From an optimization exercise on the open Yosys and OpenROAD flow, aimed at a short achievable clock period and few clock cycles; shortcuts taken in it are not production practice.
At most, simulation tests tie the RTL to the original design; equivalence was not proved.
Not every run is shown, and edits may drop behaviour that the tests do not exercise.
Function not checked in runs 5 and 7: the RTL went through the layout flow alone.
Power and IR drop assume default switching activity.

==> flow/design.v <==
module projectCPU2021(
  clk,
  rst,
  wrEn,
  data_fromRAM,
  addr_toRAM,
  data_toRAM,
  PC,
  W
);
input clk, rst;
input wire [15:0] data_fromRAM;
output reg [15:0] data_toRAM;
output reg wrEn;
output reg [12:0] addr_toRAM;
output reg [12:0] PC;  
output reg [15:0] W;  
reg [3:0] counter, counterNext;
reg [15:0] num, numNext;
reg [2:0]  opcode, opcodeNext;
reg [12:0] operand, operandNext;
reg [12:0] PCnext;
reg [2:0]  state, stateNext;
reg [15:0] Wnext;
always @(posedge clk) begin
    counter <= counterNext;
    num     <= numNext;
    opcode  <= opcodeNext;
    operand <= operandNext;
    PC      <= PCnext;
    state   <= stateNext;
    W       <= Wnext;
end
always @* begin
    addr_toRAM  = 0;
    counterNext = counter;
    data_toRAM  = 0;
    numNext     = num;
    opcodeNext  = opcode;
    operandNext = operand;
    PCnext      = PC;
    stateNext   = state;
    Wnext       = W;
    wrEn        = 0;
    if(rst) begin
        addr_toRAM  = 0;
        counterNext = 0;
        data_toRAM  = 0;
        numNext     = 0;
        opcodeNext  = 0;
        operandNext = 0;
        PCnext      = 0;
        stateNext   = 0;
        Wnext       = 0;    
        wrEn        = 0;    
    end
    else
    case(state)
        0: begin                                  
            counterNext = 0;
            data_toRAM  = 0;                      
            numNext     = 0;                      
            opcodeNext  = opcode;                 
            operandNext = operand;                
            addr_toRAM  = PC;                     
            PCnext      = PC;                     
            Wnext       = W;                      
            wrEn        = 0;                      
            stateNext   = 1;                      
        end
        1: begin                                  
           counterNext = 0;
            data_toRAM  = 0;                      
            numNext     = 0;                      
            addr_toRAM  = data_fromRAM[12:0];     
            opcodeNext  = data_fromRAM[15:13];    
            operandNext = data_fromRAM[12:0];     
            PCnext      = PC;                     
            Wnext       = W;                      
            wrEn        = 0;                      
            if(data_fromRAM[12:0] == 0) begin     
                stateNext = 5;                    
            end
            else begin                            
                if(data_fromRAM[15:13] == 3'b110)
                    stateNext = 4;                
                else if(data_fromRAM[15:13] == 3'b100 || data_fromRAM[15:13] == 3'b111)
                    stateNext = 3;                
                else
                    stateNext = 2;                
            end
        end
        2: begin                                  
            addr_toRAM = 0;                       
            data_toRAM = 0;                       
            counterNext = 0;
            numNext     = data_fromRAM;           
            opcodeNext  = opcode;                 
            operandNext = operand;                
            wrEn        = 0;                      
            if(opcode == 3'b000) begin            
                Wnext  = W + data_fromRAM;
                PCnext = PC + 1;                  
            end
            else if(opcode == 3'b001) begin       
                Wnext  = ~(W & data_fromRAM);
                PCnext = PC + 1;                  
            end
            else if(opcode == 3'b010) begin       
                if(data_fromRAM < 16) begin
                    Wnext  = W >> data_fromRAM;
                    PCnext = PC + 1;              
                end
                else if(data_fromRAM < 32) begin
                    Wnext  = W << data_fromRAM[3:0];
                    PCnext = PC + 1;              
                end
                else 
                    stateNext = 7;
            end
            else if(opcode == 3'b011) begin       
                Wnext  = W >= data_fromRAM;
                PCnext = PC + 1;                  
            end
            else if(opcode == 3'b101) begin       
                Wnext = data_fromRAM;
                PCnext      = PC + 1;             
            end
            if(~(opcode == 3'b010 && data_fromRAM >= 32))
                stateNext = 0;                    
        end
        3: begin                                  
            addr_toRAM = 0;                       
            counterNext = 0;
            data_toRAM = 0;                       
            numNext     = data_fromRAM;           
            opcodeNext  = opcode;                 
            operandNext = operand;                
            Wnext       = W;                      
            wrEn        = 0;                      
            if(opcode == 3'b100)                  
                PCnext = (data_fromRAM == 0) ? (PC + 2) : (PC + 1);
            else if(opcode == 3'b111)             
                PCnext = data_fromRAM[12:0];
            stateNext = 0;                        
        end
        4: begin                                  
            counterNext = 0;
            numNext = 0;                          
            opcodeNext  = opcode;                 
            operandNext = operand;                
            PCnext      = PC + 1;                 
            Wnext       = W;                      
            if(opcode == 3'b110 && operand == 0)
                addr_toRAM = num;
            else                                  
                addr_toRAM = operand;             
            data_toRAM = W;                       
            wrEn       = 1;                       
            stateNext = 0;                        
        end
        5: begin
            counterNext = 0;
            data_toRAM  = 0;                      
            numNext     = 0;                      
            addr_toRAM  = 2;                      
            opcodeNext  = opcode;                 
            operandNext = operand;                
            PCnext      = PC;                     
            Wnext       = W;                      
            wrEn        = 0;                      
            stateNext = 6;
        end
        6: begin
            counterNext = 0;
            data_toRAM  = 0;                      
            addr_toRAM = data_fromRAM;            
            numNext = data_fromRAM;               
            opcodeNext  = opcode;                 
            operandNext = operand;                
            PCnext      = PC;                     
            Wnext       = W;                      
            wrEn        = 0;                      
            if(opcode == 3'b110)
                stateNext = 4;                    
            else if(opcode == 3'b100 || opcode == 3'b111)
                stateNext = 3;                    
            else
                stateNext = 2;                    
        end
        7: begin
            if(counter < num[3:0]) begin
                counterNext = counter + 1;
                if(opcode == 3'b010) begin
                    if(num < 48)
                        Wnext = {W[0], W[15:1]};
                    else
                        Wnext = {W[14:0], W[15]};
                end
                stateNext = 7;
            end
            else begin
                stateNext = 0;
                PCnext    = PC + 1;
            end
        end
    endcase
end
endmodule
==> flow/run.sh <==
#!/bin/bash
# synth_recipe.tcl (not shown) runs the flow's synth.tcl, then flattens the netlist and writes it again
# the make line also repeats each setting of config.mk as NAME=value (left out here)
make -C /OpenROAD-flow-scripts/flow DESIGN_CONFIG=/design/flow/config.mk WORK_HOME=/design/flow/orfs CLKGATE_MAP_FILE= SYNTH_SCRIPT=/design/flow/synth_recipe.tcl finish
==> flow/config.mk <==
export PLATFORM = sky130hd
export DESIGN_NAME = projectCPU2021
export DESIGN_NICKNAME = projectCPU2021
export VERILOG_FILES = /design/flow/design.v
export SDC_FILE = /design/flow/constraint.sdc
export NUM_CORES = 4
export LEC_CHECK = 0
export CAP_MARGIN = 20
export CORE_MARGIN = 2
export CORE_UTILIZATION = 40
export SLEW_MARGIN = 20
==> flow/constraint.sdc <==
create_clock -name core_clock -period 4.5 [get_ports {clk}]
set_input_delay 0.9000 -clock core_clock [delete_from_list [all_inputs] [get_ports {clk}]]
set_output_delay 0.9000 -clock core_clock [all_outputs]
set_load 0.01 [all_outputs]
run_1/clk_routes.png
The bar under the picture is 50 µm long.
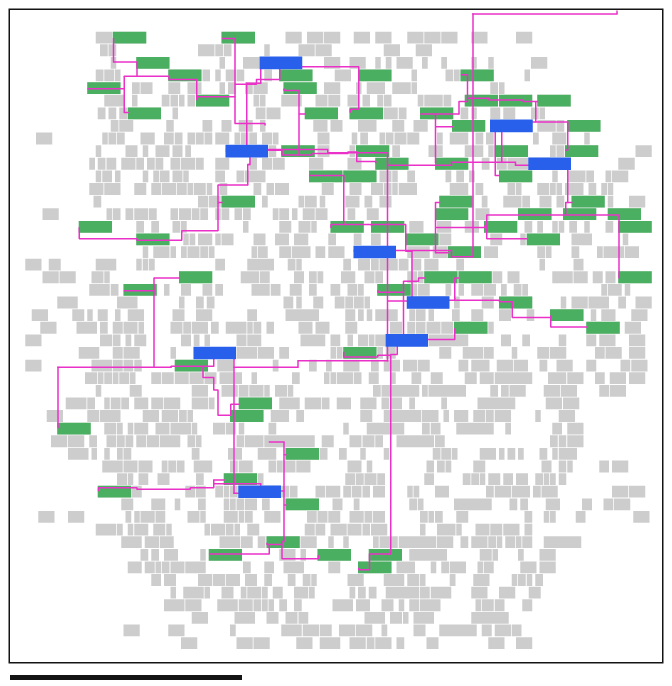
Blue shows clock drivers, count 9. Magenta shows clock wires, length 1170 µm. Green shows flip-flops, count 68.
There are 10 routed clock nets.

run_1/sizes.png
The bar under the picture is 50 µm long.
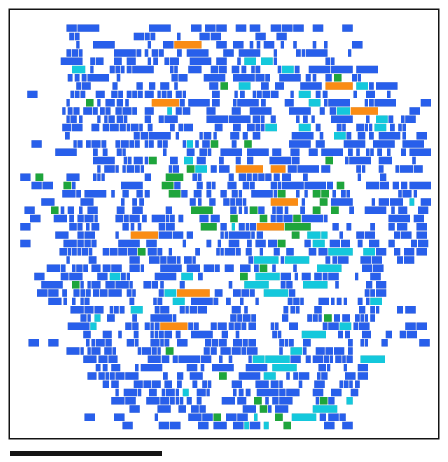
Blue shows _0 and _1 cells, cells 930, share 90%. Orange shows _6 and larger, cells 11, share 1.1%. Green shows _3 and _4 cells, cells 43, share 4.1%. Cyan shows _2 cells, cells 55, share 5.3%.
fin area: 8600 µm²
Layout area overhead: 15.2%

==> impl_metrics.toml, run 1 <==
[power_and_ir_drop]
seq_power_share = 0.329
cellPowerDensity_nw_per_um2 = 252
switching_share = 0.369
p_int_w = 0.00136
clkPwrFrac = 0.339
p_switching_w = 0.000798
vdd_ir_drop_max_uv = 156

[grt]
grt_max_degree = 48
grt_pass1_wl_um = 44100
grt_usage = 0.283
met2_usage = 0.410
antenna_found_initial = 0

[setup_path]
worstPathMaxFanout = 8
crit_path_top_delay_cell = "nor4_2"
required_ps = 3600
endpoint_kind = "output pin"
critPathBufInv = 2

[place]
gp_congestion = 0.985
pre_cts_ws_ps = 583
io_buffers = 76
hpwl_um = 20200

[status]
status = "complete, no violations"

[die]
die_w_um = 141
core_um2 = 18100
dieArea_um2 = 19800

[layout]
most-common-layout-cells = "nand2_1 (115), a21oi_1 (86), nor2_1 (75)"
layout_commonest_cell = "nand2_1"
nNetsFinal = 1093
drive_gt1_frac = 0.105

[logic_synthesis]
ys.flop_type = "dfxtp_1"
synthTopCellsByArea = "dfxtp_1 (18%), ha_1 (6.5%), nand2_1 (5.8%)"
syn_area_um2 = 7460

[timing]
min_period_ps = 3920
rsz0062_at_grt = "no"
fin_skew_ps = 7.09
fin_ws_ps = 580
finalSetupViolCount = 0
worst_slew_pin_slew_ps = 927
drv_slew = 0
fin_tns_setup_ps = 0
relSlewSlack = 0.382
hold_viol = 0

[detailed_routing]
antenna_left = 0
drc = 0
wl_per_cell_um = 22.2
first_pass_iters = 6
viasPerCell = 6.54

[clock_tree]
htree_levels = 3
post-cts-setup-buffer-count = 0
cts_root_buf = "clkbuf_16"
clockBufferDepth = 2
numCtsBuffers = 9

[min_path]
min_path_type = "register to register"

[run]
max_cap_violations = 0
Testbench counts for the RTL of run 1, summed over its fixed seeds: cycles 168,084.
run_1/power_grid.png
The bar under the picture is 50 µm long. Pins as bars on the die edge. Tap cells in gray.
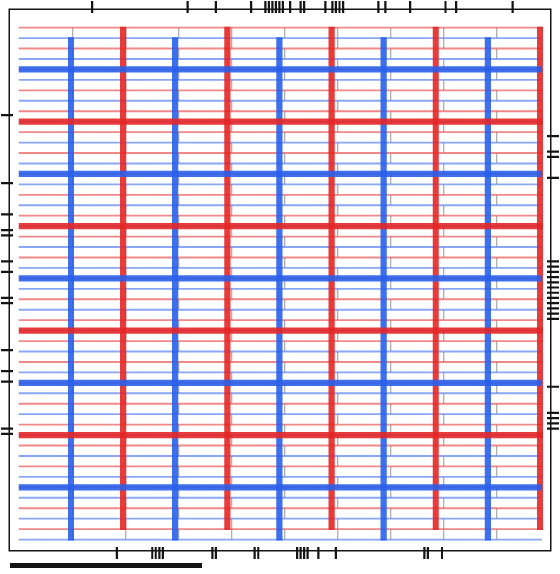
Red shows VDD. Blue shows VSS.
50 met1 rails follow the rows. 9 straps on met5. 10 straps on met4.

## run 1: state kept, by name (all words and copies together), names as in the netlist
signal,flops
W,16
num,16
PC,13
operand,13
counter,4
opcode,3
state,3
## run 1: layer usage
| metal | wire length (µm) | up-vias |
|---|---|---|
| li1 | - | 3802 |
| met5 | 0 | - |
| met1 | 12600 | 3948 |
| met3 | 3120 | 55 |
| met4 | 594 | 0 |
| met2 | 11800 | 486 |
## run 1: cell usage after synthesis, types with 14 or more instances
cell	number
mux2i_1	39
nand2_1	115
a21oi_1	86
a22o_1	14
mux4_2	14
a22oi_1	16
o21ai_0	64
inv_1	36
buf_2	19
and2_1	23
ha_1	39
nand4_1	16
dfxtp_1	68
nand3_1	23
nor2_1	75
a31oi_1	18
clkbuf_1	73
nor3_1	24
## run 1: worst paths after layout
path              slack, ps             end  cells past startpoint       start
setup / recovery        580  addr_toRAM[12]                      7  operand[2]
hold / removal          470      operand[4]                      2  operand[4]
setup reg to reg       1340           W[12]                      9        W[1]
hold reg to reg         470      operand[4]                      2  operand[4]
## run 1: worst reg2reg max path, cell delays in order (launching register included)
cell and delay [ps]:
dfxtp_1 500, inv_1 250, fa_1 510, or2_2 300
a221oi_1 410, o221ai_1 330, o211a_1 310, xnor2_1 190
o211a_1 160, o22ai_1 70
## run 1: area by class of cell
cell class | instances | area [µm²] | area share
multi-input cells | 806 | 5500 | 0.640
flip-flops and latches | 68 | 1360 | 0.158
repair buffers | 111 | 1010 | 0.117
well taps | 229 | 287 | 0.0333
clock buffers | 11 | 243 | 0.0282
inverters | 39 | 146 | 0.0170
clock inverters | 4 | 50.0 | 0.00582
## run 1: stage by stage
stage	utilization	hold WS, ps	power (W)	area, µm²	cells
final	0.474	467	0.00216	8600	1268
after global routing	0.474	488	0.00225	8600	1268
after floorplan	-	434	0.00119	7460	1018
after detailed placement	0.458	460	0.00142	8300	1253
after CTS	0.474	467	0.00215	8600	1268
after global placement	0.458	449	0.00142	8300	1253
## run 1: logic make-up (layout without fill, tap and decap cells)
group,count (synthesis),count (layout),share of synthesized area
simple gates,350,350,0.231
compound gates,332,332,0.303
buf+inv,144,165,0.0813
flops,68,68,0.182
mux,64,64,0.111
fa+ha+maj,40,40,0.0681
xor+xnor,20,20,0.0235
## run 1: power groups by stage
stage / clock network (W) / logic [W] / registers (W)
CTS: 0.000739 / 0.000703 / 0.000708
global placement: 0 / 0.000700 / 0.000721
floorplan: 0 / 0.000513 / 0.000677
finish: 0.000733 / 0.000718 / 0.000712
detailed placement: 0 / 0.000700 / 0.000721
global route: 0.000760 / 0.000777 / 0.000718
run_1/worst_path.png
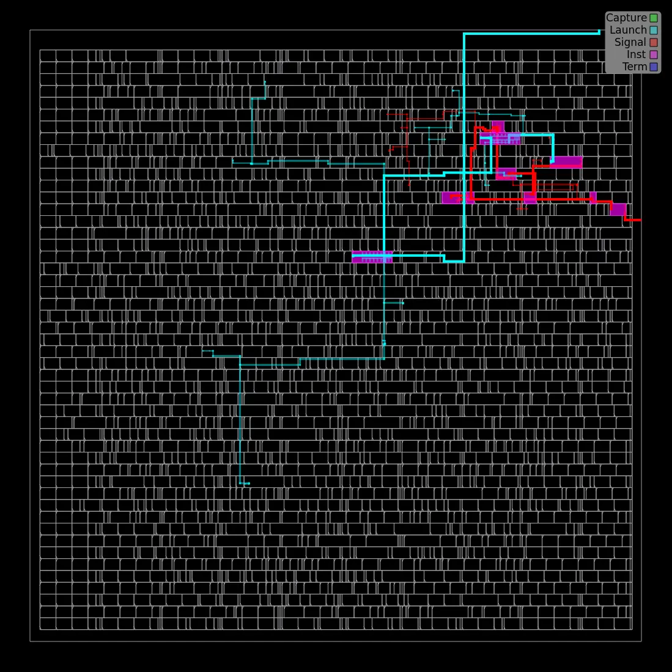

==> run 2: changes to the inputs <==
==> flow/design.v (replaced) <==
module projectCPU2021(
  clk,
  rst,
  wrEn,
  data_fromRAM,
  addr_toRAM,
  data_toRAM,
  PC,
  W
);
input clk, rst;
input wire [15:0] data_fromRAM;
output wire [15:0] data_toRAM;
output wire wrEn;
output wire [12:0] addr_toRAM;
output reg [12:0] PC;
output reg [15:0] W;
localparam OP_ADD = 3'b000, OP_NAND = 3'b001, OP_SRRL = 3'b010, OP_GE = 3'b011,
           OP_SZ = 3'b100, OP_CP2W = 3'b101, OP_CPFW = 3'b110, OP_JMP = 3'b111;
reg        ph;         
reg [12:0] addr_q;
reg        wr_q;
reg        cur_f, cur_j, cur_o, cur_r2;
reg        in_i, in_t, in_o, in_s;
reg        d_valid;
reg [2:0]  d_op;
reg [12:0] d_ea;
reg        e_valid;
reg [2:0]  e_op;
reg [12:0] fpc;        
reg [12:0] fa_q;       
reg [12:0] shadow;     
reg        fwd_q;      
reg        shfwd_q;    
assign addr_toRAM = addr_q;
assign wrEn       = wr_q & ~rst;
assign data_toRAM = W;
wire [15:0] din = data_fromRAM;
wire [15:0] iw     = fwd_q ? W : din;
wire [2:0]  i_op   = iw[15:13];
wire [12:0] sh_eff = shfwd_q ? W[12:0] : shadow;
wire        i_ind  = (iw[12:0] == 13'd0);
wire [12:0] i_ea   = i_ind ? sh_eff : iw[12:0];
wire        exec   = in_o & e_valid;
wire        zero   = (din == 16'd0);
wire        skip   = exec & (e_op == OP_SZ) & zero;
wire [3:0]  k      = din[3:0];
wire        s_r    = (din[15:4] == 12'd0);
wire        s_l    = (din[15:4] == 12'd1);
wire        s_rr   = (din[15:4] == 12'd2);
wire [31:0] rr2    = {W, W} >> k;
wire [31:0] rl2    = {W, W} << k;
wire [15:0] shr    = W >> k;
wire [15:0] shl    = W << k;
wire [15:0] srrl   = s_r ? shr : s_l ? shl : s_rr ? rr2[15:0] : rl2[31:16];
reg [15:0] alu;
always @* begin
    case (e_op)
        OP_ADD:  alu = W + din;
        OP_NAND: alu = ~(W & din);
        OP_SRRL: alu = srrl;
        OP_GE:   alu = {15'd0, W >= din};
        default: alu = din;
    endcase
end
wire        wen_w  = exec & (e_op != OP_SZ);
always @(posedge clk) begin
    if (rst) begin
        ph      <= 1'b1;
        addr_q  <= 13'd2;
        wr_q    <= 1'b0;
        cur_f   <= 1'b0;
        cur_j   <= 1'b0;
        cur_o   <= 1'b0;
        cur_r2  <= 1'b1;
        in_i    <= 1'b0;
        in_t    <= 1'b0;
        in_o    <= 1'b0;
        in_s    <= 1'b0;
        d_valid <= 1'b0;
        d_op    <= 3'd0;
        d_ea    <= 13'd0;
        e_valid <= 1'b0;
        e_op    <= 3'd0;
        fpc     <= 13'd0;
        fa_q    <= 13'd0;
        shadow  <= 13'd0;
        fwd_q   <= 1'b0;
        shfwd_q <= 1'b0;
        PC      <= 13'd0;
        W       <= 16'd0;
    end else begin
        ph    <= ~ph;
        in_i  <= cur_f;
        in_t  <= cur_j;
        in_o  <= cur_o;
        in_s  <= cur_r2;
        cur_f  <= 1'b0;
        cur_j  <= 1'b0;
        cur_o  <= 1'b0;
        cur_r2 <= 1'b0;
        wr_q    <= 1'b0;
        fwd_q   <= 1'b0;
        shfwd_q <= 1'b0;
        if (in_s)
            shadow <= din[12:0];
        if (shfwd_q)
            shadow <= W[12:0];
        if (wen_w)
            W <= alu;
        if (ph) begin
            e_valid <= d_valid & (d_op != OP_CPFW) & (d_op != OP_JMP);
            e_op    <= d_op;
            if (in_i) begin
                d_valid <= 1'b1;
                d_op    <= i_op;
                d_ea    <= i_ea;
                PC      <= fa_q;
                if (i_op == OP_JMP) begin
                    addr_q <= i_ea;
                    cur_j  <= 1'b1;
                end else begin
                    addr_q <= fpc;
                    fa_q   <= fpc;
                    fpc    <= fpc + 13'd1;
                    cur_f  <= 1'b1;
                end
            end else if (in_t) begin
                d_valid <= 1'b0;
                addr_q  <= d_valid ? din[12:0] : fpc;
                fa_q    <= d_valid ? din[12:0] : fpc;
                fpc     <= (d_valid ? din[12:0] : fpc) + 13'd1;
                cur_f   <= 1'b1;
            end else begin
                d_valid <= 1'b0;
                addr_q  <= fpc;
                fa_q    <= fpc;
                fpc     <= fpc + 13'd1;
                cur_f   <= 1'b1;
            end
        end else begin
            if (skip)
                d_valid <= 1'b0;
            if (d_valid & ~skip & (d_op != OP_JMP)) begin
                addr_q  <= d_ea;
                wr_q    <= (d_op == OP_CPFW);
                cur_o   <= (d_op != OP_CPFW);
                fwd_q   <= (d_op == OP_CPFW) & cur_f & (d_ea == fa_q);
                shfwd_q <= (d_op == OP_CPFW) & (d_ea == 13'd2);
            end
        end
    end
end
endmodule
run_2/worst_path.png
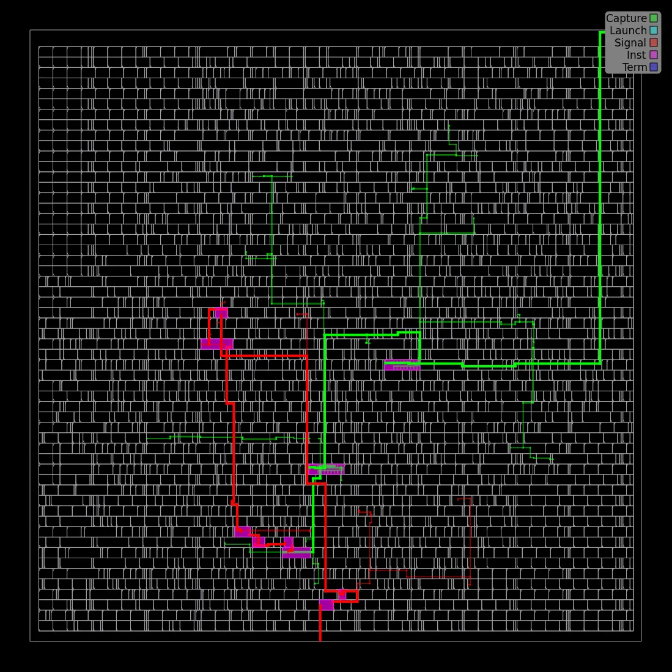
Core Util, Final: 0.475
minimum clock period: 3600 ps
Setup WS post-layout: 900 ps

==> impl_metrics.toml, run 2 <==
[detailed_routing]
viasPerCell = 6.33
drc = 0

[layout]
fin_area_um2 = 11200
most-common-layout-cells = "nor2_1 (141), nand2_1 (135), dfxtp_1 (114)"

[timing]
finalSetupViolCount = 0
drv_slew = 0
fin_skew_ps = 11.8
rsz0062_at_grt = "no"
relSlewSlack = 0.328
hold_viol = 0

[grt]
antenna_found_initial = 0
grt_max_degree = 54

[clock_tree]
htree_levels = 4
clockBufferDepth = 2

[place]
io_buffers = 76
gp_congestion = 0.992

[logic_synthesis]
syn_area_um2 = 9660
synth.top_cells.by_count = "nor2_1 (142), nand2_1 (135), dfxtp_1 (114)"
synthMostInstantiatedCell = "nor2_1"

[setup_path]
rr_startpoint = "W[4]"
worstPathMaxFanout = 5
r2r_cells = 8
critPathLaunch = "data_fromRAM[13]"
r2r_setup_slack_ps = 1200

[die]
core_um2 = 23600

[power_and_ir_drop]
power_w = 0.00291

[status]
status = "complete, no violations"
Testbench counts for the RTL of run 2, summed over its fixed seeds: cycles 108,348.
run_2/power_grid.png
The bar under the picture is 50 µm long. Pins as bars on the die edge. Tap cells in gray.
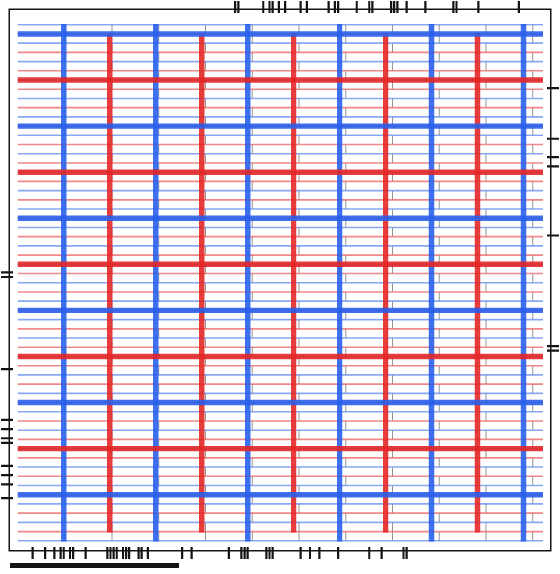
Red shows VDD. Blue shows VSS.
The core has 56 rows. 57 met1 rails follow the rows. 77 signal pins sit on the boundary.

-- run 2: cell types whose count changed in the layout (fill, tap and decap cells not counted), moves of 13 or more --
cell     change
nand2_1     +20
xnor2_1     +16
dfxtp_1     +46
and2_1      -21
nor2_1      +66
buf_4       +21
o221a_2     -13
mux2i_1     +23
-- run 2: worst min path at each step --
| stage | startpoint | to | slack, ps | cells after the start |
|---|---|---|---|---|
| after global routing | cur_j | in_t | 460 | 1 |
| after detailed placement | cur_o | in_o | 430 | 1 |
| final | cur_j | in_t | 440 | 1 |
| after floorplan | cur_o | in_o | 410 | 1 |
| after CTS | cur_j | in_t | 440 | 1 |
| after global placement | cur_j | in_t | 420 | 1 |
-- run 2: logic make-up after synthesis --
group	Yosys count	share of synthesized area
AND/OR/NAND/NOR	417	0.201
AO/OA/AOI/OAI	357	0.251
buffers and inverters	172	0.0816
flip-flops	114	0.236
multiplexers	110	0.151
XOR/XNOR	36	0.0326
adder cells (fa/ha/maj)	36	0.0474
-- run 2: worst max-delay path, stage by stage --
cell             delay, ps
clkdlybuf4s50_1        540
nor3_1                 820
and4_1                 370
mux4_2                 580
o221a_1                230
a2111oi_0              370
or3_1                  160
-- run 2: per-stage QoR --
| step | hold WS, ps | util | std cells |
|---|---|---|---|
| floorplan | 414 | - | 1242 |
| global placement | 417 | 0.450 | 1564 |
| detailed placement | 426 | 0.450 | 1564 |
| CTS | 442 | 0.475 | 1596 |
| global route | 462 | 0.475 | 1596 |
| finish | 443 | 0.475 | 1597 |
-- run 2: area by class of cell --
type	instances	area, µm²
fillers	2358	12400
multi-input cells	956	6600
flip-flops and latches	114	2280
repair buffers	132	1180
clock buffers	17	425
well taps	319	399
clock inverters	15	163
inverters	43	161
diodes	1	2.50
-- run 2: report_power, final --
part | switching (W) | internal, W
sequential | 0.0000462 | 0.00105
combinational | 0.000263 | 0.000164
clock | 0.000606 | 0.000789
-- run 2: routing by layer --
layer | share of wire | GRT usage | vias to the layer above
li1 | - | - | 4594
met1 | 0.44 | 0.405 | 4874
met2 | 0.45 | 0.463 | 543
met3 | 0.080 | 0.0417 | 95
met4 | 0.033 | 0.105 | 0
met5 | 0 | 0 | -
run_2/sizes.png
The bar under the picture is 50 µm long.
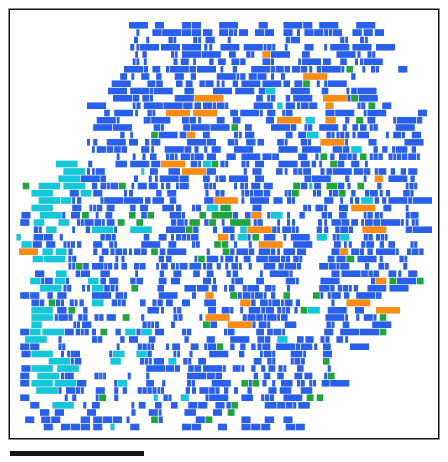

==> run 3: changes to the inputs <==
--- a/flow/config.mk
+++ b/flow/config.mk
@@ -6,6 +6,8 @@
 export NUM_CORES = 4
 export LEC_CHECK = 0
+export ABC_CLOCK_PERIOD_IN_PS = 2000
 export CAP_MARGIN = 20
 export CORE_MARGIN = 2
 export CORE_UTILIZATION = 40
+export SETUP_SLACK_MARGIN = 2.5
 export SLEW_MARGIN = 20
run_3/sizes.png
The bar under the picture is 50 µm long.
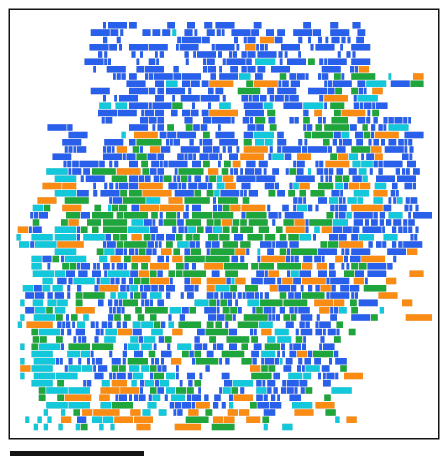
Orange shows _6 and larger, cells 120, share 8.4%. Cyan shows _2 cells, cells 178, share 12%. Blue shows _0 and _1 cells, cells 893, share 62%. Green shows _3 and _4 cells, cells 241, share 17%.
Setup WS post-layout: 1900 ps
Layout area overhead: 45.1%

run_3/clk_routes.png
The bar under the picture is 50 µm long.
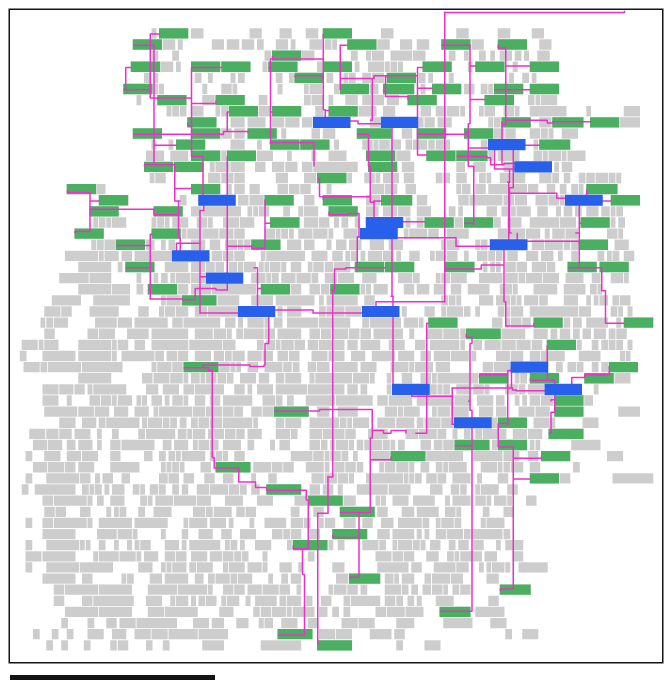
Green shows flip-flops, count 114. Blue shows clock drivers, count 17. Magenta shows clock wires, length 2030 µm.
There are 18 routed clock nets. Position of the flops: all over the die.
Clk pwr share: 0.464
Setup Skew: 15.4 ps

==> impl_metrics.toml, run 3 <==
[timing]
rsz0062_at_grt = "yes"
fin_tns_setup_ps = 0
relSlewSlack = 0.303
drv_slew = 0
hold_viol = 0
finalSetupViolCount = 0
worst_slew_pin_slew_ps = 1040
min_period_ps = 2600

[setup_path]
rr_startpoint = "W[0]"
r2r_setup_slack_ps = 1950
endpoint_kind = "register"
worstPathMaxFanout = 5

[die]
core_um2 = 23600
die_w_um = 159

[clock_tree]
cts_root_buf = "clkbuf_16"
clockBufferDepth = 2

[logic_synthesis]
synthMostInstantiatedCell = "nor2_1"
syn_area_um2 = 9660

[power_and_ir_drop]
cellPowerDensity_nw_per_um2 = 219
p_int_w = 0.00212
vdd_ir_drop_max_uv = 242
power_frac_comb = 0.181

[layout]
final_core_util = 0.594
finalNonFillerCells = 1751
nNetsFinal = 1473
layout_commonest_cell = "buf_4"
antenna_cells = 0
fillerInstances = 2044

[place]
io_buffers = 76
pre_cts_ws_ps = 526

[grt]
antenna_found_initial = 0
grt_pass1_wl_um = 64600

[min_path]
whs_path_depth = 1
holdPathEnd = "in_t"
min_from = "cur_j"

[run]
max_cap_violations = 0

[status]
status = "complete, no violations"

[detailed_routing]
antenna_left = 0
wl_per_cell_um = 25.3
-- run 3: cell counts after synthesis --
No cell type changed its count.
-- run 3: routing by layer --
layer | share of wire | up-vias | global-route usage
li1 | - | 4932 | -
met1 | 0.40 | 5293 | 0.447
met2 | 0.43 | 808 | 0.496
met3 | 0.11 | 195 | 0.0714
met4 | 0.060 | 0 | 0.161
met5 | 0 | - | 0
-- run 3: worst max path at each step --
stage                    startpoint  slack, ps  endpoint  cells after the start
floorplan           data_fromRAM[0]       1550   fpc[12]                     11
global placement    data_fromRAM[8]        550      W[4]                      9
detailed placement  data_fromRAM[8]        530      W[4]                      9
CTS                 data_fromRAM[9]       1910      W[4]                      9
global route        data_fromRAM[8]       1850      W[7]                     10
finish              data_fromRAM[0]       1900     W[14]                     10
-- run 3: critical path, stage by stage --
cell and delay (ps):
buf_16 130, ha_4 170, fa_2 350, nor2b_4 150
o21ai_4 230, a311oi_2 150, a221oi_2 340, o31ai_1 120
xnor2_1 240, o211ai_1 130
-- run 3: cell type report --
class	count	area, µm²	area share
timing repair buffer	286	2820	0.201
clock inverter	15	173	0.0123
clock buffer	17	425	0.0303
inverter	43	193	0.0137
multi-input combinational	957	7650	0.546
sequential	114	2350	0.168
tap	319	399	0.0285
-- run 3: logic make-up after synthesis --
group | synth area share
compound gates | 0.251
xor+xnor | 0.0326
fa+ha+maj | 0.0474
buf+inv | 0.0816
flops | 0.236
mux | 0.151
simple gates | 0.201
-- run 3: through the flow --
stage	hold slack, ps	total power, W
after global routing	446	0.00316
after CTS	429	0.00301
after global placement	418	0.00154
final	430	0.00308
after floorplan	414	0.00141
after detailed placement	420	0.00154
-- run 3: repair_timing --
action,in CTS,in global routing
cloned,4,0
resized for setup,429,143
setup buffers,121,37
pin swaps,81,71
setup endpoints to repair,135,91
-- run 3: power by group through the flow --
| stage | Combinational [W] | Sequential [W] | Clock [W] |
|---|---|---|---|
| after detailed placement | 0.000424 | 0.00112 | 0 |
| after CTS | 0.000492 | 0.00109 | 0.00143 |
| after global placement | 0.000424 | 0.00112 | 0 |
| after global routing | 0.000583 | 0.00110 | 0.00148 |
| after floorplan | 0.000311 | 0.00110 | 0 |
| final | 0.000556 | 0.00109 | 0.00143 |
run_3/power_grid.png
The bar under the picture is 50 µm long. Pins as bars on the die edge. Tap cells in gray.
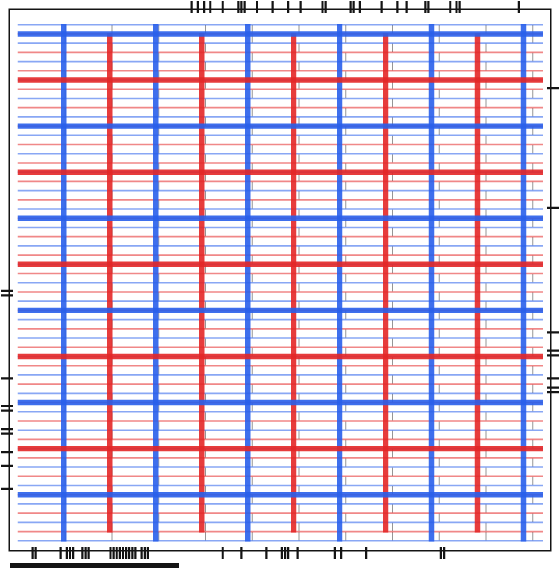

==> run 4: changes to the inputs <==
--- a/flow/design.v
+++ b/flow/design.v
@@ -18,7 +18,30 @@
 localparam OP_ADD = 3'b000, OP_NAND = 3'b001, OP_SRRL = 3'b010, OP_GE = 3'b011,
            OP_SZ = 3'b100, OP_CP2W = 3'b101, OP_CPFW = 3'b110, OP_JMP = 3'b111;
+function [15:0] pfx_carry;
+    input [15:0] g_in, p_in;
+    input        cin;
+    reg   [15:0] g, p, gn, pn;
+    integer i, d;
+    begin
+        g = g_in;
+        p = p_in;
+        g[0] = g[0] | (p[0] & cin);
+        for (d = 1; d < 16; d = d * 2) begin
+            gn = g;
+            pn = p;
+            for (i = d; i < 16; i = i + 1) begin
+                gn[i] = g[i] | (p[i] & g[i-d]);
+                pn[i] = p[i] & p[i-d];
+            end
+            g = gn;
+            p = pn;
+        end
+        pfx_carry = g;
+    end
+endfunction
 reg        ph;         
 reg [12:0] addr_q;
 reg        wr_q;
+reg        pt_q;       
 reg        cur_f, cur_j, cur_o, cur_r2;
 reg        in_i, in_t, in_o, in_s;
@@ -33,5 +56,5 @@
 reg        fwd_q;      
 reg        shfwd_q;    
-assign addr_toRAM = addr_q;
+assign addr_toRAM = pt_q ? data_fromRAM[12:0] : addr_q;
 assign wrEn       = wr_q & ~rst;
 assign data_toRAM = W;
@@ -54,15 +77,20 @@
 wire [15:0] shl    = W << k;
 wire [15:0] srrl   = s_r ? shr : s_l ? shl : s_rr ? rr2[15:0] : rl2[31:16];
+wire [15:0] add_c  = pfx_carry(W & din, W ^ din, 1'b0);
+wire [15:0] sum    = (W ^ din) ^ {add_c[14:0], 1'b0};
+wire [15:0] ge_c   = pfx_carry(W & ~din, W | ~din, 1'b1);
+wire        ge     = ge_c[15];
 reg [15:0] alu;
 always @* begin
     case (e_op)
-        OP_ADD:  alu = W + din;
+        OP_ADD:  alu = sum;
         OP_NAND: alu = ~(W & din);
         OP_SRRL: alu = srrl;
-        OP_GE:   alu = {15'd0, W >= din};
+        OP_GE:   alu = {15'd0, ge};
         default: alu = din;
     endcase
 end
 wire        wen_w  = exec & (e_op != OP_SZ);
+wire [12:0] tgt    = pt_q ? din[12:0] : addr_q;
 always @(posedge clk) begin
     if (rst) begin
@@ -70,4 +98,5 @@
         addr_q  <= 13'd2;
         wr_q    <= 1'b0;
+        pt_q    <= 1'b0;
         cur_f   <= 1'b0;
         cur_j   <= 1'b0;
@@ -101,4 +130,5 @@
         cur_r2 <= 1'b0;
         wr_q    <= 1'b0;
+        pt_q    <= 1'b0;
         fwd_q   <= 1'b0;
         shfwd_q <= 1'b0;
@@ -112,5 +142,10 @@
             e_valid <= d_valid & (d_op != OP_CPFW) & (d_op != OP_JMP);
             e_op    <= d_op;
-            if (in_i) begin
+            if (in_t) begin
+                ph      <= 1'b1;
+                d_valid <= 1'b0;
+                fa_q    <= tgt;
+                fpc     <= tgt + 13'd1;
+            end else if (in_i) begin
                 d_valid <= 1'b1;
                 d_op    <= i_op;
@@ -126,10 +161,4 @@
                     cur_f  <= 1'b1;
                 end
-            end else if (in_t) begin
-                d_valid <= 1'b0;
-                addr_q  <= d_valid ? din[12:0] : fpc;
-                fa_q    <= d_valid ? din[12:0] : fpc;
-                fpc     <= (d_valid ? din[12:0] : fpc) + 13'd1;
-                cur_f   <= 1'b1;
             end else begin
                 d_valid <= 1'b0;
@@ -142,5 +171,9 @@
             if (skip)
                 d_valid <= 1'b0;
-            if (d_valid & ~skip & (d_op != OP_JMP)) begin
+            if (cur_j) begin
+                addr_q <= fpc;
+                cur_f  <= 1'b1;
+                pt_q   <= d_valid & ~skip;
+            end else if (d_valid & ~skip & (d_op != OP_JMP)) begin
                 addr_q  <= d_ea;
                 wr_q    <= (d_op == OP_CPFW);
run_4/power_grid.png
The bar under the picture is 50 µm long. Pins as bars on the die edge. Tap cells in gray.
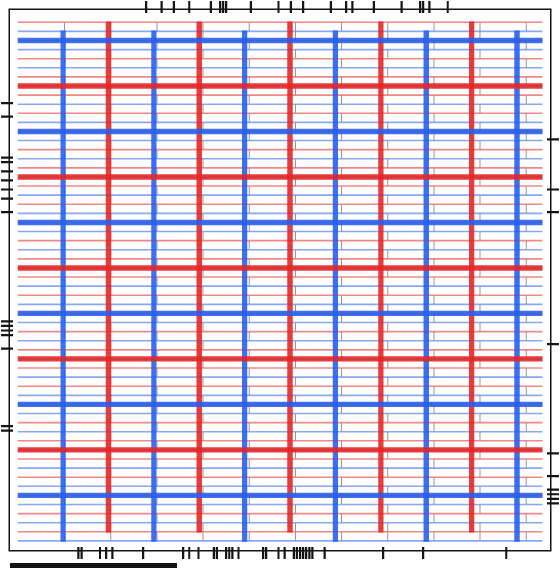
Worst VDD drop: 284 µV
DIE HEIGHT: 161 µm
die span in x: 161 µm

==> impl_metrics.toml, run 4 <==
[status]
status = "complete, no violations"

[timing]
rsz0062_at_grt = "yes"
worst_slew_pin_slew_ps = 939
hold_viol = 0

[setup_path]
r2r_setup_slack_ps = 1830
worstPathCellList = "buf_8 -> or4_4 -> or4b_4 -> nand2_4 -> buf_12 -> mux2i_4 -> nor2_1 -> or3_1 -> a21oi_1"
worstPathMaxFanout = 4
crit_path_top_delay_cell = "or4b_4"
cp_slowest_stage_delay_ps = 610

[clock_tree]
clockBufferDepth = 2
numCtsBuffers = 17
htree_levels = 4

[place]
placed_cells = 1506
hpwl_um = 27000
gp_congestion = 1.01
placed_area_um2 = 11200
io_buffers = 76

[layout]
most-common-layout-cells = "buf_4 (138), nand2_1 (103), nor2_1 (97)"
drive_gt1_frac = 0.396
antenna_cells = 0
syn_to_final_growth_pct = 47.5
largest-register = "W"
largest_reg_flops = 16

[detailed_routing]
m1WireLength_um = 18000
top_layer = "met5"
met3_wirelength_um = 4610
first_pass_iters = 7
drc = 0
viasPerCell = 6.40

[logic_synthesis]
synth_xor_area_frac = 0.0283
yosys-mux-area-fraction = 0.199
synthAdderAreaFrac = 0.0651
synth.top_cells.by_count = "dfxtp_1 (115), nand2_1 (107), nor2_1 (103)"
ys.flop_type = "dfxtp_1"
synth-simple-area-share = 0.178
synthTopCellsByArea = "dfxtp_1 (23%), mux4_2 (10%), mux2i_1 (6.7%)"

[grt]
antenna_found_initial = 1
grt_pass1_wl_um = 64000

[die]
dieArea_um2 = 26100
core_um2 = 24300

[run]
max_cap_violations = 0

[power_and_ir_drop]
cellPowerDensity_nw_per_um2 = 206

[min_path]
min_path_type = "register to register"
Testbench counts for the RTL of run 4, summed over its fixed seeds: cycles 103,348.
run_4/worst_path.png
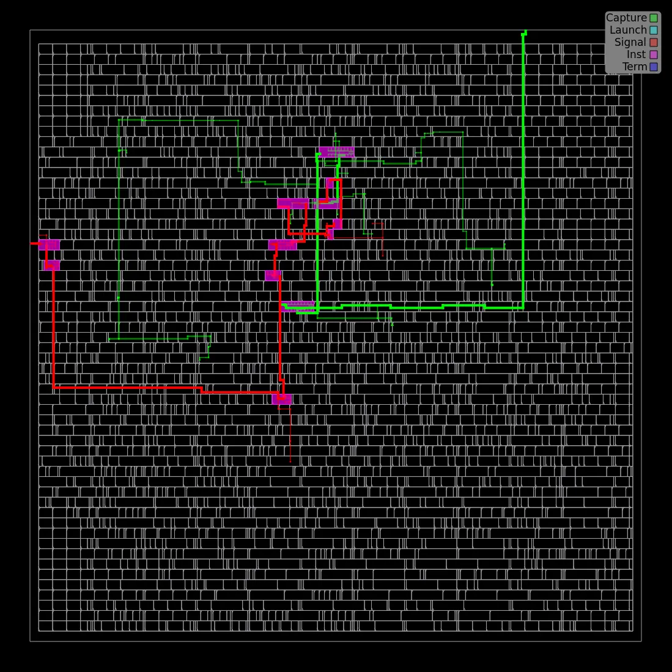
minimum clock period: 2930 ps
fin cells: 1715
Core Util, Final: 0.601
Setup WS post-layout: 1570 ps
sum of negative setup slack: 0 ps

==> run 4: cell type report <==
cell class	instances	area [µm²]	area share
repair buffers	302	3170	0.217
clock buffers	25	505	0.0346
inverters	60	255	0.0175
clock inverters	4	48.8	0.00334
multi-input cells	885	7870	0.538
well taps	324	405	0.0277
flip-flops and latches	115	2370	0.162
==> run 4: worst max-delay path: cells and delay by family <==
| family | cells | cell delay [ps] |
|---|---|---|
| buffers and inverters | 2 | 210 |
| AND/OR/NAND/NOR | 5 | 1720 |
| AO/OA/AOI/OAI | 1 | 130 |
| multiplexers | 1 | 300 |
==> run 4: kinds of logic after synthesis <==
family,count (synthesis)
buffers and inverters,176
xor gates and xnor gates,32
and+or+nand+nor,356
AOI/OAI and AO/OA,310
DFF,115
adders and majority gates,51
muxes,136
==> run 4: where the power goes <==
| part | total (W) | switching, W | internal, W | leakage [nW] |
|---|---|---|---|---|
| Combinational | 0.000619 | 0.000335 | 0.000284 | 4.45 |
| Clock | 0.00130 | 0.000476 | 0.000822 | 0.275 |
| Sequential | 0.00110 | 0.0000430 | 0.00105 | 0.951 |
| Total | 0.00301 | 0.000854 | 0.00216 | 5.67 |
==> run 4: final timing paths <==
check / from / end
hold / removal: cur_o / in_o
setup reg to reg: e_op[1] / addr_q[1]
hold reg to reg: cur_o / in_o
setup / recovery: data_fromRAM[10] / d_ea[4]
==> run 4: metal layers <==
metal  vias up  track usage
li1       4782            -
met1      5392        0.455
met2       662        0.477
met3       138       0.0827
met4         2        0.123
met5         -            0
==> run 4: what timing repair did <==
item | 4_1_cts | 5_1_grt
buffers inserted | 139 | 34
endpoints found under the hold margin | 0 | 0
pin swaps | 70 | 66
gates resized for setup | 480 | 114
gates cloned | 7 | 0
endpoints found under the setup margin | 152 | 126
==> run 4: per-stage QoR <==
stage                     setup slack [ps]  power, W  hold slack, ps
after global routing                  1540   0.00311             461
final                                 1570   0.00301             435
after CTS                             1560   0.00296             438
after detailed placement               533   0.00158             434
after floorplan                       1370   0.00145             414
after global placement                 514   0.00158             422
run_4/sizes.png
The bar under the picture is 50 µm long.
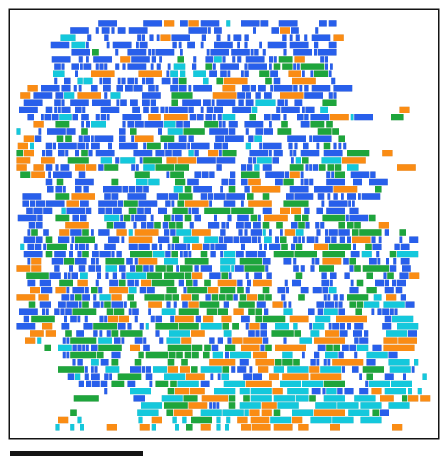

--- run 5 (changed files replaced; the others as in run 4) ---
==> flow/design.v <==
module projectCPU2021(
  clk,
  rst,
  wrEn,
  data_fromRAM,
  addr_toRAM,
  data_toRAM,
  PC,
  W
);
input clk, rst;
input wire [15:0] data_fromRAM;
output wire [15:0] data_toRAM;
output wire wrEn;
output wire [12:0] addr_toRAM;
output reg [12:0] PC;
output reg [15:0] W;
localparam OP_ADD = 3'b000, OP_NAND = 3'b001, OP_SRRL = 3'b010, OP_GE = 3'b011,
           OP_SZ = 3'b100, OP_CP2W = 3'b101, OP_CPFW = 3'b110, OP_JMP = 3'b111;
function [15:0] pfx_carry;
    input [15:0] g_in, p_in;
    input        cin;
    reg   [15:0] g, p, gn, pn;
    integer i, d;
    begin
        g = g_in;
        p = p_in;
        g[0] = g[0] | (p[0] & cin);
        for (d = 1; d < 16; d = d * 2) begin
            gn = g;
            pn = p;
            for (i = d; i < 16; i = i + 1) begin
                gn[i] = g[i] | (p[i] & g[i-d]);
                pn[i] = p[i] & p[i-d];
            end
            g = gn;
            p = pn;
        end
        pfx_carry = g;
    end
endfunction
function [12:0] inc13;
    input [12:0] x;
    reg   [12:0] c;
    integer i;
    begin
        c[0] = 1'b1;
        for (i = 1; i < 13; i = i + 1)
            c[i] = &(x | ~((13'd1 << i) - 13'd1));
        inc13 = x ^ c;
    end
endfunction
reg        ph;         
reg [12:0] addr_q;
reg        wr_q;
reg        cur_f, cur_j, cur_o, cur_r2;
reg        in_i, in_t, in_o, in_s;
reg        d_valid;
reg [15:0] d_w;
reg        jfix;       
reg        e_valid;
reg [2:0]  e_op;
reg [12:0] fpc;        
reg [12:0] fa_q;       
reg [12:0] shadow;     
reg        fwd_q;      
assign addr_toRAM = addr_q;
assign wrEn       = wr_q & ~rst;
assign data_toRAM = W;
wire [15:0] din = data_fromRAM;
wire [15:0] iw     = fwd_q ? W : din;
wire        i_jmp  = (iw[15:13] == OP_JMP);
wire [2:0]  d_op   = d_w[15:13];
wire        d_ind  = (d_w[12:0] == 13'd0);
wire [12:0] d_ea   = d_ind ? shadow : d_w[12:0];
wire        exec   = in_o & e_valid;
wire        zero   = (din == 16'd0);
wire        skip   = exec & (e_op == OP_SZ) & zero;
wire [3:0]  k      = din[3:0];
wire        s_r    = (din[15:4] == 12'd0);
wire        s_l    = (din[15:4] == 12'd1);
wire        s_rr   = (din[15:4] == 12'd2);
wire [31:0] rr2    = {W, W} >> k;
wire [31:0] rl2    = {W, W} << k;
wire [15:0] shr    = W >> k;
wire [15:0] shl    = W << k;
wire [15:0] srrl   = s_r ? shr : s_l ? shl : s_rr ? rr2[15:0] : rl2[31:16];
wire [15:0] add_c  = pfx_carry(W & din, W | din, 1'b0);
wire [15:0] sum    = W ^ (din ^ {add_c[14:0], 1'b0});
wire [15:0] ge_c   = pfx_carry(W & ~din, W | ~din, 1'b1);
wire        ge     = ge_c[15];
reg [15:0] alu;
always @* begin
    case (e_op)
        OP_ADD:  alu = sum;
        OP_NAND: alu = ~(W & din);
        OP_SRRL: alu = srrl;
        OP_GE:   alu = {15'd0, ge};
        default: alu = din;
    endcase
end
wire        wen_w  = exec & (e_op != OP_SZ);
wire [12:0] tgt    = d_valid ? din[12:0] : fpc;
always @(posedge clk) begin
    if (rst) begin
        ph      <= 1'b1;
        addr_q  <= 13'd2;
        wr_q    <= 1'b0;
        cur_f   <= 1'b0;
        cur_j   <= 1'b0;
        cur_o   <= 1'b0;
        cur_r2  <= 1'b1;
        in_i    <= 1'b0;
        in_t    <= 1'b0;
        in_o    <= 1'b0;
        in_s    <= 1'b0;
        d_valid <= 1'b0;
        d_w     <= 16'd0;
        jfix    <= 1'b0;
        e_valid <= 1'b0;
        e_op    <= 3'd0;
        fpc     <= 13'd0;
        fa_q    <= 13'd0;
        shadow  <= 13'd0;
        fwd_q   <= 1'b0;
        PC      <= 13'd0;
        W       <= 16'd0;
    end else begin
        ph    <= ~ph;
        in_i  <= cur_f;
        in_t  <= cur_j;
        in_o  <= cur_o;
        in_s  <= cur_r2;
        cur_f  <= 1'b0;
        cur_j  <= 1'b0;
        cur_o  <= 1'b0;
        cur_r2 <= 1'b0;
        wr_q    <= 1'b0;
        fwd_q   <= 1'b0;
        if (in_s)
            shadow <= din[12:0];
        if (wr_q && addr_q == 13'd2)
            shadow <= W[12:0];
        if (wen_w)
            W <= alu;
        if (ph) begin
            e_valid <= d_valid & (d_op != OP_CPFW) & (d_op != OP_JMP);
            e_op    <= d_op;
            jfix    <= 1'b0;
            if (in_i) begin
                d_valid <= 1'b1;
                d_w     <= iw;
                PC      <= fa_q;
                if (i_jmp) begin
                    addr_q <= iw[12:0];
                    cur_j  <= 1'b1;
                end else begin
                    addr_q <= fpc;
                    fa_q   <= fpc;
                    fpc    <= inc13(fpc);
                    cur_f  <= 1'b1;
                end
            end else if (in_t) begin
                d_valid <= 1'b0;
                addr_q  <= tgt;
                fa_q    <= tgt;
                fpc     <= inc13(tgt);
                cur_f   <= 1'b1;
            end else begin
                d_valid <= 1'b0;
                addr_q  <= fpc;
                fa_q    <= fpc;
                fpc     <= inc13(fpc);
                cur_f   <= 1'b1;
            end
        end else begin
            if (skip)
                d_valid <= 1'b0;
            if (cur_j) begin
                if (d_valid & ~skip & d_ind & ~jfix) begin
                    addr_q <= shadow;
                    cur_j  <= 1'b1;
                    jfix   <= 1'b1;
                    ph     <= 1'b0;
                end
            end else if (d_valid & ~skip & (d_op != OP_JMP)) begin
                addr_q  <= d_ea;
                wr_q    <= (d_op == OP_CPFW);
                cur_o   <= (d_op != OP_CPFW);
                fwd_q   <= (d_op == OP_CPFW) & cur_f & (d_ea == fa_q);
            end
        end
    end
end
endmodule
run_5/sizes.png
The bar under the picture is 50 µm long.
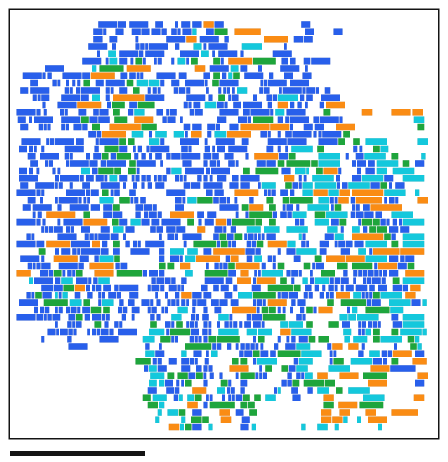
Setup WS post-layout: 1050 ps
Layout area overhead: 35.3%

run_5/power_grid.png
The bar under the picture is 50 µm long. Pins as bars on the die edge. Tap cells in gray.
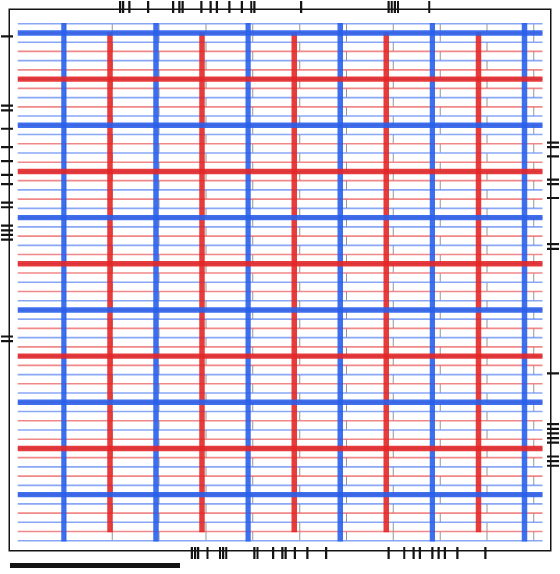
Core Footprint: 23500 µm²
die span in x: 159 µm
Worst VDD drop: 267 µV
DIE HEIGHT: 159 µm

==> impl_metrics.toml, run 5 <==
[clock_tree]
clockBufferDepth = 2
cts_root_buf = "clkbuf_16"

[timing]
relSlewSlack = 0.293
min_period_ps = 3450
worst_slew_pin_slew_ps = 1060
rsz0062_at_grt = "yes"
fin_tns_setup_ps = 0
finalSetupViolCount = 0

[grt]
grt_pass1_wl_um = 60000
antenna_found_initial = 0
grt_max_degree = 45

[logic_synthesis]
synth.top_cells.by_count = "nor2_1 (133), nand2_1 (132), dfxtp_1 (114)"
ys.flop_type = "dfxtp_1"
synthMostInstantiatedCell = "nor2_1"
synthTopCellsByArea = "dfxtp_1 (24%), mux4_2 (8.0%), mux2i_1 (7.2%)"

[place]
hpwl_um = 24600
io_buffers = 76
gp_congestion = 0.937

[status]
status = "complete, no violations"

[detailed_routing]
drc = 0
viasPerCell = 6.35
antenna_left = 0

[die]
dieArea_um2 = 25300

[min_path]
min_path_type = "register to register"

[power_and_ir_drop]
cellPowerDensity_nw_per_um2 = 231
power_w = 0.00301

[layout]
final_core_util = 0.553
fillerInstances = 2173
nNetsFinal = 1370
most-common-layout-cells = "nand2_1 (127), nor2_1 (125), buf_4 (101)"

[setup_path]
r2r_cells = 13
worstPathMaxFanout = 3
required_ps = 4840
run 5: cell count changes after synthesis, moves of 23 or more:
cell	previous run	this run
o21ai_0	35	100
ha_1	50	11
a21oi_1	64	96
a211oi_1	68	38
nor2_1	103	133
nand2_1	107	132
inv_1	57	34
run 5: critical path, cell delays in order:
cell and delay, ps:
buf_8 100, ha_4 170, inv_2 60, fa_2 250, inv_2 50, maj3_2 340
a221oi_4 370, nor3_4 80, o41ai_2 320, a31oi_1 170, maj3_2 320, maj3_2 330
mux2i_1 130, o31ai_1 200
run 5: per-layer routing:
layer	part of all wire	track usage	vias to the layer above
li1	-	-	4731
met1	0.40	0.398	5027
met2	0.45	0.478	697
met3	0.097	0.0537	163
met4	0.056	0.157	0
met5	0	0	-
run 5: what timing repair did:
action                                  in CTS  in global routing
cloned                                      10                  1
setup buffers                               66                 32
resized for setup                          271                 88
endpoints found under the setup margin     152                 94
pin swaps                                   39                 55
run 5: final cells by class:
class	instances	area (µm²)	area share
Sequential cell	114	2330	0.179
Tap cell	319	399	0.0307
Multi-Input combinational cell	937	7070	0.543
Clock buffer	18	429	0.0330
Timing Repair Buffer	234	2480	0.190
Clock inverter	14	155	0.0119
Inverter	36	153	0.0117
run 5: kinds of logic after synthesis:
family / Yosys count / share of synthesized area
multiplexers: 122 / 0.178
buffers and inverters: 171 / 0.0960
AO/OA/AOI/OAI: 366 / 0.246
adder cells (fa/ha/maj): 24 / 0.0293
AND/OR/NAND/NOR: 388 / 0.182
XOR/XNOR: 35 / 0.0319
flip-flops: 114 / 0.237
run 5: power breakdown:
group	internal, W	switching (W)
sequential	0.00104	0.0000503
clock	0.000822	0.000542
combinational	0.000236	0.000317
run 5: worst paths after layout:
kind / from / to
min: cur_o / in_o
min reg2reg: cur_o / in_o
max: data_fromRAM[0] / W[12]
max reg2reg: W[0] / W[12]
run 5: metrics by stage:
stage / setup slack [ps] / std cells / hold WS [ps] / area (µm²)
after global placement: 367 / 1529 / 417 / 10700
after floorplan: 912 / 1220 / 414 / 10100
final: 1050 / 1672 / 434 / 13000
after CTS: 1020 / 1639 / 437 / 12500
after detailed placement: 321 / 1531 / 423 / 10700
after global routing: 905 / 1672 / 465 / 13000
run_5/logic_types.png
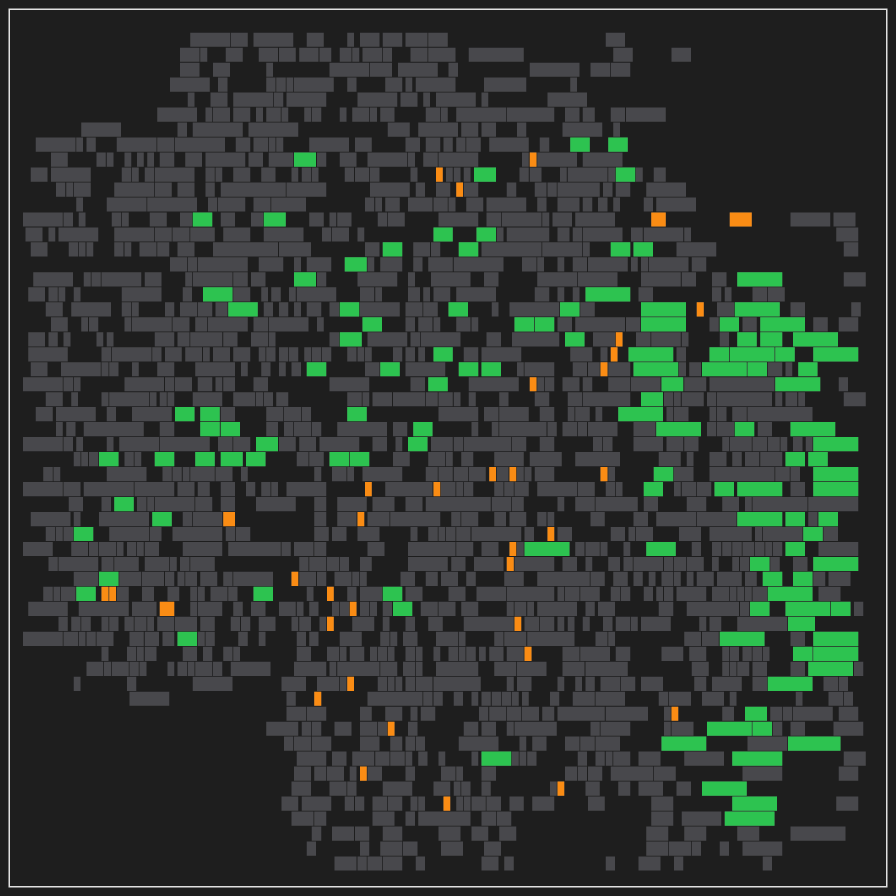

==> run 6: a larger rewrite; changed files in full <==
==> flow/design.v <==
module projectCPU2021(
  clk,
  rst,
  wrEn,
  data_fromRAM,
  addr_toRAM,
  data_toRAM,
  PC,
  W
);
input clk, rst;
input wire [15:0] data_fromRAM;
output wire [15:0] data_toRAM;
output wire wrEn;
output wire [12:0] addr_toRAM;
output reg [12:0] PC;
output reg [15:0] W;
localparam NB = 4;
localparam OP_ADD = 3'b000, OP_NAND = 3'b001, OP_SRRL = 3'b010, OP_GE = 3'b011,
           OP_SZ = 3'b100, OP_CP2W = 3'b101, OP_CPFW = 3'b110, OP_JMP = 3'b111;
reg        ph;         
reg [12:0] addr_q;
reg        wr_q;
reg        skrec_q;    
reg [15:0] Wa;         
reg [15:0] Wd;         
reg        cur_f, cur_j, cur_o, cur_r2;
reg        in_i, in_t, in_o, in_s;
reg        d_valid;
reg [15:0] d_w;
reg        jfix;       
reg        e_valid;
reg [2:0]  e_op;
reg [12:0] fpc;        
reg [12:0] fa_q;       
reg [12:0] shadow;     
reg        fwd_q;      
reg        bv  [0:NB-1];
reg [12:0] bpc [0:NB-1];
reg [12:0] btg [0:NB-1];
reg [1:0]  bptr;
reg        bh_q;       
reg [12:0] bt_q;
reg [1:0]  bi_q;
reg [12:0] d_pc;       
reg [12:0] d_pc1, d_pc2;   
reg        d_pred;     
reg [12:0] d_ptgt;
reg [1:0]  d_bi;
reg        e_pred;
reg [12:0] e_ptgt;
reg [1:0]  e_bi;
reg        jm_q;       
reg [12:0] jt_q;       
reg [1:0]  jb_q;
assign addr_toRAM = addr_q;
assign wrEn       = wr_q & ~rst;
assign data_toRAM = Wd;
wire [15:0] din = data_fromRAM;
wire [15:0] iw     = fwd_q ? Wa : din;
wire        i_jmp  = (iw[15:13] == OP_JMP);
wire [2:0]  d_op   = d_w[15:13];
wire        d_ind;
cpu_zero13 u_dind (.x(d_w[12:0]), .z(d_ind));
wire [12:0] d_ea   = d_ind ? shadow : d_w[12:0];
wire        d_hits_fa = d_ind ? (shadow == fa_q) : (d_w[12:0] == fa_q);
reg        bhit;
reg [12:0] btgt;
reg [1:0]  bidx;
integer    b;
always @* begin
    bhit = 1'b0;
    btgt = 13'd0;
    bidx = 2'd0;
    for (b = 0; b < NB; b = b + 1)
        if (bv[b] && bpc[b] == fa_q) begin
            bhit = 1'b1;
            btgt = btgt | btg[b];
            bidx = bidx | b[1:0];
        end
end
wire [12:0] bt1, jt1;
cpu_inc13  u_incb (.x(bt_q), .y(bt1));
cpu_inc13  u_incj (.x(jt_q), .y(jt1));
wire        exec   = in_o & e_valid;
wire        zero;
cpu_zero16 u_zero (.x(din), .z(zero));
wire        skip   = exec & (e_op == OP_SZ) & zero;
wire        wen_w  = exec & (e_op != OP_SZ) & (e_op != OP_JMP);
wire [15:0] w_next;
cpu_alu    u_alu  (.op(e_op), .wen(wen_w), .rst(rst), .w(Wa), .d(din), .y(w_next));
wire        jmiss  = exec & e_pred & (din[12:0] != e_ptgt);
wire        d_live = d_valid;
wire [12:0] tgt    = d_live ? din[12:0] : fpc;
wire [12:0] din1;
cpu_inc13  u_incdi (.x(din[12:0]), .y(din1));
wire [12:0] fpc1;
cpu_inc13  u_incf (.x(fpc), .y(fpc1));
always @(posedge clk) begin
    W  <= w_next;      
    Wa <= w_next;
    Wd <= w_next;
    if (rst) begin
        ph      <= 1'b1;
        addr_q  <= 13'd2;
        wr_q    <= 1'b0;
        skrec_q <= 1'b0;
        cur_f   <= 1'b0;
        cur_j   <= 1'b0;
        cur_o   <= 1'b0;
        cur_r2  <= 1'b1;
        in_i    <= 1'b0;
        in_t    <= 1'b0;
        in_o    <= 1'b0;
        in_s    <= 1'b0;
        d_valid <= 1'b0;
        d_w     <= 16'd0;
        jfix    <= 1'b0;
        e_valid <= 1'b0;
        e_op    <= 3'd0;
        fpc     <= 13'd0;
        fa_q    <= 13'd0;
        shadow  <= 13'd0;
        fwd_q   <= 1'b0;
        d_pc    <= 13'd0;
        d_pc1   <= 13'd0;
        d_pc2   <= 13'd0;
        d_pred  <= 1'b0;
        d_ptgt  <= 13'd0;
        d_bi    <= 2'd0;
        e_pred  <= 1'b0;
        e_ptgt  <= 13'd0;
        e_bi    <= 2'd0;
        for (b = 0; b < NB; b = b + 1) begin
            bv[b]  <= 1'b0;
            bpc[b] <= 13'd0;
            btg[b] <= 13'd0;
        end
        bptr    <= 2'd0;
        bh_q    <= 1'b0;
        bt_q    <= 13'd0;
        bi_q    <= 2'd0;
        jm_q    <= 1'b0;
        jt_q    <= 13'd0;
        jb_q    <= 2'd0;
        PC      <= 13'd0;
    end else begin
        ph    <= ~ph;
        in_i  <= cur_f;
        in_t  <= cur_j;
        in_o  <= cur_o;
        in_s  <= cur_r2;
        cur_f  <= 1'b0;
        cur_j  <= 1'b0;
        cur_o  <= 1'b0;
        cur_r2 <= 1'b0;
        wr_q    <= 1'b0;
        fwd_q   <= 1'b0;
        skrec_q <= ~ph & d_valid & d_pred & skip;
        jm_q    <= jmiss;
        jt_q    <= din[12:0];
        jb_q    <= e_bi;
        bh_q    <= bhit & cur_f;
        bt_q    <= btgt;
        bi_q    <= bidx;
        if (in_s)
            shadow <= din[12:0];
        if (wr_q && addr_q == 13'd2)
            shadow <= Wa[12:0];
        if (ph) begin
            e_valid <= d_live & ~jm_q & (d_op != OP_CPFW) & ((d_op != OP_JMP) | d_pred);
            e_op    <= d_op;
            e_pred  <= d_live & ~jm_q & d_pred;
            e_ptgt  <= d_ptgt;
            e_bi    <= d_bi;
            jfix    <= 1'b0;
            if (jm_q) begin
                bv[jb_q]  <= 1'b1;
                btg[jb_q] <= jt_q;
                d_valid <= 1'b0;
                d_pred  <= 1'b0;
                addr_q  <= jt_q;
                fa_q    <= jt_q;
                fpc     <= jt1;
                cur_f   <= 1'b1;
            end else if (skrec_q) begin
                d_valid <= 1'b0;
                d_pred  <= 1'b0;
                addr_q  <= d_pc1;
                fa_q    <= d_pc1;
                fpc     <= d_pc2;
                cur_f   <= 1'b1;
            end else if (in_i) begin
                d_valid <= 1'b1;
                d_w     <= iw;
                d_pc    <= fa_q;
                d_pc1   <= fpc;
                d_pc2   <= fpc1;
                d_pred  <= i_jmp & bh_q;
                d_ptgt  <= bt_q;
                d_bi    <= bi_q;
                PC      <= fa_q;
                if (i_jmp & bh_q) begin
                    addr_q <= bt_q;
                    fa_q   <= bt_q;
                    fpc    <= bt1;
                    cur_f  <= 1'b1;
                end else if (i_jmp) begin
                    addr_q <= iw[12:0];
                    cur_j  <= 1'b1;
                end else begin
                    addr_q <= fpc;
                    fa_q   <= fpc;
                    fpc    <= fpc1;
                    cur_f  <= 1'b1;
                end
            end else if (in_t) begin
                d_valid <= 1'b0;
                d_pred  <= 1'b0;
                if (d_live) begin
                    bv[bptr]  <= 1'b1;
                    bpc[bptr] <= d_pc;
                    btg[bptr] <= din[12:0];
                    bptr      <= bptr + 2'd1;
                end
                addr_q  <= tgt;
                fa_q    <= tgt;
                fpc     <= d_live ? din1 : fpc1;
                cur_f   <= 1'b1;
            end else begin
                d_valid <= 1'b0;
                d_pred  <= 1'b0;
                addr_q  <= fpc;
                fa_q    <= fpc;
                fpc     <= fpc1;
                cur_f   <= 1'b1;
            end
        end else begin
            if (skip)
                d_valid <= 1'b0;
            if (cur_j) begin
                if (d_live & d_ind & ~jfix) begin
                    addr_q <= shadow;
                    cur_j  <= 1'b1;
                    jfix   <= 1'b1;
                    ph     <= 1'b0;
                end
            end else if (d_live & ((d_op != OP_JMP) | d_pred)) begin
                addr_q  <= d_ea;
                wr_q    <= (d_op == OP_CPFW) & ~skip & ~jmiss;
                cur_o   <= (d_op != OP_CPFW);
                fwd_q   <= (d_op == OP_CPFW) & ~skip & ~jmiss & cur_f & d_hits_fa;
            end
        end
    end
end
endmodule
module cpu_inc13(x, y);
input  [12:0] x;
output [12:0] y;
assign y = x + 13'd1;
endmodule
module cpu_zero16(x, z);
input  [15:0] x;
output        z;
assign z = (x == 16'd0);
endmodule
module cpu_zero13(x, z);
input  [12:0] x;
output        z;
assign z = (x == 13'd0);
endmodule
module cpu_alu(op, wen, rst, w, d, y);
input  [2:0]  op;
input         wen, rst;
input  [15:0] w, d;
output [15:0] y;
wire s_add, s_nand, s_srrl, s_ge, s_cp, s_hold;
alu_sel u_sel (.op(op), .wen(wen), .rst(rst), .s_add(s_add), .s_nand(s_nand),
               .s_srrl(s_srrl), .s_ge(s_ge), .s_cp(s_cp), .s_hold(s_hold));
wire [15:0] sum, nandv, srrl;
wire        ge;
alu_add  u_add  (.a(w), .b(d), .s(sum));
alu_ge   u_ge   (.a(w), .b(d), .ge(ge));
alu_srrl u_srrl (.w(w), .d(d), .y(srrl));
alu_nand u_nand (.a(w), .b(d), .y(nandv));
alu_out  u_out  (.s_add(s_add), .s_nand(s_nand), .s_srrl(s_srrl), .s_ge(s_ge),
                 .s_cp(s_cp), .s_hold(s_hold), .sum(sum), .nandv(nandv),
                 .srrl(srrl), .ge(ge), .d(d), .w(w), .y(y));
endmodule
module alu_sel(op, wen, rst, s_add, s_nand, s_srrl, s_ge, s_cp, s_hold);
input  [2:0] op;
input        wen, rst;
output       s_add, s_nand, s_srrl, s_ge, s_cp, s_hold;
wire   en = wen & ~rst;
assign s_add  = en & (op == 3'b000);
assign s_nand = en & (op == 3'b001);
assign s_srrl = en & (op == 3'b010);
assign s_ge   = en & (op == 3'b011);
assign s_cp   = en & (op == 3'b101);
assign s_hold = ~wen & ~rst;
endmodule
module alu_out(s_add, s_nand, s_srrl, s_ge, s_cp, s_hold, sum, nandv, srrl, ge, d, w, y);
input         s_add, s_nand, s_srrl, s_ge, s_cp, s_hold;
input  [15:0] sum, nandv, srrl, d, w;
input         ge;
output [15:0] y;
assign y = ({16{s_add}} & sum) | ({16{s_nand}} & nandv) | ({16{s_srrl}} & srrl) |
           {15'd0, s_ge & ge} | ({16{s_cp}} & d) | ({16{s_hold}} & w);
endmodule
module alu_nand(a, b, y);
input  [15:0] a, b;
output [15:0] y;
assign y = ~(a & b);
endmodule
module alu_add(a, b, s);
input  [15:0] a, b;
output [15:0] s;
wire [15:0] gn0, pn0, x;
wire [15:0] g1, p1, gn2, pn2, g3, p3, gn4, pn4;
ks_pg  u0 (.a(a), .b(b), .gn(gn0), .pn(pn0), .x(x));
ks_oai #(.D(1)) u1 (.gn(gn0), .pn(pn0), .g(g1), .p(p1));
ks_aoi #(.D(2)) u2 (.g(g1), .p(p1), .gn(gn2), .pn(pn2));
ks_oai #(.D(4)) u3 (.gn(gn2), .pn(pn2), .g(g3), .p(p3));
ks_aoi #(.D(8)) u4 (.g(g3), .p(p3), .gn(gn4), .pn(pn4));
ks_sum u5 (.x(x), .cn(gn4), .s(s));
endmodule
module alu_ge(a, b, ge);
input  [15:0] a, b;
output        ge;
wire [15:0] gn0, pn0;
wire [15:0] g1, p1, gn2, pn2, g3, p3, gn4, pn4;
ge_pg  u0 (.a(a), .b(b), .gn(gn0), .pn(pn0));
ks_oai #(.D(1)) u1 (.gn(gn0), .pn(pn0), .g(g1), .p(p1));
ks_aoi #(.D(2)) u2 (.g(g1), .p(p1), .gn(gn2), .pn(pn2));
ks_oai #(.D(4)) u3 (.gn(gn2), .pn(pn2), .g(g3), .p(p3));
ks_aoi #(.D(8)) u4 (.g(g3), .p(p3), .gn(gn4), .pn(pn4));
assign ge = ~gn4[15];
endmodule
module ks_pg(a, b, gn, pn, x);
input  [15:0] a, b;
output [15:0] gn, pn, x;
assign gn = ~(a & b);
assign pn = ~(a | b);
assign x  = a ^ b;
endmodule
module ge_pg(a, b, gn, pn);
input  [15:0] a, b;
output [15:0] gn, pn;
assign pn = ~(a | ~b);
assign gn = {~(a[15:1] & ~b[15:1]), ~(a[0] | ~b[0])};
endmodule
module ks_oai(gn, pn, g, p);
parameter D = 1;
input  [15:0] gn, pn;
output [15:0] g, p;
genvar i;
generate
    for (i = 0; i < 16; i = i + 1) begin : lv
        if (i < D) begin : lo
            assign g[i] = ~gn[i];
            assign p[i] = ~pn[i];
        end else begin : hi
            assign g[i] = ~(gn[i] & (pn[i] | gn[i-D]));
            assign p[i] = ~(pn[i] | pn[i-D]);
        end
    end
endgenerate
endmodule
module ks_aoi(g, p, gn, pn);
parameter D = 2;
input  [15:0] g, p;
output [15:0] gn, pn;
genvar i;
generate
    for (i = 0; i < 16; i = i + 1) begin : lv
        if (i < D) begin : lo
            assign gn[i] = ~g[i];
            assign pn[i] = ~p[i];
        end else begin : hi
            assign gn[i] = ~(g[i] | (p[i] & g[i-D]));
            assign pn[i] = ~(p[i] & p[i-D]);
        end
    end
endgenerate
endmodule
module ks_sum(x, cn, s);
input  [15:0] x, cn;
output [15:0] s;
assign s = {~(x[15:1] ^ cn[14:0]), x[0]};
endmodule
module alu_srrl(w, d, y);
input  [15:0] w, d;
output [15:0] y;
wire [15:0] oh;
wire        m_shr, m_wr, m_shl, m_wl;
srrl_dec   u_dec (.d(d), .oh(oh), .m_shr(m_shr), .m_wr(m_wr), .m_shl(m_shl), .m_wl(m_wl));
wire [15:0] shr, wr, shl, wl;
srrl_terms u_t   (.w(w), .oh(oh), .shr(shr), .wr(wr), .shl(shl), .wl(wl));
srrl_out   u_o   (.shr(shr), .wr(wr), .shl(shl), .wl(wl),
                  .m_shr(m_shr), .m_wr(m_wr), .m_shl(m_shl), .m_wl(m_wl), .y(y));
endmodule
module srrl_dec(d, oh, m_shr, m_wr, m_shl, m_wl);
input  [15:0] d;
output [15:0] oh;
output        m_shr, m_wr, m_shl, m_wl;
wire   hz  = (d[15:6] == 10'd0);
wire   s_r = hz & ~d[5] & ~d[4];
wire   s_l = hz & ~d[5] &  d[4];
wire   s_rr = hz & d[5] & ~d[4];
assign m_shr = s_r | s_rr;
assign m_wr  = s_rr;
assign m_shl = ~(s_r | s_rr);
assign m_wl  = ~(s_r | s_rr | s_l);
genvar i;
generate
    for (i = 0; i < 16; i = i + 1) begin : o
        assign oh[i] = (d[3:0] == i);
    end
endgenerate
endmodule
module srrl_terms(w, oh, shr, wr, shl, wl);
input  [15:0] w, oh;
output reg [15:0] shr, wr, shl, wl;
integer i, j;
always @* begin
    shr = 16'd0; wr = 16'd0; shl = 16'd0; wl = 16'd0;
    for (i = 0; i < 16; i = i + 1)
        for (j = 0; j < 16; j = j + 1) begin
            if (i + j <= 15) shr[i] = shr[i] | (oh[j] & w[i+j]);
            else             wr[i]  = wr[i]  | (oh[j] & w[i+j-16]);
            if (j <= i)      shl[i] = shl[i] | (oh[j] & w[i-j]);
            else             wl[i]  = wl[i]  | (oh[j] & w[i-j+16]);
        end
end
endmodule
module srrl_out(shr, wr, shl, wl, m_shr, m_wr, m_shl, m_wl, y);
input  [15:0] shr, wr, shl, wl;
input         m_shr, m_wr, m_shl, m_wl;
output [15:0] y;
assign y = ({16{m_shr}} & shr) | ({16{m_wr}} & wr) | ({16{m_shl}} & shl) | ({16{m_wl}} & wl);
endmodule
==> flow/config.mk <==
export PLATFORM = sky130hd
export DESIGN_NAME = projectCPU2021
export DESIGN_NICKNAME = projectCPU2021
export VERILOG_FILES = /design/flow/design.v
export SDC_FILE = /design/flow/constraint.sdc
export NUM_CORES = 4
export LEC_CHECK = 0
export ABC_CLOCK_PERIOD_IN_PS = 2000
export CAP_MARGIN = 20
export CORE_MARGIN = 2
export CORE_UTILIZATION = 40
export SETUP_SLACK_MARGIN = 2.5
export SLEW_MARGIN = 20
export SYNTH_HIERARCHICAL = 1
export SYNTH_MINIMUM_KEEP_SIZE = 0
run_6/logic_types.png
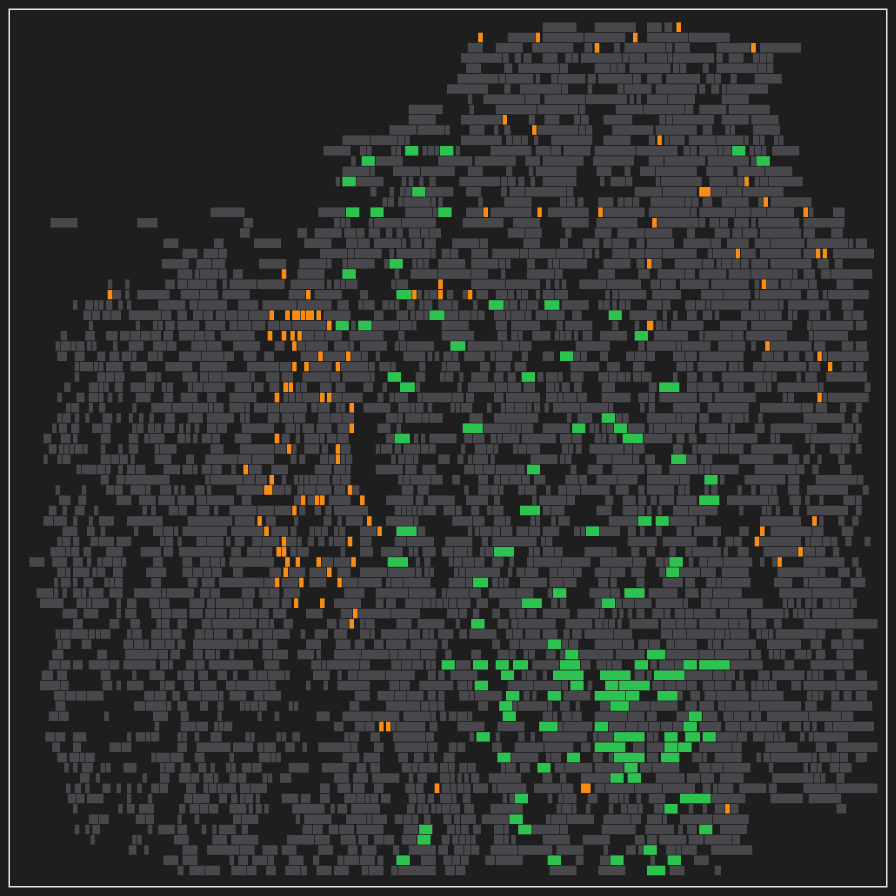
Green shows multiplexers, cells 112. Orange shows inverters, cells 102.
fin cells: 3503
most common cell after layout, fill and taps aside: nand2_1
multi-input combinational area share: 0.478

run_6/sizes.png
The bar under the picture is 50 µm long.
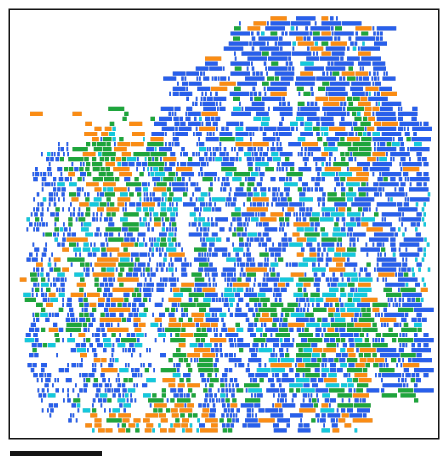
Blue shows _0 and _1 cells, cells 1867, share 66%. Green shows _3 and _4 cells, cells 429, share 15%. Orange shows _6 and larger, cells 239, share 8.5%. Cyan shows _2 cells, cells 288, share 10%.
Non-Clock Buffer Count: 457
Layout area overhead: 38.1%
fin area: 28600 µm²

==> impl_metrics.toml, run 6 <==
[min_path]
min_from = "bi_q[1]"
min_path_type = "register to register"

[layout]
top_regs = "bpc: 52 flops, btg: 52 flops"
nNetsFinal = 2849
antenna_cells = 0
fillerInstances = 4513
most-common-layout-cells = "nand2_1 (431), buf_4 (232), nor2_1 (150)"
drive_gt1_frac = 0.339

[power_and_ir_drop]
power_w = 0.00719
cellPowerDensity_nw_per_um2 = 251
vdd_ir_drop_max_uv = 235

[detailed_routing]
first_pass_iters = 9
viasPerCell = 6.45
drc = 0
antenna_left = 0
wl_per_cell_um = 28.3

[timing]
fmax_ghz = 0.406
min_period_ps = 2460
drv_slew = 0
relSlewSlack = 0.412
rsz0062_at_grt = "yes"
fin_ws_ps = 2040
hold_viol = 0

[die]
dieArea_um2 = 53700
die_h_um = 232
die_w_um = 232
core_um2 = 51300

[place]
io_buffers = 76
hpwl_um = 58000
pre_cts_ws_ps = 711
placed_area_um2 = 22500

[setup_path]
endpoint_kind = "register"
rr_startpoint = "Wd[10]"
worstPathMaxFanout = 6

[grt]
grt_max_degree = 71
antenna_found_initial = 0

[logic_synthesis]
synth_cells = 2519
syn_area_um2 = 20700

[clock_tree]
clockBufferDepth = 3
cts_root_buf = "clkbuf_16"
htree_levels = 2

[run]
max_cap_violations = 0

[status]
status = "complete, no violations"
Testbench counts for the RTL of run 6, summed over its fixed seeds: cycles 105,416.
## run 6: cell count changes in the layout (fill, tap and decap cells not counted), sizes merged, moves of 88 or more
cell / previous run / this run
nand2: 132 / 458
buf: 178 / 439
a22oi: 6 / 142
nand4: 4 / 122
edfxtp: 0 / 108
dfxtp: 114 / 207
xnor2: 24 / 112
## run 6: path summary, 6_finish.rpt
kind	end	slack, ps	cells after the start
hold / removal	d_bi[1]	450	2
setup reg to reg	Wd[14]	2110	10
hold reg to reg	d_bi[1]	450	2
setup / recovery	Wd[5]	2040	15
## run 6: report_power, final
group,leakage [nW],switching [W],total (W),internal [W]
combinational,7.50,0.000613,0.00114,0.000523
clock,0.552,0.00127,0.00291,0.00164
sequential,2.85,0.000136,0.00314,0.00301
total,10.9,0.00201,0.00719,0.00517
## run 6: per-layer routing
layer	vias to the layer above	GRT usage	routed length (µm)
li1	9630	-	-
met4	0	0.288	9680
met5	-	0	0
met3	545	0.0778	10400
met1	10900	0.423	35700
met2	1584	0.554	43600
## run 6: worst max-delay path, stage by stage
cell and delay (ps):
buf_12 120, buf_8 130, nand2b_4 100, buf_6 110, nor2_4 80, buf_8 150, buf_6 120, buf_6 120
a22oi_2 130, and3_1 180, nand4_1 100, a22oi_2 320, nand2_1 130, a22oi_2 130, nand2_1 60
## run 6: metrics by stage
step / instances / util / hold WS (ps)
final: 3503 / 0.558 / 447
after global routing: 3503 / 0.558 / 460
after CTS: 3454 / 0.531 / 448
after detailed placement: 3164 / 0.439 / 434
after global placement: 3162 / 0.439 / 420
after floorplan: 2520 / - / 414
## run 6: cell type report
class,count,area (µm²),area share
Tap cell,680,851,0.0297
Clock buffer,51,1010,0.0354
Clock inverter,14,116,0.00406
Timing Repair Buffer,457,4960,0.173
Sequential cell,315,7600,0.266
Inverter,102,400,0.0140
Multi-Input combinational cell,1884,13700,0.478
## run 6: what timing repair did
| item | in CTS | in global routing |
|---|---|---|
| pin swaps | 141 | 104 |
| resized for setup | 777 | 226 |
| setup endpoints to repair | 425 | 243 |
| buffers inserted | 204 | 43 |
| cloned | 21 | 6 |
run_6/clk_routes.png
The bar under the picture is 50 µm long.
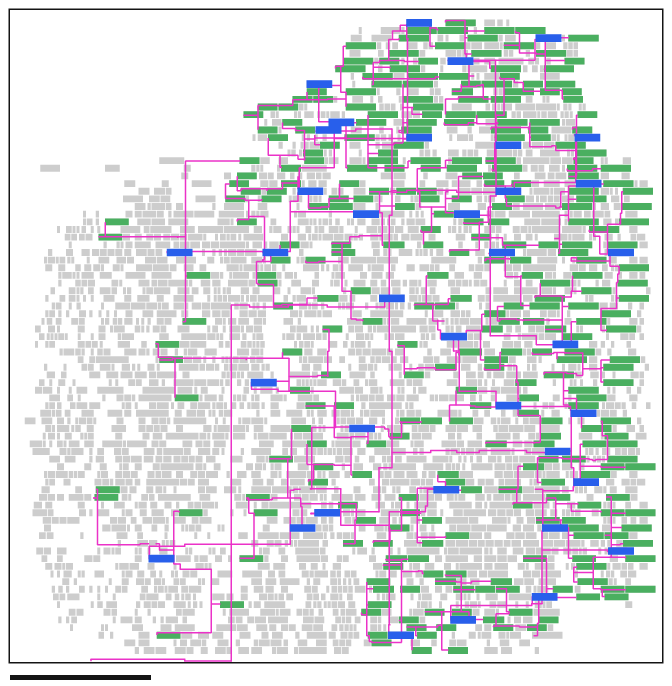

==> run 7: changes to the inputs <==
--- a/flow/design.v
+++ b/flow/design.v
@@ -22,7 +22,8 @@
 reg [12:0] addr_q;
 reg        wr_q;
+reg        w2_q;       
 reg        skrec_q;    
-reg [15:0] Wa;         
-reg [15:0] Wd;         
+reg [15:0] Wn;         
+wire [15:0] Wa = ~Wn;
 reg        cur_f, cur_j, cur_o, cur_r2;
 reg        in_i, in_t, in_o, in_s;
@@ -30,4 +31,6 @@
 reg [15:0] d_w;
 reg        jfix;       
+reg        d_ind;      
+reg [12:0] d_ea;       
 reg        e_valid;
 reg [2:0]  e_op;
@@ -56,13 +59,19 @@
 assign addr_toRAM = addr_q;
 assign wrEn       = wr_q & ~rst;
-assign data_toRAM = Wd;
+assign data_toRAM = W;
 wire [15:0] din = data_fromRAM;
 wire [15:0] iw     = fwd_q ? Wa : din;
-wire        i_jmp  = (iw[15:13] == OP_JMP);
+wire        i_jmp  = fwd_q ? (Wa[15:13] == OP_JMP) : (din[15:13] == OP_JMP);
 wire [2:0]  d_op   = d_w[15:13];
-wire        d_ind;
-cpu_zero13 u_dind (.x(d_w[12:0]), .z(d_ind));
-wire [12:0] d_ea   = d_ind ? shadow : d_w[12:0];
-wire        d_hits_fa = d_ind ? (shadow == fa_q) : (d_w[12:0] == fa_q);
+wire        d_hits_fa = (d_ea == fa_q);
+wire        z_din, z_w;
+cpu_zero13 u_zdin (.x(din[12:0]), .z(z_din));
+cpu_zero13 u_zw   (.x(Wa[12:0]), .z(z_w));
+wire        i_ind  = fwd_q ? z_w : z_din;
+wire [12:0] sh_now = w2_q ? Wa[12:0] : shadow;
+wire [12:0] ea_din, ea_w, i_ea;
+cpu_mux13  u_eadin (.s(z_din), .a(sh_now), .b(din[12:0]), .y(ea_din));
+cpu_mux13  u_eaw   (.s(z_w), .a(sh_now), .b(Wa[12:0]), .y(ea_w));
+cpu_mux13  u_ea    (.s(fwd_q), .a(ea_w), .b(ea_din), .y(i_ea));
 reg        bhit;
 reg [12:0] btgt;
@@ -99,10 +108,10 @@
 always @(posedge clk) begin
     W  <= w_next;      
-    Wa <= w_next;
-    Wd <= w_next;
+    Wn <= ~w_next;
     if (rst) begin
         ph      <= 1'b1;
         addr_q  <= 13'd2;
         wr_q    <= 1'b0;
+        w2_q    <= 1'b0;
         skrec_q <= 1'b0;
         cur_f   <= 1'b0;
@@ -117,4 +126,6 @@
         d_w     <= 16'd0;
         jfix    <= 1'b0;
+        d_ind   <= 1'b0;
+        d_ea    <= 13'd0;
         e_valid <= 1'b0;
         e_op    <= 3'd0;
@@ -156,4 +167,5 @@
         cur_r2 <= 1'b0;
         wr_q    <= 1'b0;
+        w2_q    <= 1'b0;
         fwd_q   <= 1'b0;
         skrec_q <= ~ph & d_valid & d_pred & skip;
@@ -166,5 +178,5 @@
         if (in_s)
             shadow <= din[12:0];
-        if (wr_q && addr_q == 13'd2)
+        if (w2_q)
             shadow <= Wa[12:0];
         if (ph) begin
@@ -194,4 +206,6 @@
                 d_valid <= 1'b1;
                 d_w     <= iw;
+                d_ind   <= i_ind;
+                d_ea    <= i_ea;
                 d_pc    <= fa_q;
                 d_pc1   <= fpc;
@@ -241,5 +255,5 @@
             if (cur_j) begin
                 if (d_live & d_ind & ~jfix) begin
-                    addr_q <= shadow;
+                    addr_q <= d_ea;
                     cur_j  <= 1'b1;
                     jfix   <= 1'b1;
@@ -249,4 +263,5 @@
                 addr_q  <= d_ea;
                 wr_q    <= (d_op == OP_CPFW) & ~skip & ~jmiss;
+                w2_q    <= (d_op == OP_CPFW) & ~skip & ~jmiss & (d_ea == 13'd2);
                 cur_o   <= (d_op != OP_CPFW);
                 fwd_q   <= (d_op == OP_CPFW) & ~skip & ~jmiss & cur_f & d_hits_fa;
@@ -306,6 +321,19 @@
 input         ge;
 output [15:0] y;
-assign y = ({16{s_add}} & sum) | ({16{s_nand}} & nandv) | ({16{s_srrl}} & srrl) |
-           {15'd0, s_ge & ge} | ({16{s_cp}} & d) | ({16{s_hold}} & w);
+wire [15:0] t1, t2, t3;
+alu_aoi22 u1 (.a({16{s_add}}),  .b(sum),   .c({16{s_nand}}), .d(nandv),           .y(t1));
+alu_aoi22 u2 (.a({16{s_srrl}}), .b(srrl),  .c({16{s_cp}}),   .d(d),               .y(t2));
+alu_aoi22 u3 (.a({16{s_hold}}), .b(w),     .c({16{s_ge}}),   .d({15'd0, ge}),     .y(t3));
+alu_nand3 u4 (.a(t1), .b(t2), .c(t3), .y(y));
+endmodule
+module alu_aoi22(a, b, c, d, y);
+input  [15:0] a, b, c, d;
+output [15:0] y;
+assign y = ~((a & b) | (c & d));
+endmodule
+module alu_nand3(a, b, c, y);
+input  [15:0] a, b, c;
+output [15:0] y;
+assign y = ~(a & b & c);
 endmodule
 module alu_nand(a, b, y);
@@ -393,50 +421,88 @@
 input  [15:0] w, d;
 output [15:0] y;
-wire [15:0] oh;
-wire        m_shr, m_wr, m_shl, m_wl;
-srrl_dec   u_dec (.d(d), .oh(oh), .m_shr(m_shr), .m_wr(m_wr), .m_shl(m_shl), .m_wl(m_wl));
-wire [15:0] shr, wr, shl, wl;
-srrl_terms u_t   (.w(w), .oh(oh), .shr(shr), .wr(wr), .shl(shl), .wl(wl));
-srrl_out   u_o   (.shr(shr), .wr(wr), .shl(shl), .wl(wl),
-                  .m_shr(m_shr), .m_wr(m_wr), .m_shl(m_shl), .m_wl(m_wl), .y(y));
+wire [3:0]  s0r, s1r, s0l, s1l;
+wire [15:0] er, el;
+srrl_ctl_r u_cr (.d(d), .s0(s0r), .s1(s1r), .er(er));
+srrl_ctl_l u_cl (.d(d), .s0(s0l), .s1(s1l), .el(el));
+wire [15:0] r1, l1, r2, l2;
+srrl_st1r u_r1 (.w(w), .s(s0r), .r(r1));
+srrl_st1l u_l1 (.w(w), .s(s0l), .l(l1));
+srrl_st2r u_r2 (.r1(r1), .s(s1r), .r(r2));
+srrl_st2l u_l2 (.l1(l1), .s(s1l), .l(l2));
+srrl_fin  u_f  (.r(r2), .l(l2), .er(er), .el(el), .y(y));
 endmodule
-module srrl_dec(d, oh, m_shr, m_wr, m_shl, m_wl);
+module srrl_ctl_r(d, s0, s1, er);
 input  [15:0] d;
-output [15:0] oh;
-output        m_shr, m_wr, m_shl, m_wl;
-wire   hz  = (d[15:6] == 10'd0);
-wire   s_r = hz & ~d[5] & ~d[4];
-wire   s_l = hz & ~d[5] &  d[4];
-wire   s_rr = hz & d[5] & ~d[4];
-assign m_shr = s_r | s_rr;
-assign m_wr  = s_rr;
-assign m_shl = ~(s_r | s_rr);
-assign m_wl  = ~(s_r | s_rr | s_l);
+output [3:0]  s0, s1;
+output [15:0] er;
+wire   hz   = (d[15:6] == 10'd0);
+wire   s_r  = hz & ~d[5] & ~d[4];
+wire   s_rr = hz &  d[5] & ~d[4];
+wire [3:0] k = d[3:0];
+assign s0 = {k[1:0] == 2'd3, k[1:0] == 2'd2, k[1:0] == 2'd1, k[1:0] == 2'd0};
+assign s1 = {k[3:2] == 2'd3, k[3:2] == 2'd2, k[3:2] == 2'd1, k[3:2] == 2'd0};
 genvar i;
 generate
-    for (i = 0; i < 16; i = i + 1) begin : o
-        assign oh[i] = (d[3:0] == i);
+    for (i = 0; i < 16; i = i + 1) begin : m
+        assign er[i] = s_rr | (s_r & ({1'b0, k} <= 5'd15 - i));
     end
 endgenerate
 endmodule
-module srrl_terms(w, oh, shr, wr, shl, wl);
-input  [15:0] w, oh;
-output reg [15:0] shr, wr, shl, wl;
-integer i, j;
-always @* begin
-    shr = 16'd0; wr = 16'd0; shl = 16'd0; wl = 16'd0;
-    for (i = 0; i < 16; i = i + 1)
-        for (j = 0; j < 16; j = j + 1) begin
-            if (i + j <= 15) shr[i] = shr[i] | (oh[j] & w[i+j]);
-            else             wr[i]  = wr[i]  | (oh[j] & w[i+j-16]);
-            if (j <= i)      shl[i] = shl[i] | (oh[j] & w[i-j]);
-            else             wl[i]  = wl[i]  | (oh[j] & w[i-j+16]);
-        end
-end
+module srrl_ctl_l(d, s0, s1, el);
+input  [15:0] d;
+output [3:0]  s0, s1;
+output [15:0] el;
+wire   hz   = (d[15:6] == 10'd0);
+wire   s_r  = hz & ~d[5] & ~d[4];
+wire   s_l  = hz & ~d[5] &  d[4];
+wire   s_rr = hz &  d[5] & ~d[4];
+wire   s_rl = ~(s_r | s_l | s_rr);
+wire [3:0] k = d[3:0];
+assign s0 = {k[1:0] == 2'd3, k[1:0] == 2'd2, k[1:0] == 2'd1, k[1:0] == 2'd0};
+assign s1 = {k[3:2] == 2'd3, k[3:2] == 2'd2, k[3:2] == 2'd1, k[3:2] == 2'd0};
+genvar i;
+generate
+    for (i = 0; i < 16; i = i + 1) begin : m
+        assign el[i] = s_rl | (s_l & ({1'b0, k} <= i));
+    end
+endgenerate
 endmodule
-module srrl_out(shr, wr, shl, wl, m_shr, m_wr, m_shl, m_wl, y);
-input  [15:0] shr, wr, shl, wl;
-input         m_shr, m_wr, m_shl, m_wl;
+module srrl_st1r(w, s, r);
+input  [15:0] w;
+input  [3:0]  s;
+output [15:0] r;
+assign r = ({16{s[0]}} & w) | ({16{s[1]}} & {w[0], w[15:1]}) |
+           ({16{s[2]}} & {w[1:0], w[15:2]}) | ({16{s[3]}} & {w[2:0], w[15:3]});
+endmodule
+module srrl_st1l(w, s, l);
+input  [15:0] w;
+input  [3:0]  s;
+output [15:0] l;
+assign l = ({16{s[0]}} & w) | ({16{s[1]}} & {w[14:0], w[15]}) |
+           ({16{s[2]}} & {w[13:0], w[15:14]}) | ({16{s[3]}} & {w[12:0], w[15:13]});
+endmodule
+module srrl_st2r(r1, s, r);
+input  [15:0] r1;
+input  [3:0]  s;
+output [15:0] r;
+assign r = ({16{s[0]}} & r1) | ({16{s[1]}} & {r1[3:0], r1[15:4]}) |
+           ({16{s[2]}} & {r1[7:0], r1[15:8]}) | ({16{s[3]}} & {r1[11:0], r1[15:12]});
+endmodule
+module srrl_st2l(l1, s, l);
+input  [15:0] l1;
+input  [3:0]  s;
+output [15:0] l;
+assign l = ({16{s[0]}} & l1) | ({16{s[1]}} & {l1[11:0], l1[15:12]}) |
+           ({16{s[2]}} & {l1[7:0], l1[15:8]}) | ({16{s[3]}} & {l1[3:0], l1[15:4]});
+endmodule
+module srrl_fin(r, l, er, el, y);
+input  [15:0] r, l, er, el;
 output [15:0] y;
-assign y = ({16{m_shr}} & shr) | ({16{m_wr}} & wr) | ({16{m_shl}} & shl) | ({16{m_wl}} & wl);
+assign y = (r & er) | (l & el);
+endmodule
+module cpu_mux13(s, a, b, y);
+input         s;
+input  [12:0] a, b;
+output [12:0] y;
+assign y = s ? a : b;
 endmodule
--- a/flow/config.mk
+++ b/flow/config.mk
@@ -9,5 +9,6 @@
 export CAP_MARGIN = 20
 export CORE_MARGIN = 2
-export CORE_UTILIZATION = 40
+export CORE_UTILIZATION = 55
+export PLACE_DENSITY = 0.7
 export SETUP_SLACK_MARGIN = 2.5
 export SLEW_MARGIN = 20
run_7/clk_routes.png
The bar under the picture is 50 µm long.
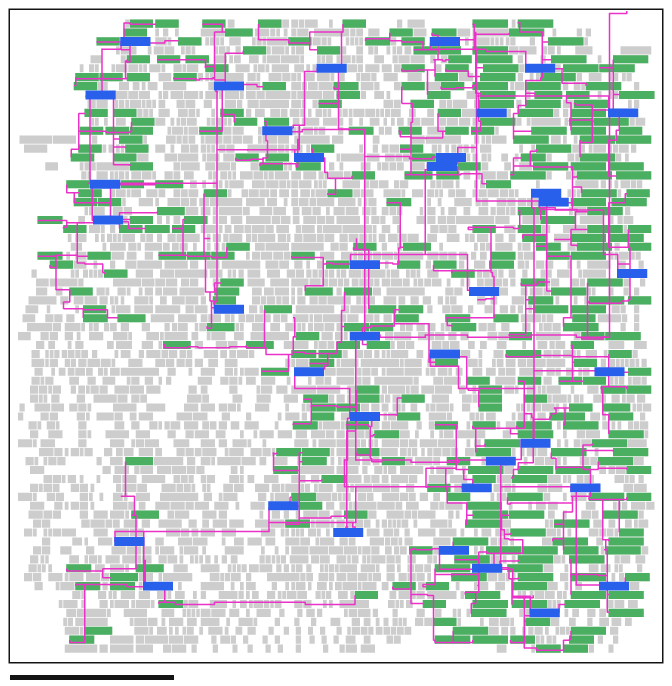
Green shows flip-flops, count 333. Magenta shows clock wires, length 4400 µm. Blue shows clock drivers, count 37.
There are 38 routed clock nets.

run_7/worst_path.png
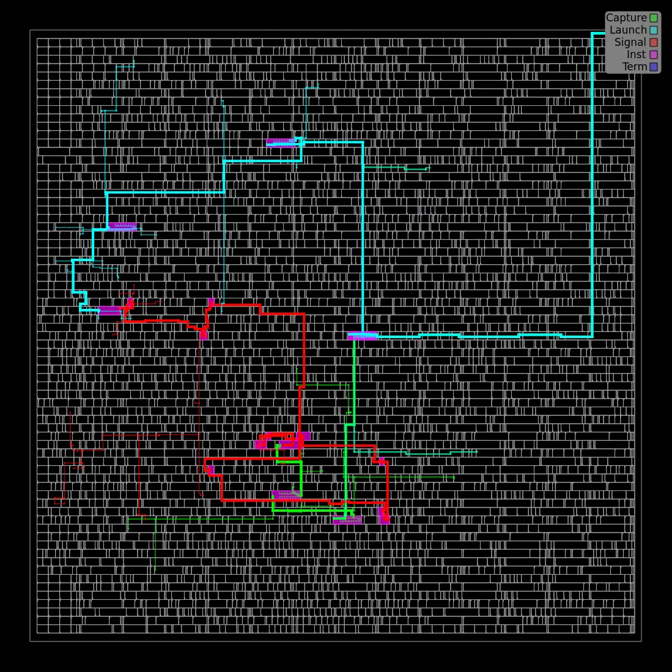
minimum clock period: 2400 ps
Core Util, Final: 0.725
Setup WS post-layout: 2100 ps
fin cells: 3208

==> impl_metrics.toml, run 7 <==
[status]
status = "complete, no violations"

[detailed_routing]
viasPerCell = 6.63
wl_per_cell_um = 26.4
first_pass_iters = 7
drc = 0

[power_and_ir_drop]
seq_power_share = 0.433
cellPowerDensity_nw_per_um2 = 279
vdd_ir_drop_max_uv = 257
switching_share = 0.265
power_frac_comb = 0.130
p_switching_w = 0.00201
clkPwrFrac = 0.437

[place]
gp_congestion = 0.986
hpwl_um = 50300

[timing]
drv_slew = 0
relSlewSlack = 0.327
fin_skew_ps = 27.5
rsz0062_at_grt = "yes"
hold_viol = 0
worst_slew_pin_slew_ps = 1000

[layout]
most-common-layout-cells = "nand2_1 (336), buf_4 (160), dfxtp_1 (145)"
layout_commonest_cell = "nand2_1"
fillerInstances = 2743

[grt]
grt_usage = 0.411
grt_pass1_wl_um = 123000
antenna_found_initial = 0
grt_max_degree = 65

[setup_path]
endpoint_kind = "register"
required_ps = 4980

[clock_tree]
numCtsBuffers = 37
htree_levels = 2

[die]
die_w_um = 199
core_um2 = 37500
dieArea_um2 = 39400

[min_path]
whs_path_depth = 2
-- run 7: cell count changes in the layout (fill, tap and decap cells not counted), moves of 33 or more --
cell     change
a21oi_1     +33
a22oi_2     +65
buf_4       -72
buf_6       -52
inv_1       +49
mux2i_1     -40
nand2_1     -95
nand4_1     -74
-- run 7: final timing paths --
| kind | slack [ps] | from | endpoint |
|---|---|---|---|
| worst min-delay path | 430 | bi_q[1] | d_bi[1] |
| worst max-delay path | 2100 | Wn[15] | Wn[0] |
| worst max register to register | 2100 | Wn[15] | Wn[0] |
| worst min register to register | 430 | bi_q[1] | d_bi[1] |
-- run 7: area by class of cell --
cell class | instances | area [µm²] | area share
multi-input combinational | 1813 | 13300 | 0.488
inverter | 157 | 652 | 0.0240
tap | 511 | 639 | 0.0235
timing repair buffer | 326 | 3380 | 0.125
clock buffer | 52 | 1090 | 0.0400
clock inverter | 15 | 228 | 0.00838
antenna | 1 | 2.50 | 0.0000921
sequential | 333 | 7910 | 0.291
-- run 7: timing repair --
action                     CTS  global route
setup buffers              141            27
gates resized for setup    676           186
cloned                      14             6
hold buffers                 0             0
setup endpoints to repair  442           248
pin swaps                   93            83
-- run 7: critical path: stages, from the launching register on --
cell     delay (ps)
dfxtp_1         400
inv_1           340
nor2b_1         290
o21ai_1         200
a21oi_1         370
o21ai_1         140
a21oi_2         140
inv_1            90
a22oi_2         160
nand3_2         110
inv_1            70
-- run 7: through the flow --
step	util	instances	instance area, µm²	hold WS [ps]	total power [W]
after detailed placement	0.591	2952	22200	429	0.00405
after CTS	0.696	3174	26100	437	0.00746
after global routing	0.725	3207	27200	459	0.00772
after global placement	0.591	2952	22200	423	0.00404
final	0.725	3208	27200	435	0.00758
after floorplan	-	2477	21400	414	0.00379
-- run 7: routing by layer --
| metal | share of wire | global-route usage | vias to the layer above |
|---|---|---|---|
| met5 | 0 | 0 | - |
| met4 | 0.078 | 0.270 | 0 |
| met3 | 0.12 | 0.0951 | 456 |
| met2 | 0.43 | 0.629 | 1552 |
| met1 | 0.37 | 0.521 | 10100 |
| li1 | - | - | 9131 |
-- run 7: power groups by stage --
| stage | combinational [W] | sequential [W] | clock, W |
|---|---|---|---|
| after global placement | 0.000689 | 0.00335 | 0 |
| after detailed placement | 0.000701 | 0.00335 | 0 |
| after global routing | 0.00102 | 0.00328 | 0.00342 |
| after CTS | 0.000885 | 0.00328 | 0.00330 |
| final | 0.000983 | 0.00328 | 0.00331 |
| after floorplan | 0.000491 | 0.00330 | 0 |
run_7/power_grid.png
The bar under the picture is 50 µm long. Pins as bars on the die edge. Tap cells in gray.
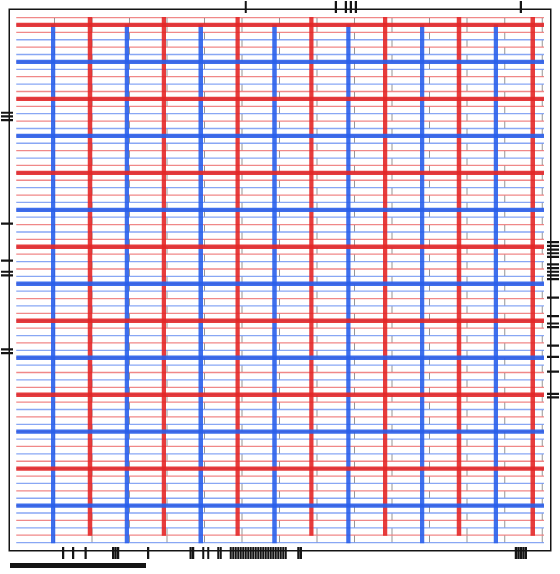

==> run 8: changes to the inputs <==
--- a/flow/design.v
+++ b/flow/design.v
@@ -22,5 +22,4 @@
 reg [12:0] addr_q;
 reg        wr_q;
-reg        w2_q;       
 reg        skrec_q;    
 reg [15:0] Wn;         
@@ -62,16 +61,11 @@
 wire [15:0] din = data_fromRAM;
 wire [15:0] iw     = fwd_q ? Wa : din;
-wire        i_jmp  = fwd_q ? (Wa[15:13] == OP_JMP) : (din[15:13] == OP_JMP);
+wire        i_jmp  = (iw[15:13] == OP_JMP);
 wire [2:0]  d_op   = d_w[15:13];
 wire        d_hits_fa = (d_ea == fa_q);
-wire        z_din, z_w;
-cpu_zero13 u_zdin (.x(din[12:0]), .z(z_din));
-cpu_zero13 u_zw   (.x(Wa[12:0]), .z(z_w));
-wire        i_ind  = fwd_q ? z_w : z_din;
-wire [12:0] sh_now = w2_q ? Wa[12:0] : shadow;
-wire [12:0] ea_din, ea_w, i_ea;
-cpu_mux13  u_eadin (.s(z_din), .a(sh_now), .b(din[12:0]), .y(ea_din));
-cpu_mux13  u_eaw   (.s(z_w), .a(sh_now), .b(Wa[12:0]), .y(ea_w));
-cpu_mux13  u_ea    (.s(fwd_q), .a(ea_w), .b(ea_din), .y(i_ea));
+wire        i_ind;
+cpu_zero13 u_iind (.x(iw[12:0]), .z(i_ind));
+wire [12:0] sh_now = (wr_q && addr_q == 13'd2) ? Wa[12:0] : shadow;
+wire [12:0] i_ea   = i_ind ? sh_now : iw[12:0];
 reg        bhit;
 reg [12:0] btgt;
@@ -113,5 +107,4 @@
         addr_q  <= 13'd2;
         wr_q    <= 1'b0;
-        w2_q    <= 1'b0;
         skrec_q <= 1'b0;
         cur_f   <= 1'b0;
@@ -167,5 +160,4 @@
         cur_r2 <= 1'b0;
         wr_q    <= 1'b0;
-        w2_q    <= 1'b0;
         fwd_q   <= 1'b0;
         skrec_q <= ~ph & d_valid & d_pred & skip;
@@ -178,5 +170,5 @@
         if (in_s)
             shadow <= din[12:0];
-        if (w2_q)
+        if (wr_q && addr_q == 13'd2)
             shadow <= Wa[12:0];
         if (ph) begin
@@ -263,5 +255,4 @@
                 addr_q  <= d_ea;
                 wr_q    <= (d_op == OP_CPFW) & ~skip & ~jmiss;
-                w2_q    <= (d_op == OP_CPFW) & ~skip & ~jmiss & (d_ea == 13'd2);
                 cur_o   <= (d_op != OP_CPFW);
                 fwd_q   <= (d_op == OP_CPFW) & ~skip & ~jmiss & cur_f & d_hits_fa;
@@ -421,36 +412,16 @@
 input  [15:0] w, d;
 output [15:0] y;
-wire [3:0]  s0r, s1r, s0l, s1l;
+wire [3:0]  s0, s1;
 wire [15:0] er, el;
-srrl_ctl_r u_cr (.d(d), .s0(s0r), .s1(s1r), .er(er));
-srrl_ctl_l u_cl (.d(d), .s0(s0l), .s1(s1l), .el(el));
+srrl_ctl  u_c  (.d(d), .s0(s0), .s1(s1), .er(er), .el(el));
 wire [15:0] r1, l1, r2, l2;
-srrl_st1r u_r1 (.w(w), .s(s0r), .r(r1));
-srrl_st1l u_l1 (.w(w), .s(s0l), .l(l1));
-srrl_st2r u_r2 (.r1(r1), .s(s1r), .r(r2));
-srrl_st2l u_l2 (.l1(l1), .s(s1l), .l(l2));
+srrl_st1  u_r1 (.w(w), .s(s0), .r(r1), .l(l1));
+srrl_st2  u_r2 (.r1(r1), .l1(l1), .s(s1), .r(r2), .l(l2));
 srrl_fin  u_f  (.r(r2), .l(l2), .er(er), .el(el), .y(y));
 endmodule
-module srrl_ctl_r(d, s0, s1, er);
+module srrl_ctl(d, s0, s1, er, el);
 input  [15:0] d;
 output [3:0]  s0, s1;
-output [15:0] er;
-wire   hz   = (d[15:6] == 10'd0);
-wire   s_r  = hz & ~d[5] & ~d[4];
-wire   s_rr = hz &  d[5] & ~d[4];
-wire [3:0] k = d[3:0];
-assign s0 = {k[1:0] == 2'd3, k[1:0] == 2'd2, k[1:0] == 2'd1, k[1:0] == 2'd0};
-assign s1 = {k[3:2] == 2'd3, k[3:2] == 2'd2, k[3:2] == 2'd1, k[3:2] == 2'd0};
-genvar i;
-generate
-    for (i = 0; i < 16; i = i + 1) begin : m
-        assign er[i] = s_rr | (s_r & ({1'b0, k} <= 5'd15 - i));
-    end
-endgenerate
-endmodule
-module srrl_ctl_l(d, s0, s1, el);
-input  [15:0] d;
-output [3:0]  s0, s1;
-output [15:0] el;
+output [15:0] er, el;
 wire   hz   = (d[15:6] == 10'd0);
 wire   s_r  = hz & ~d[5] & ~d[4];
@@ -464,35 +435,26 @@
 generate
     for (i = 0; i < 16; i = i + 1) begin : m
+        assign er[i] = s_rr | (s_r & ({1'b0, k} <= 5'd15 - i));
         assign el[i] = s_rl | (s_l & ({1'b0, k} <= i));
     end
 endgenerate
 endmodule
-module srrl_st1r(w, s, r);
+module srrl_st1(w, s, r, l);
 input  [15:0] w;
 input  [3:0]  s;
-output [15:0] r;
-assign r = ({16{s[0]}} & w) | ({16{s[1]}} & {w[0], w[15:1]}) |
-           ({16{s[2]}} & {w[1:0], w[15:2]}) | ({16{s[3]}} & {w[2:0], w[15:3]});
+output [15:0] r, l;
+wire [15:0] r0 = w, r_1 = {w[0], w[15:1]}, r_2 = {w[1:0], w[15:2]}, r_3 = {w[2:0], w[15:3]};
+wire [15:0] l0 = w, l_1 = {w[14:0], w[15]}, l_2 = {w[13:0], w[15:14]}, l_3 = {w[12:0], w[15:13]};
+assign r = ({16{s[0]}} & r0) | ({16{s[1]}} & r_1) | ({16{s[2]}} & r_2) | ({16{s[3]}} & r_3);
+assign l = ({16{s[0]}} & l0) | ({16{s[1]}} & l_1) | ({16{s[2]}} & l_2) | ({16{s[3]}} & l_3);
 endmodule
-module srrl_st1l(w, s, l);
-input  [15:0] w;
+module srrl_st2(r1, l1, s, r, l);
+input  [15:0] r1, l1;
 input  [3:0]  s;
-output [15:0] l;
-assign l = ({16{s[0]}} & w) | ({16{s[1]}} & {w[14:0], w[15]}) |
-           ({16{s[2]}} & {w[13:0], w[15:14]}) | ({16{s[3]}} & {w[12:0], w[15:13]});
-endmodule
-module srrl_st2r(r1, s, r);
-input  [15:0] r1;
-input  [3:0]  s;
-output [15:0] r;
-assign r = ({16{s[0]}} & r1) | ({16{s[1]}} & {r1[3:0], r1[15:4]}) |
-           ({16{s[2]}} & {r1[7:0], r1[15:8]}) | ({16{s[3]}} & {r1[11:0], r1[15:12]});
-endmodule
-module srrl_st2l(l1, s, l);
-input  [15:0] l1;
-input  [3:0]  s;
-output [15:0] l;
-assign l = ({16{s[0]}} & l1) | ({16{s[1]}} & {l1[11:0], l1[15:12]}) |
-           ({16{s[2]}} & {l1[7:0], l1[15:8]}) | ({16{s[3]}} & {l1[3:0], l1[15:4]});
+output [15:0] r, l;
+wire [15:0] r_4 = {r1[3:0], r1[15:4]}, r_8 = {r1[7:0], r1[15:8]}, r_12 = {r1[11:0], r1[15:12]};
+wire [15:0] l_4 = {l1[11:0], l1[15:12]}, l_8 = {l1[7:0], l1[15:8]}, l_12 = {l1[3:0], l1[15:4]};
+assign r = ({16{s[0]}} & r1) | ({16{s[1]}} & r_4) | ({16{s[2]}} & r_8) | ({16{s[3]}} & r_12);
+assign l = ({16{s[0]}} & l1) | ({16{s[1]}} & l_4) | ({16{s[2]}} & l_8) | ({16{s[3]}} & l_12);
 endmodule
 module srrl_fin(r, l, er, el, y);
@@ -501,8 +463,2 @@
 assign y = (r & er) | (l & el);
 endmodule
-module cpu_mux13(s, a, b, y);
-input         s;
-input  [12:0] a, b;
-output [12:0] y;
-assign y = s ? a : b;
-endmodule
run_8/power_grid.png
The bar under the picture is 50 µm long. Pins as bars on the die edge. Tap cells in gray.
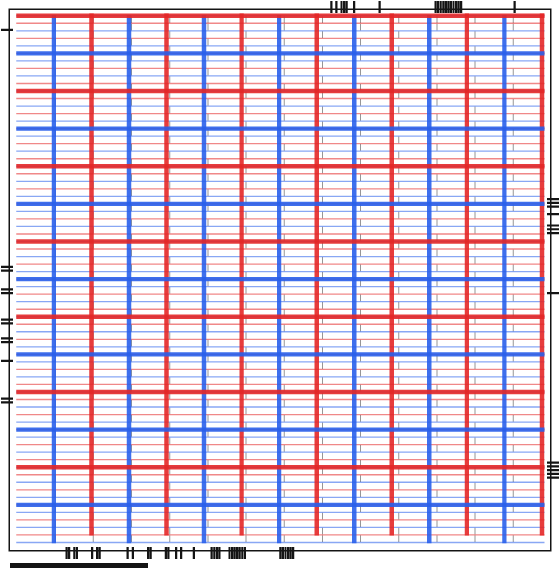
Red shows VDD. Blue shows VSS.
77 signal pins sit on the boundary. 14 straps on met5.
Core Footprint: 36300 µm²
Worst VDD drop: 283 µV
die span in x: 195 µm
DIE HEIGHT: 195 µm

==> impl_metrics.toml, run 8 <==
[setup_path]
reg2reg_to = "d_ea[8]"
endpoint_kind = "register"
critPathLaunch = "data_fromRAM[0]"
worstPathMaxFanout = 6
required_ps = 4890
r2r_cells = 9
rr_startpoint = "fwd_q"
r2r_setup_slack_ps = 2260

[logic_synthesis]
synth_cells = 2366
syn_area_um2 = 20100

[layout]
drive_gt1_frac = 0.356
layout_commonest_cell = "nand2_1"
fillerInstances = 2546
top_regs = "bpc: 52 flops, btg: 52 flops"
most-common-layout-cells = "nand2_1 (285), nor2_1 (217), buf_4 (198)"
syn_to_final_growth_pct = 33.3

[timing]
min_period_ps = 2350
drv_slew = 0
hold_viol = 0
rsz0062_at_grt = "yes"
fin_tns_setup_ps = 0
fin_skew_ps = 30.2
finalSetupViolCount = 0
worst_slew_pin_slew_ps = 823
relSlewSlack = 0.450
fmax_ghz = 0.425

[clock_tree]
ctsHoldBuffers = 0
clockBufferDepth = 3
htree_levels = 2
cts_root_buf = "clkbuf_16"
numCtsBuffers = 37

[min_path]
whs_path_depth = 2
min_path_type = "register to register"
holdPathEnd = "d_bi[0]"
min_from = "bi_q[0]"

[die]
dieArea_um2 = 38100

[detailed_routing]
viasPerCell = 6.69
antenna_left = 0
drc = 0
top_layer = "met4"
m1WireLength_um = 32200
wl_per_cell_um = 27.6
dr_wl_met2_um = 35200

[grt]
grt_max_degree = 51
grt_usage = 0.429
grt_pass1_wl_um = 124000
antenna_found_initial = 2

[status]
status = "complete, no violations"

[place]
io_buffers = 76
placed_cells = 2814
gp_congestion = 0.961
hpwl_um = 48800

[run]
max_cap_violations = 0

[power_and_ir_drop]
cellPowerDensity_nw_per_um2 = 278
Testbench counts for the RTL of run 8, summed over its fixed seeds: cycles 105,416.
run_8/sizes.png
The bar under the picture is 50 µm long.
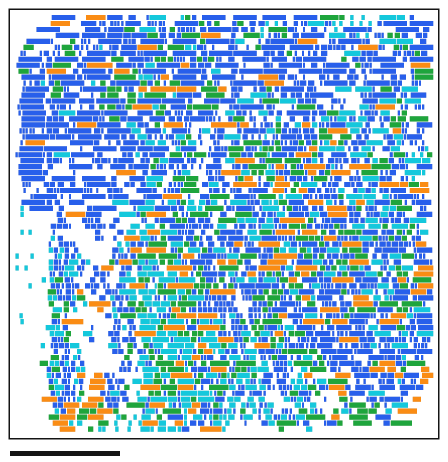
Green shows _3 and _4 cells, cells 368, share 14%. Orange shows _6 and larger, cells 157, share 5.9%. Blue shows _0 and _1 cells, cells 1712, share 64%. Cyan shows _2 cells, cells 422, share 16%.

## run 8: routing by layer
| layer | global-route usage | vias up |
|---|---|---|
| met3 | 0.123 | 519 |
| met5 | 0 | - |
| met1 | 0.567 | 9829 |
| met4 | 0.246 | 0 |
| li1 | - | 8842 |
| met2 | 0.627 | 1742 |
## run 8: repair_timing
action                     4_1_cts  5_1_grt
gates resized for setup        740      157
cloned                          30       10
pin swaps                      136      112
setup buffers                  162       44
setup endpoints to repair      449      290
## run 8: layout make-up
cell class | instances | area, µm² | share of cell area
multi-input combinational | 1725 | 12600 | 0.471
clock buffer | 49 | 981 | 0.0366
clock inverter | 18 | 171 | 0.00639
tap | 468 | 586 | 0.0218
timing repair buffer | 366 | 3800 | 0.142
inverter | 167 | 708 | 0.0264
antenna | 1 | 2.50 | 0.0000933
sequential | 332 | 7910 | 0.295
timing repair inverter | 2 | 25.0 | 0.000933
## run 8: where the power goes
group	switching, W	internal [W]	leakage (nW)
clock network	0.00129	0.00166	0.559
registers	0.000163	0.00318	2.97
logic	0.000642	0.000506	6.92
## run 8: worst max-delay path by stage
stage / end / slack, ps / cells past startpoint
6_report: W[13] / 2150 / 13
5_1_grt: W[13] / 2150 / 13
4_1_cts: d_ea[10] / 2330 / 10
3_5_place_dp: fpc[12] / 840 / 9
3_3_place_gp: Wn[14] / 780 / 10
2_1_floorplan: W[14] / 2080 / 12
## run 8: worst max-delay path: stages
cell and delay (ps):
buf_12 110, buf_12 120, buf_16 120, nand2_8 130
inv_12 60, nand2_2 80, nand4_1 140, buf_4 190
a22oi_2 140, nand2_1 110, a22o_1 270, a22oi_2 210
nand3_1 150
## run 8: metrics by stage
stage                     power, W  instance area [µm²]  hold slack (ps)  setup slack (ps)   util
after CTS                  0.00727                25800              437              2330  0.709
final                      0.00745                26800              434              2150  0.738
after detailed placement   0.00415                21400              424               843  0.587
after global placement     0.00414                21300              416               780  0.587
after floorplan            0.00388                20600              414              2080      -
after global routing       0.00761                26800              463              2150  0.738
run_8/worst_path.png
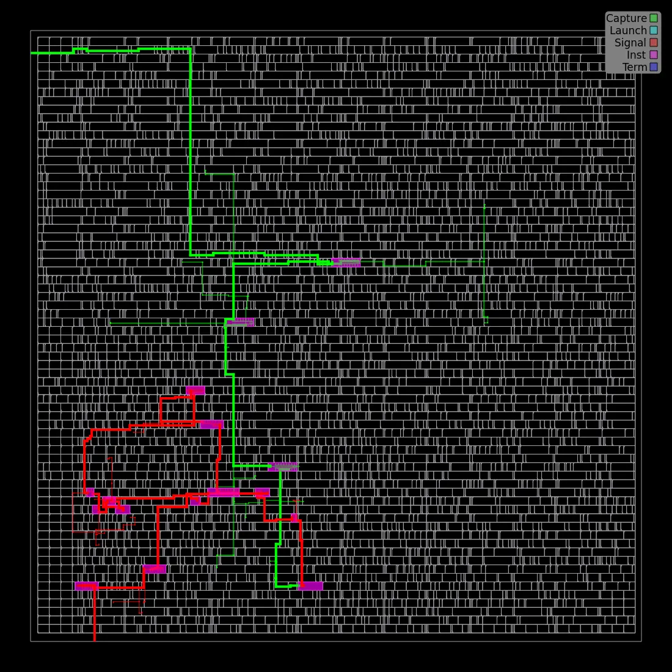

==> run 9: changes to the inputs <==
--- a/flow/design.v
+++ b/flow/design.v
@@ -22,4 +22,5 @@
 reg [12:0] addr_q;
 reg        wr_q;
+reg        w2_q;       
 reg        skrec_q;    
 reg [15:0] Wn;         
@@ -66,5 +67,5 @@
 wire        i_ind;
 cpu_zero13 u_iind (.x(iw[12:0]), .z(i_ind));
-wire [12:0] sh_now = (wr_q && addr_q == 13'd2) ? Wa[12:0] : shadow;
+wire [12:0] sh_now = w2_q ? Wa[12:0] : shadow;
 wire [12:0] i_ea   = i_ind ? sh_now : iw[12:0];
 reg        bhit;
@@ -93,5 +94,7 @@
 wire [15:0] w_next;
 cpu_alu    u_alu  (.op(e_op), .wen(wen_w), .rst(rst), .w(Wa), .d(din), .y(w_next));
-wire        jmiss  = exec & e_pred & (din[12:0] != e_ptgt);
+wire        tne;
+cpu_ne13   u_tne  (.a(din[12:0]), .b(e_ptgt), .ne(tne));
+wire        jmiss  = exec & e_pred & tne;
 wire        d_live = d_valid;
 wire [12:0] tgt    = d_live ? din[12:0] : fpc;
@@ -107,4 +110,5 @@
         addr_q  <= 13'd2;
         wr_q    <= 1'b0;
+        w2_q    <= 1'b0;
         skrec_q <= 1'b0;
         cur_f   <= 1'b0;
@@ -160,4 +164,5 @@
         cur_r2 <= 1'b0;
         wr_q    <= 1'b0;
+        w2_q    <= 1'b0;
         fwd_q   <= 1'b0;
         skrec_q <= ~ph & d_valid & d_pred & skip;
@@ -170,5 +175,5 @@
         if (in_s)
             shadow <= din[12:0];
-        if (wr_q && addr_q == 13'd2)
+        if (w2_q)
             shadow <= Wa[12:0];
         if (ph) begin
@@ -255,4 +260,5 @@
                 addr_q  <= d_ea;
                 wr_q    <= (d_op == OP_CPFW) & ~skip & ~jmiss;
+                w2_q    <= (d_op == OP_CPFW) & ~skip & ~jmiss & (d_ea == 13'd2);
                 cur_o   <= (d_op != OP_CPFW);
                 fwd_q   <= (d_op == OP_CPFW) & ~skip & ~jmiss & cur_f & d_hits_fa;
@@ -267,14 +273,4 @@
 assign y = x + 13'd1;
 endmodule
-module cpu_zero16(x, z);
-input  [15:0] x;
-output        z;
-assign z = (x == 16'd0);
-endmodule
-module cpu_zero13(x, z);
-input  [12:0] x;
-output        z;
-assign z = (x == 13'd0);
-endmodule
 module cpu_alu(op, wen, rst, w, d, y);
 input  [2:0]  op;
@@ -424,5 +420,6 @@
 output [3:0]  s0, s1;
 output [15:0] er, el;
-wire   hz   = (d[15:6] == 10'd0);
+wire   hz;
+cpu_zero16 u_hz (.x({6'd0, d[15:6]}), .z(hz));
 wire   s_r  = hz & ~d[5] & ~d[4];
 wire   s_l  = hz & ~d[5] &  d[4];
@@ -463,2 +460,38 @@
 assign y = (r & er) | (l & el);
 endmodule
+module g_nor2v(a, b, y);
+parameter N = 1;
+input  [N-1:0] a, b;
+output [N-1:0] y;
+assign y = ~(a | b);
+endmodule
+module g_nand2v(a, b, y);
+parameter N = 1;
+input  [N-1:0] a, b;
+output [N-1:0] y;
+assign y = ~(a & b);
+endmodule
+module cpu_zero16(x, z);
+input  [15:0] x;
+output        z;
+wire [7:0] l1;
+wire [3:0] l2;
+wire [1:0] l3;
+g_nor2v  #(.N(8)) u1 (.a(x[15:8]), .b(x[7:0]), .y(l1));
+g_nand2v #(.N(4)) u2 (.a(l1[7:4]), .b(l1[3:0]), .y(l2));
+g_nor2v  #(.N(2)) u3 (.a(l2[3:2]), .b(l2[1:0]), .y(l3));
+assign z = l3[1] & l3[0];
+endmodule
+module cpu_zero13(x, z);
+input  [12:0] x;
+output        z;
+cpu_zero16 u (.x({3'd0, x}), .z(z));
+endmodule
+module cpu_ne13(a, b, ne);
+input  [12:0] a, b;
+output        ne;
+wire [12:0] x = a ^ b;
+wire        z;
+cpu_zero16 u (.x({3'd0, x}), .z(z));
+assign ne = ~z;
+endmodule
run_9/worst_path.png
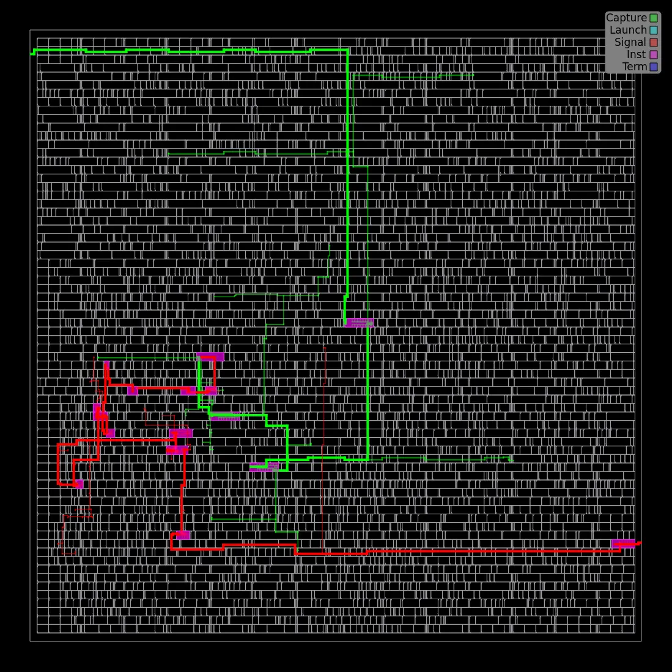
fin cells: 3126
Setup WS post-layout: 2170 ps
Core Util, Final: 0.709
minimum clock period: 2330 ps

run_9/clk_routes.png
The bar under the picture is 50 µm long.
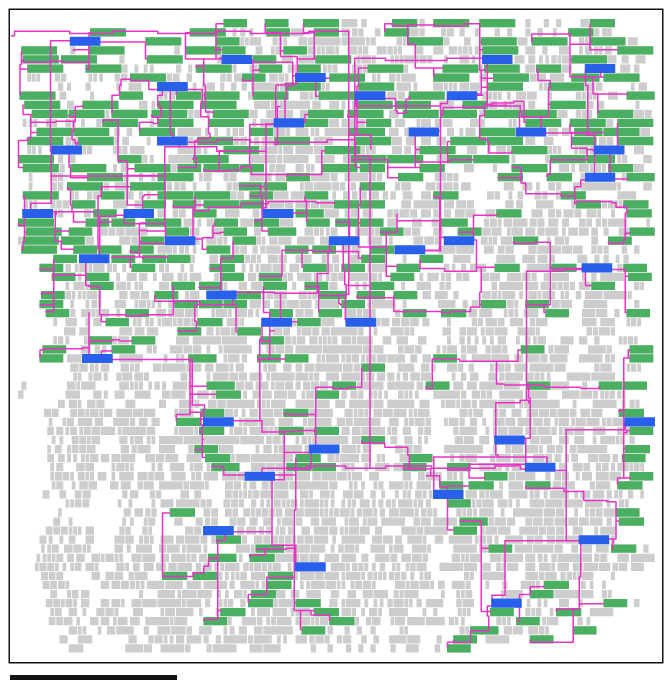
Clock Latency Late Sink: 580 ps
clock network power: 0.00322 W
Setup Skew: 17.7 ps

==> impl_metrics.toml, run 9 <==
[clock_tree]
ctsHoldBuffers = 0
post-cts-setup-buffer-count = 138
cts_resized = 663
numCtsBuffers = 39

[layout]
drive_gt1_frac = 0.299
syn_to_final_growth_pct = 27.7
fillerInstances = 2799
layout.area.seq_um2 = 7890
multi_input_area_um2 = 12300

[die]
die_h_um = 196

[setup_path]
r2r_cells = 10
path_delay_family = "buffers and inverters"
endpoint_kind = "register"
worstPathCellList = "buf_12 -> buf_6 -> nand2_4 -> clkinvlp_4 -> buf_12 -> nand2_2 -> nand4_1 -> buf_4 -> a22oi_2 -> nand2_1 -> a22o_1 -> a22oi_2 -> nand3_2"
crit_path_top_delay_cell = "a22o_1"
path_depth = 13

[grt]
met3_usage = 0.0756
met2_usage = 0.595
grt_usage = 0.392
grt_pass1_wl_um = 114000
gr-usage-met1 = 0.529

[timing]
hold_viol = 0
relSlewSlack = 0.349
worst_slew_pin_slew_ps = 975
rsz0062_at_grt = "yes"
fmax_ghz = 0.430

[power_and_ir_drop]
power_w = 0.00746

[detailed_routing]
wl_per_cell_um = 24.7
first_pass_iters = 8
top_layer = "met4"
dr_wl_met2_um = 33900
viasPerCell = 6.40

[run]
max_cap_violations = 0

[status]
status = "complete, no violations"
Testbench counts for the RTL of run 9, summed over its fixed seeds: cycles 105,416.
run 9: cell types whose count changed in the layout (fill, tap and decap cells not counted), sizes merged, moves of 14 or more:
| cell | change |
|---|---|
| nand3 | +75 |
| buf | -45 |
| nand3b | -39 |
| nand2 | +38 |
| o211ai | -32 |
| o21ai | +30 |
| a21oi | +19 |
| inv | -18 |
| nor2 | -18 |
| or3 | -18 |
| o2111ai | -14 |
run 9: worst paths after layout:
kind              slack (ps)      end            start
hold reg to reg          430  d_bi[1]          bi_q[1]
setup / recovery        2170     W[3]  data_fromRAM[1]
setup reg to reg        2250    Wn[7]            Wn[7]
hold / removal           430  d_bi[1]          bi_q[1]
run 9: report_power, final:
group          internal (W)  switching [W]
registers           0.00318       0.000124
logic              0.000392       0.000538
clock network       0.00187        0.00135
run 9: final cells by class:
| cell class | count | share of cell area |
|---|---|---|
| Timing Repair inverter | 1 | 0.000291 |
| Multi-Input combinational cell | 1797 | 0.478 |
| Antenna cell | 2 | 0.000194 |
| Clock inverter | 16 | 0.00785 |
| Sequential cell | 333 | 0.306 |
| Tap cell | 468 | 0.0227 |
| Timing Repair Buffer | 306 | 0.119 |
| Inverter | 150 | 0.0248 |
| Clock buffer | 53 | 0.0419 |

## re-timing with driven ports
The results above use ideal ports. As a check the final layouts listed here were re-extracted and re-timed, cells and wires unchanged.
Step 1 (the two cells are an assumption about what drives the block):
set clk [get_ports {clk}]
set_driving_cell -lib_cell sky130_fd_sc_hd__clkbuf_16 $clk
set_driving_cell -lib_cell sky130_fd_sc_hd__buf_2 [delete_from_list [all_inputs] $clk]
Step 2 adds t to the input delays and takes it off the output delays; t is the mean of the earliest and latest rising clock arrival at the registers after step 1. Input paths then give back, and output paths get back, about the clock's delay inside the block.
Slacks: ideal ports / drivers / drivers and shift; pairs: ideal ports / drivers.
run | shift t [ns] | setup WS [ns] | worst hold slack (ns) | worst setup path after step 2 | cell pins on the clock port's net
run 1 | 0.386 | 0.580 / 0.539 / 0.493 | 0.467 / 0.467 / 0.467 | input to register | 1
run 2 | 0.473 | 0.900 / 0.925 / 0.452 | 0.443 / 0.443 / 0.443 | input to register | 1
run 3 | 0.470 | 1.903 / 1.888 / 1.418 | 0.430 / 0.430 / 0.430 | input to register | 1
run 4 | 0.464 | 1.570 / 1.579 / 1.115 | 0.435 / 0.435 / 0.435 | input to register | 1
run 5 | 0.466 | 1.048 / 1.053 / 0.587 | 0.434 / 0.434 / 0.434 | input to register | 1
run 6 | 0.613 | 2.036 / 2.004 / 1.391 | 0.447 / 0.447 / 0.447 | input to register | 1
run 7 | 0.604 | 2.104 / 2.104 / 1.559 | 0.435 / 0.435 / 0.435 | input to register | 1
run 8 | 0.593 | 2.146 / 2.128 / 1.538 | 0.434 / 0.434 / 0.434 | input to register | 1
run 9 | 0.627 | 2.173 / 2.181 / 1.553 | 0.433 / 0.433 / 0.433 | input to register | 1
After both steps setup and hold are still met in every run listed. The setup slack of run 6, which loses most, moves by -0.032 ns with the drivers and by -0.645 ns with both steps.
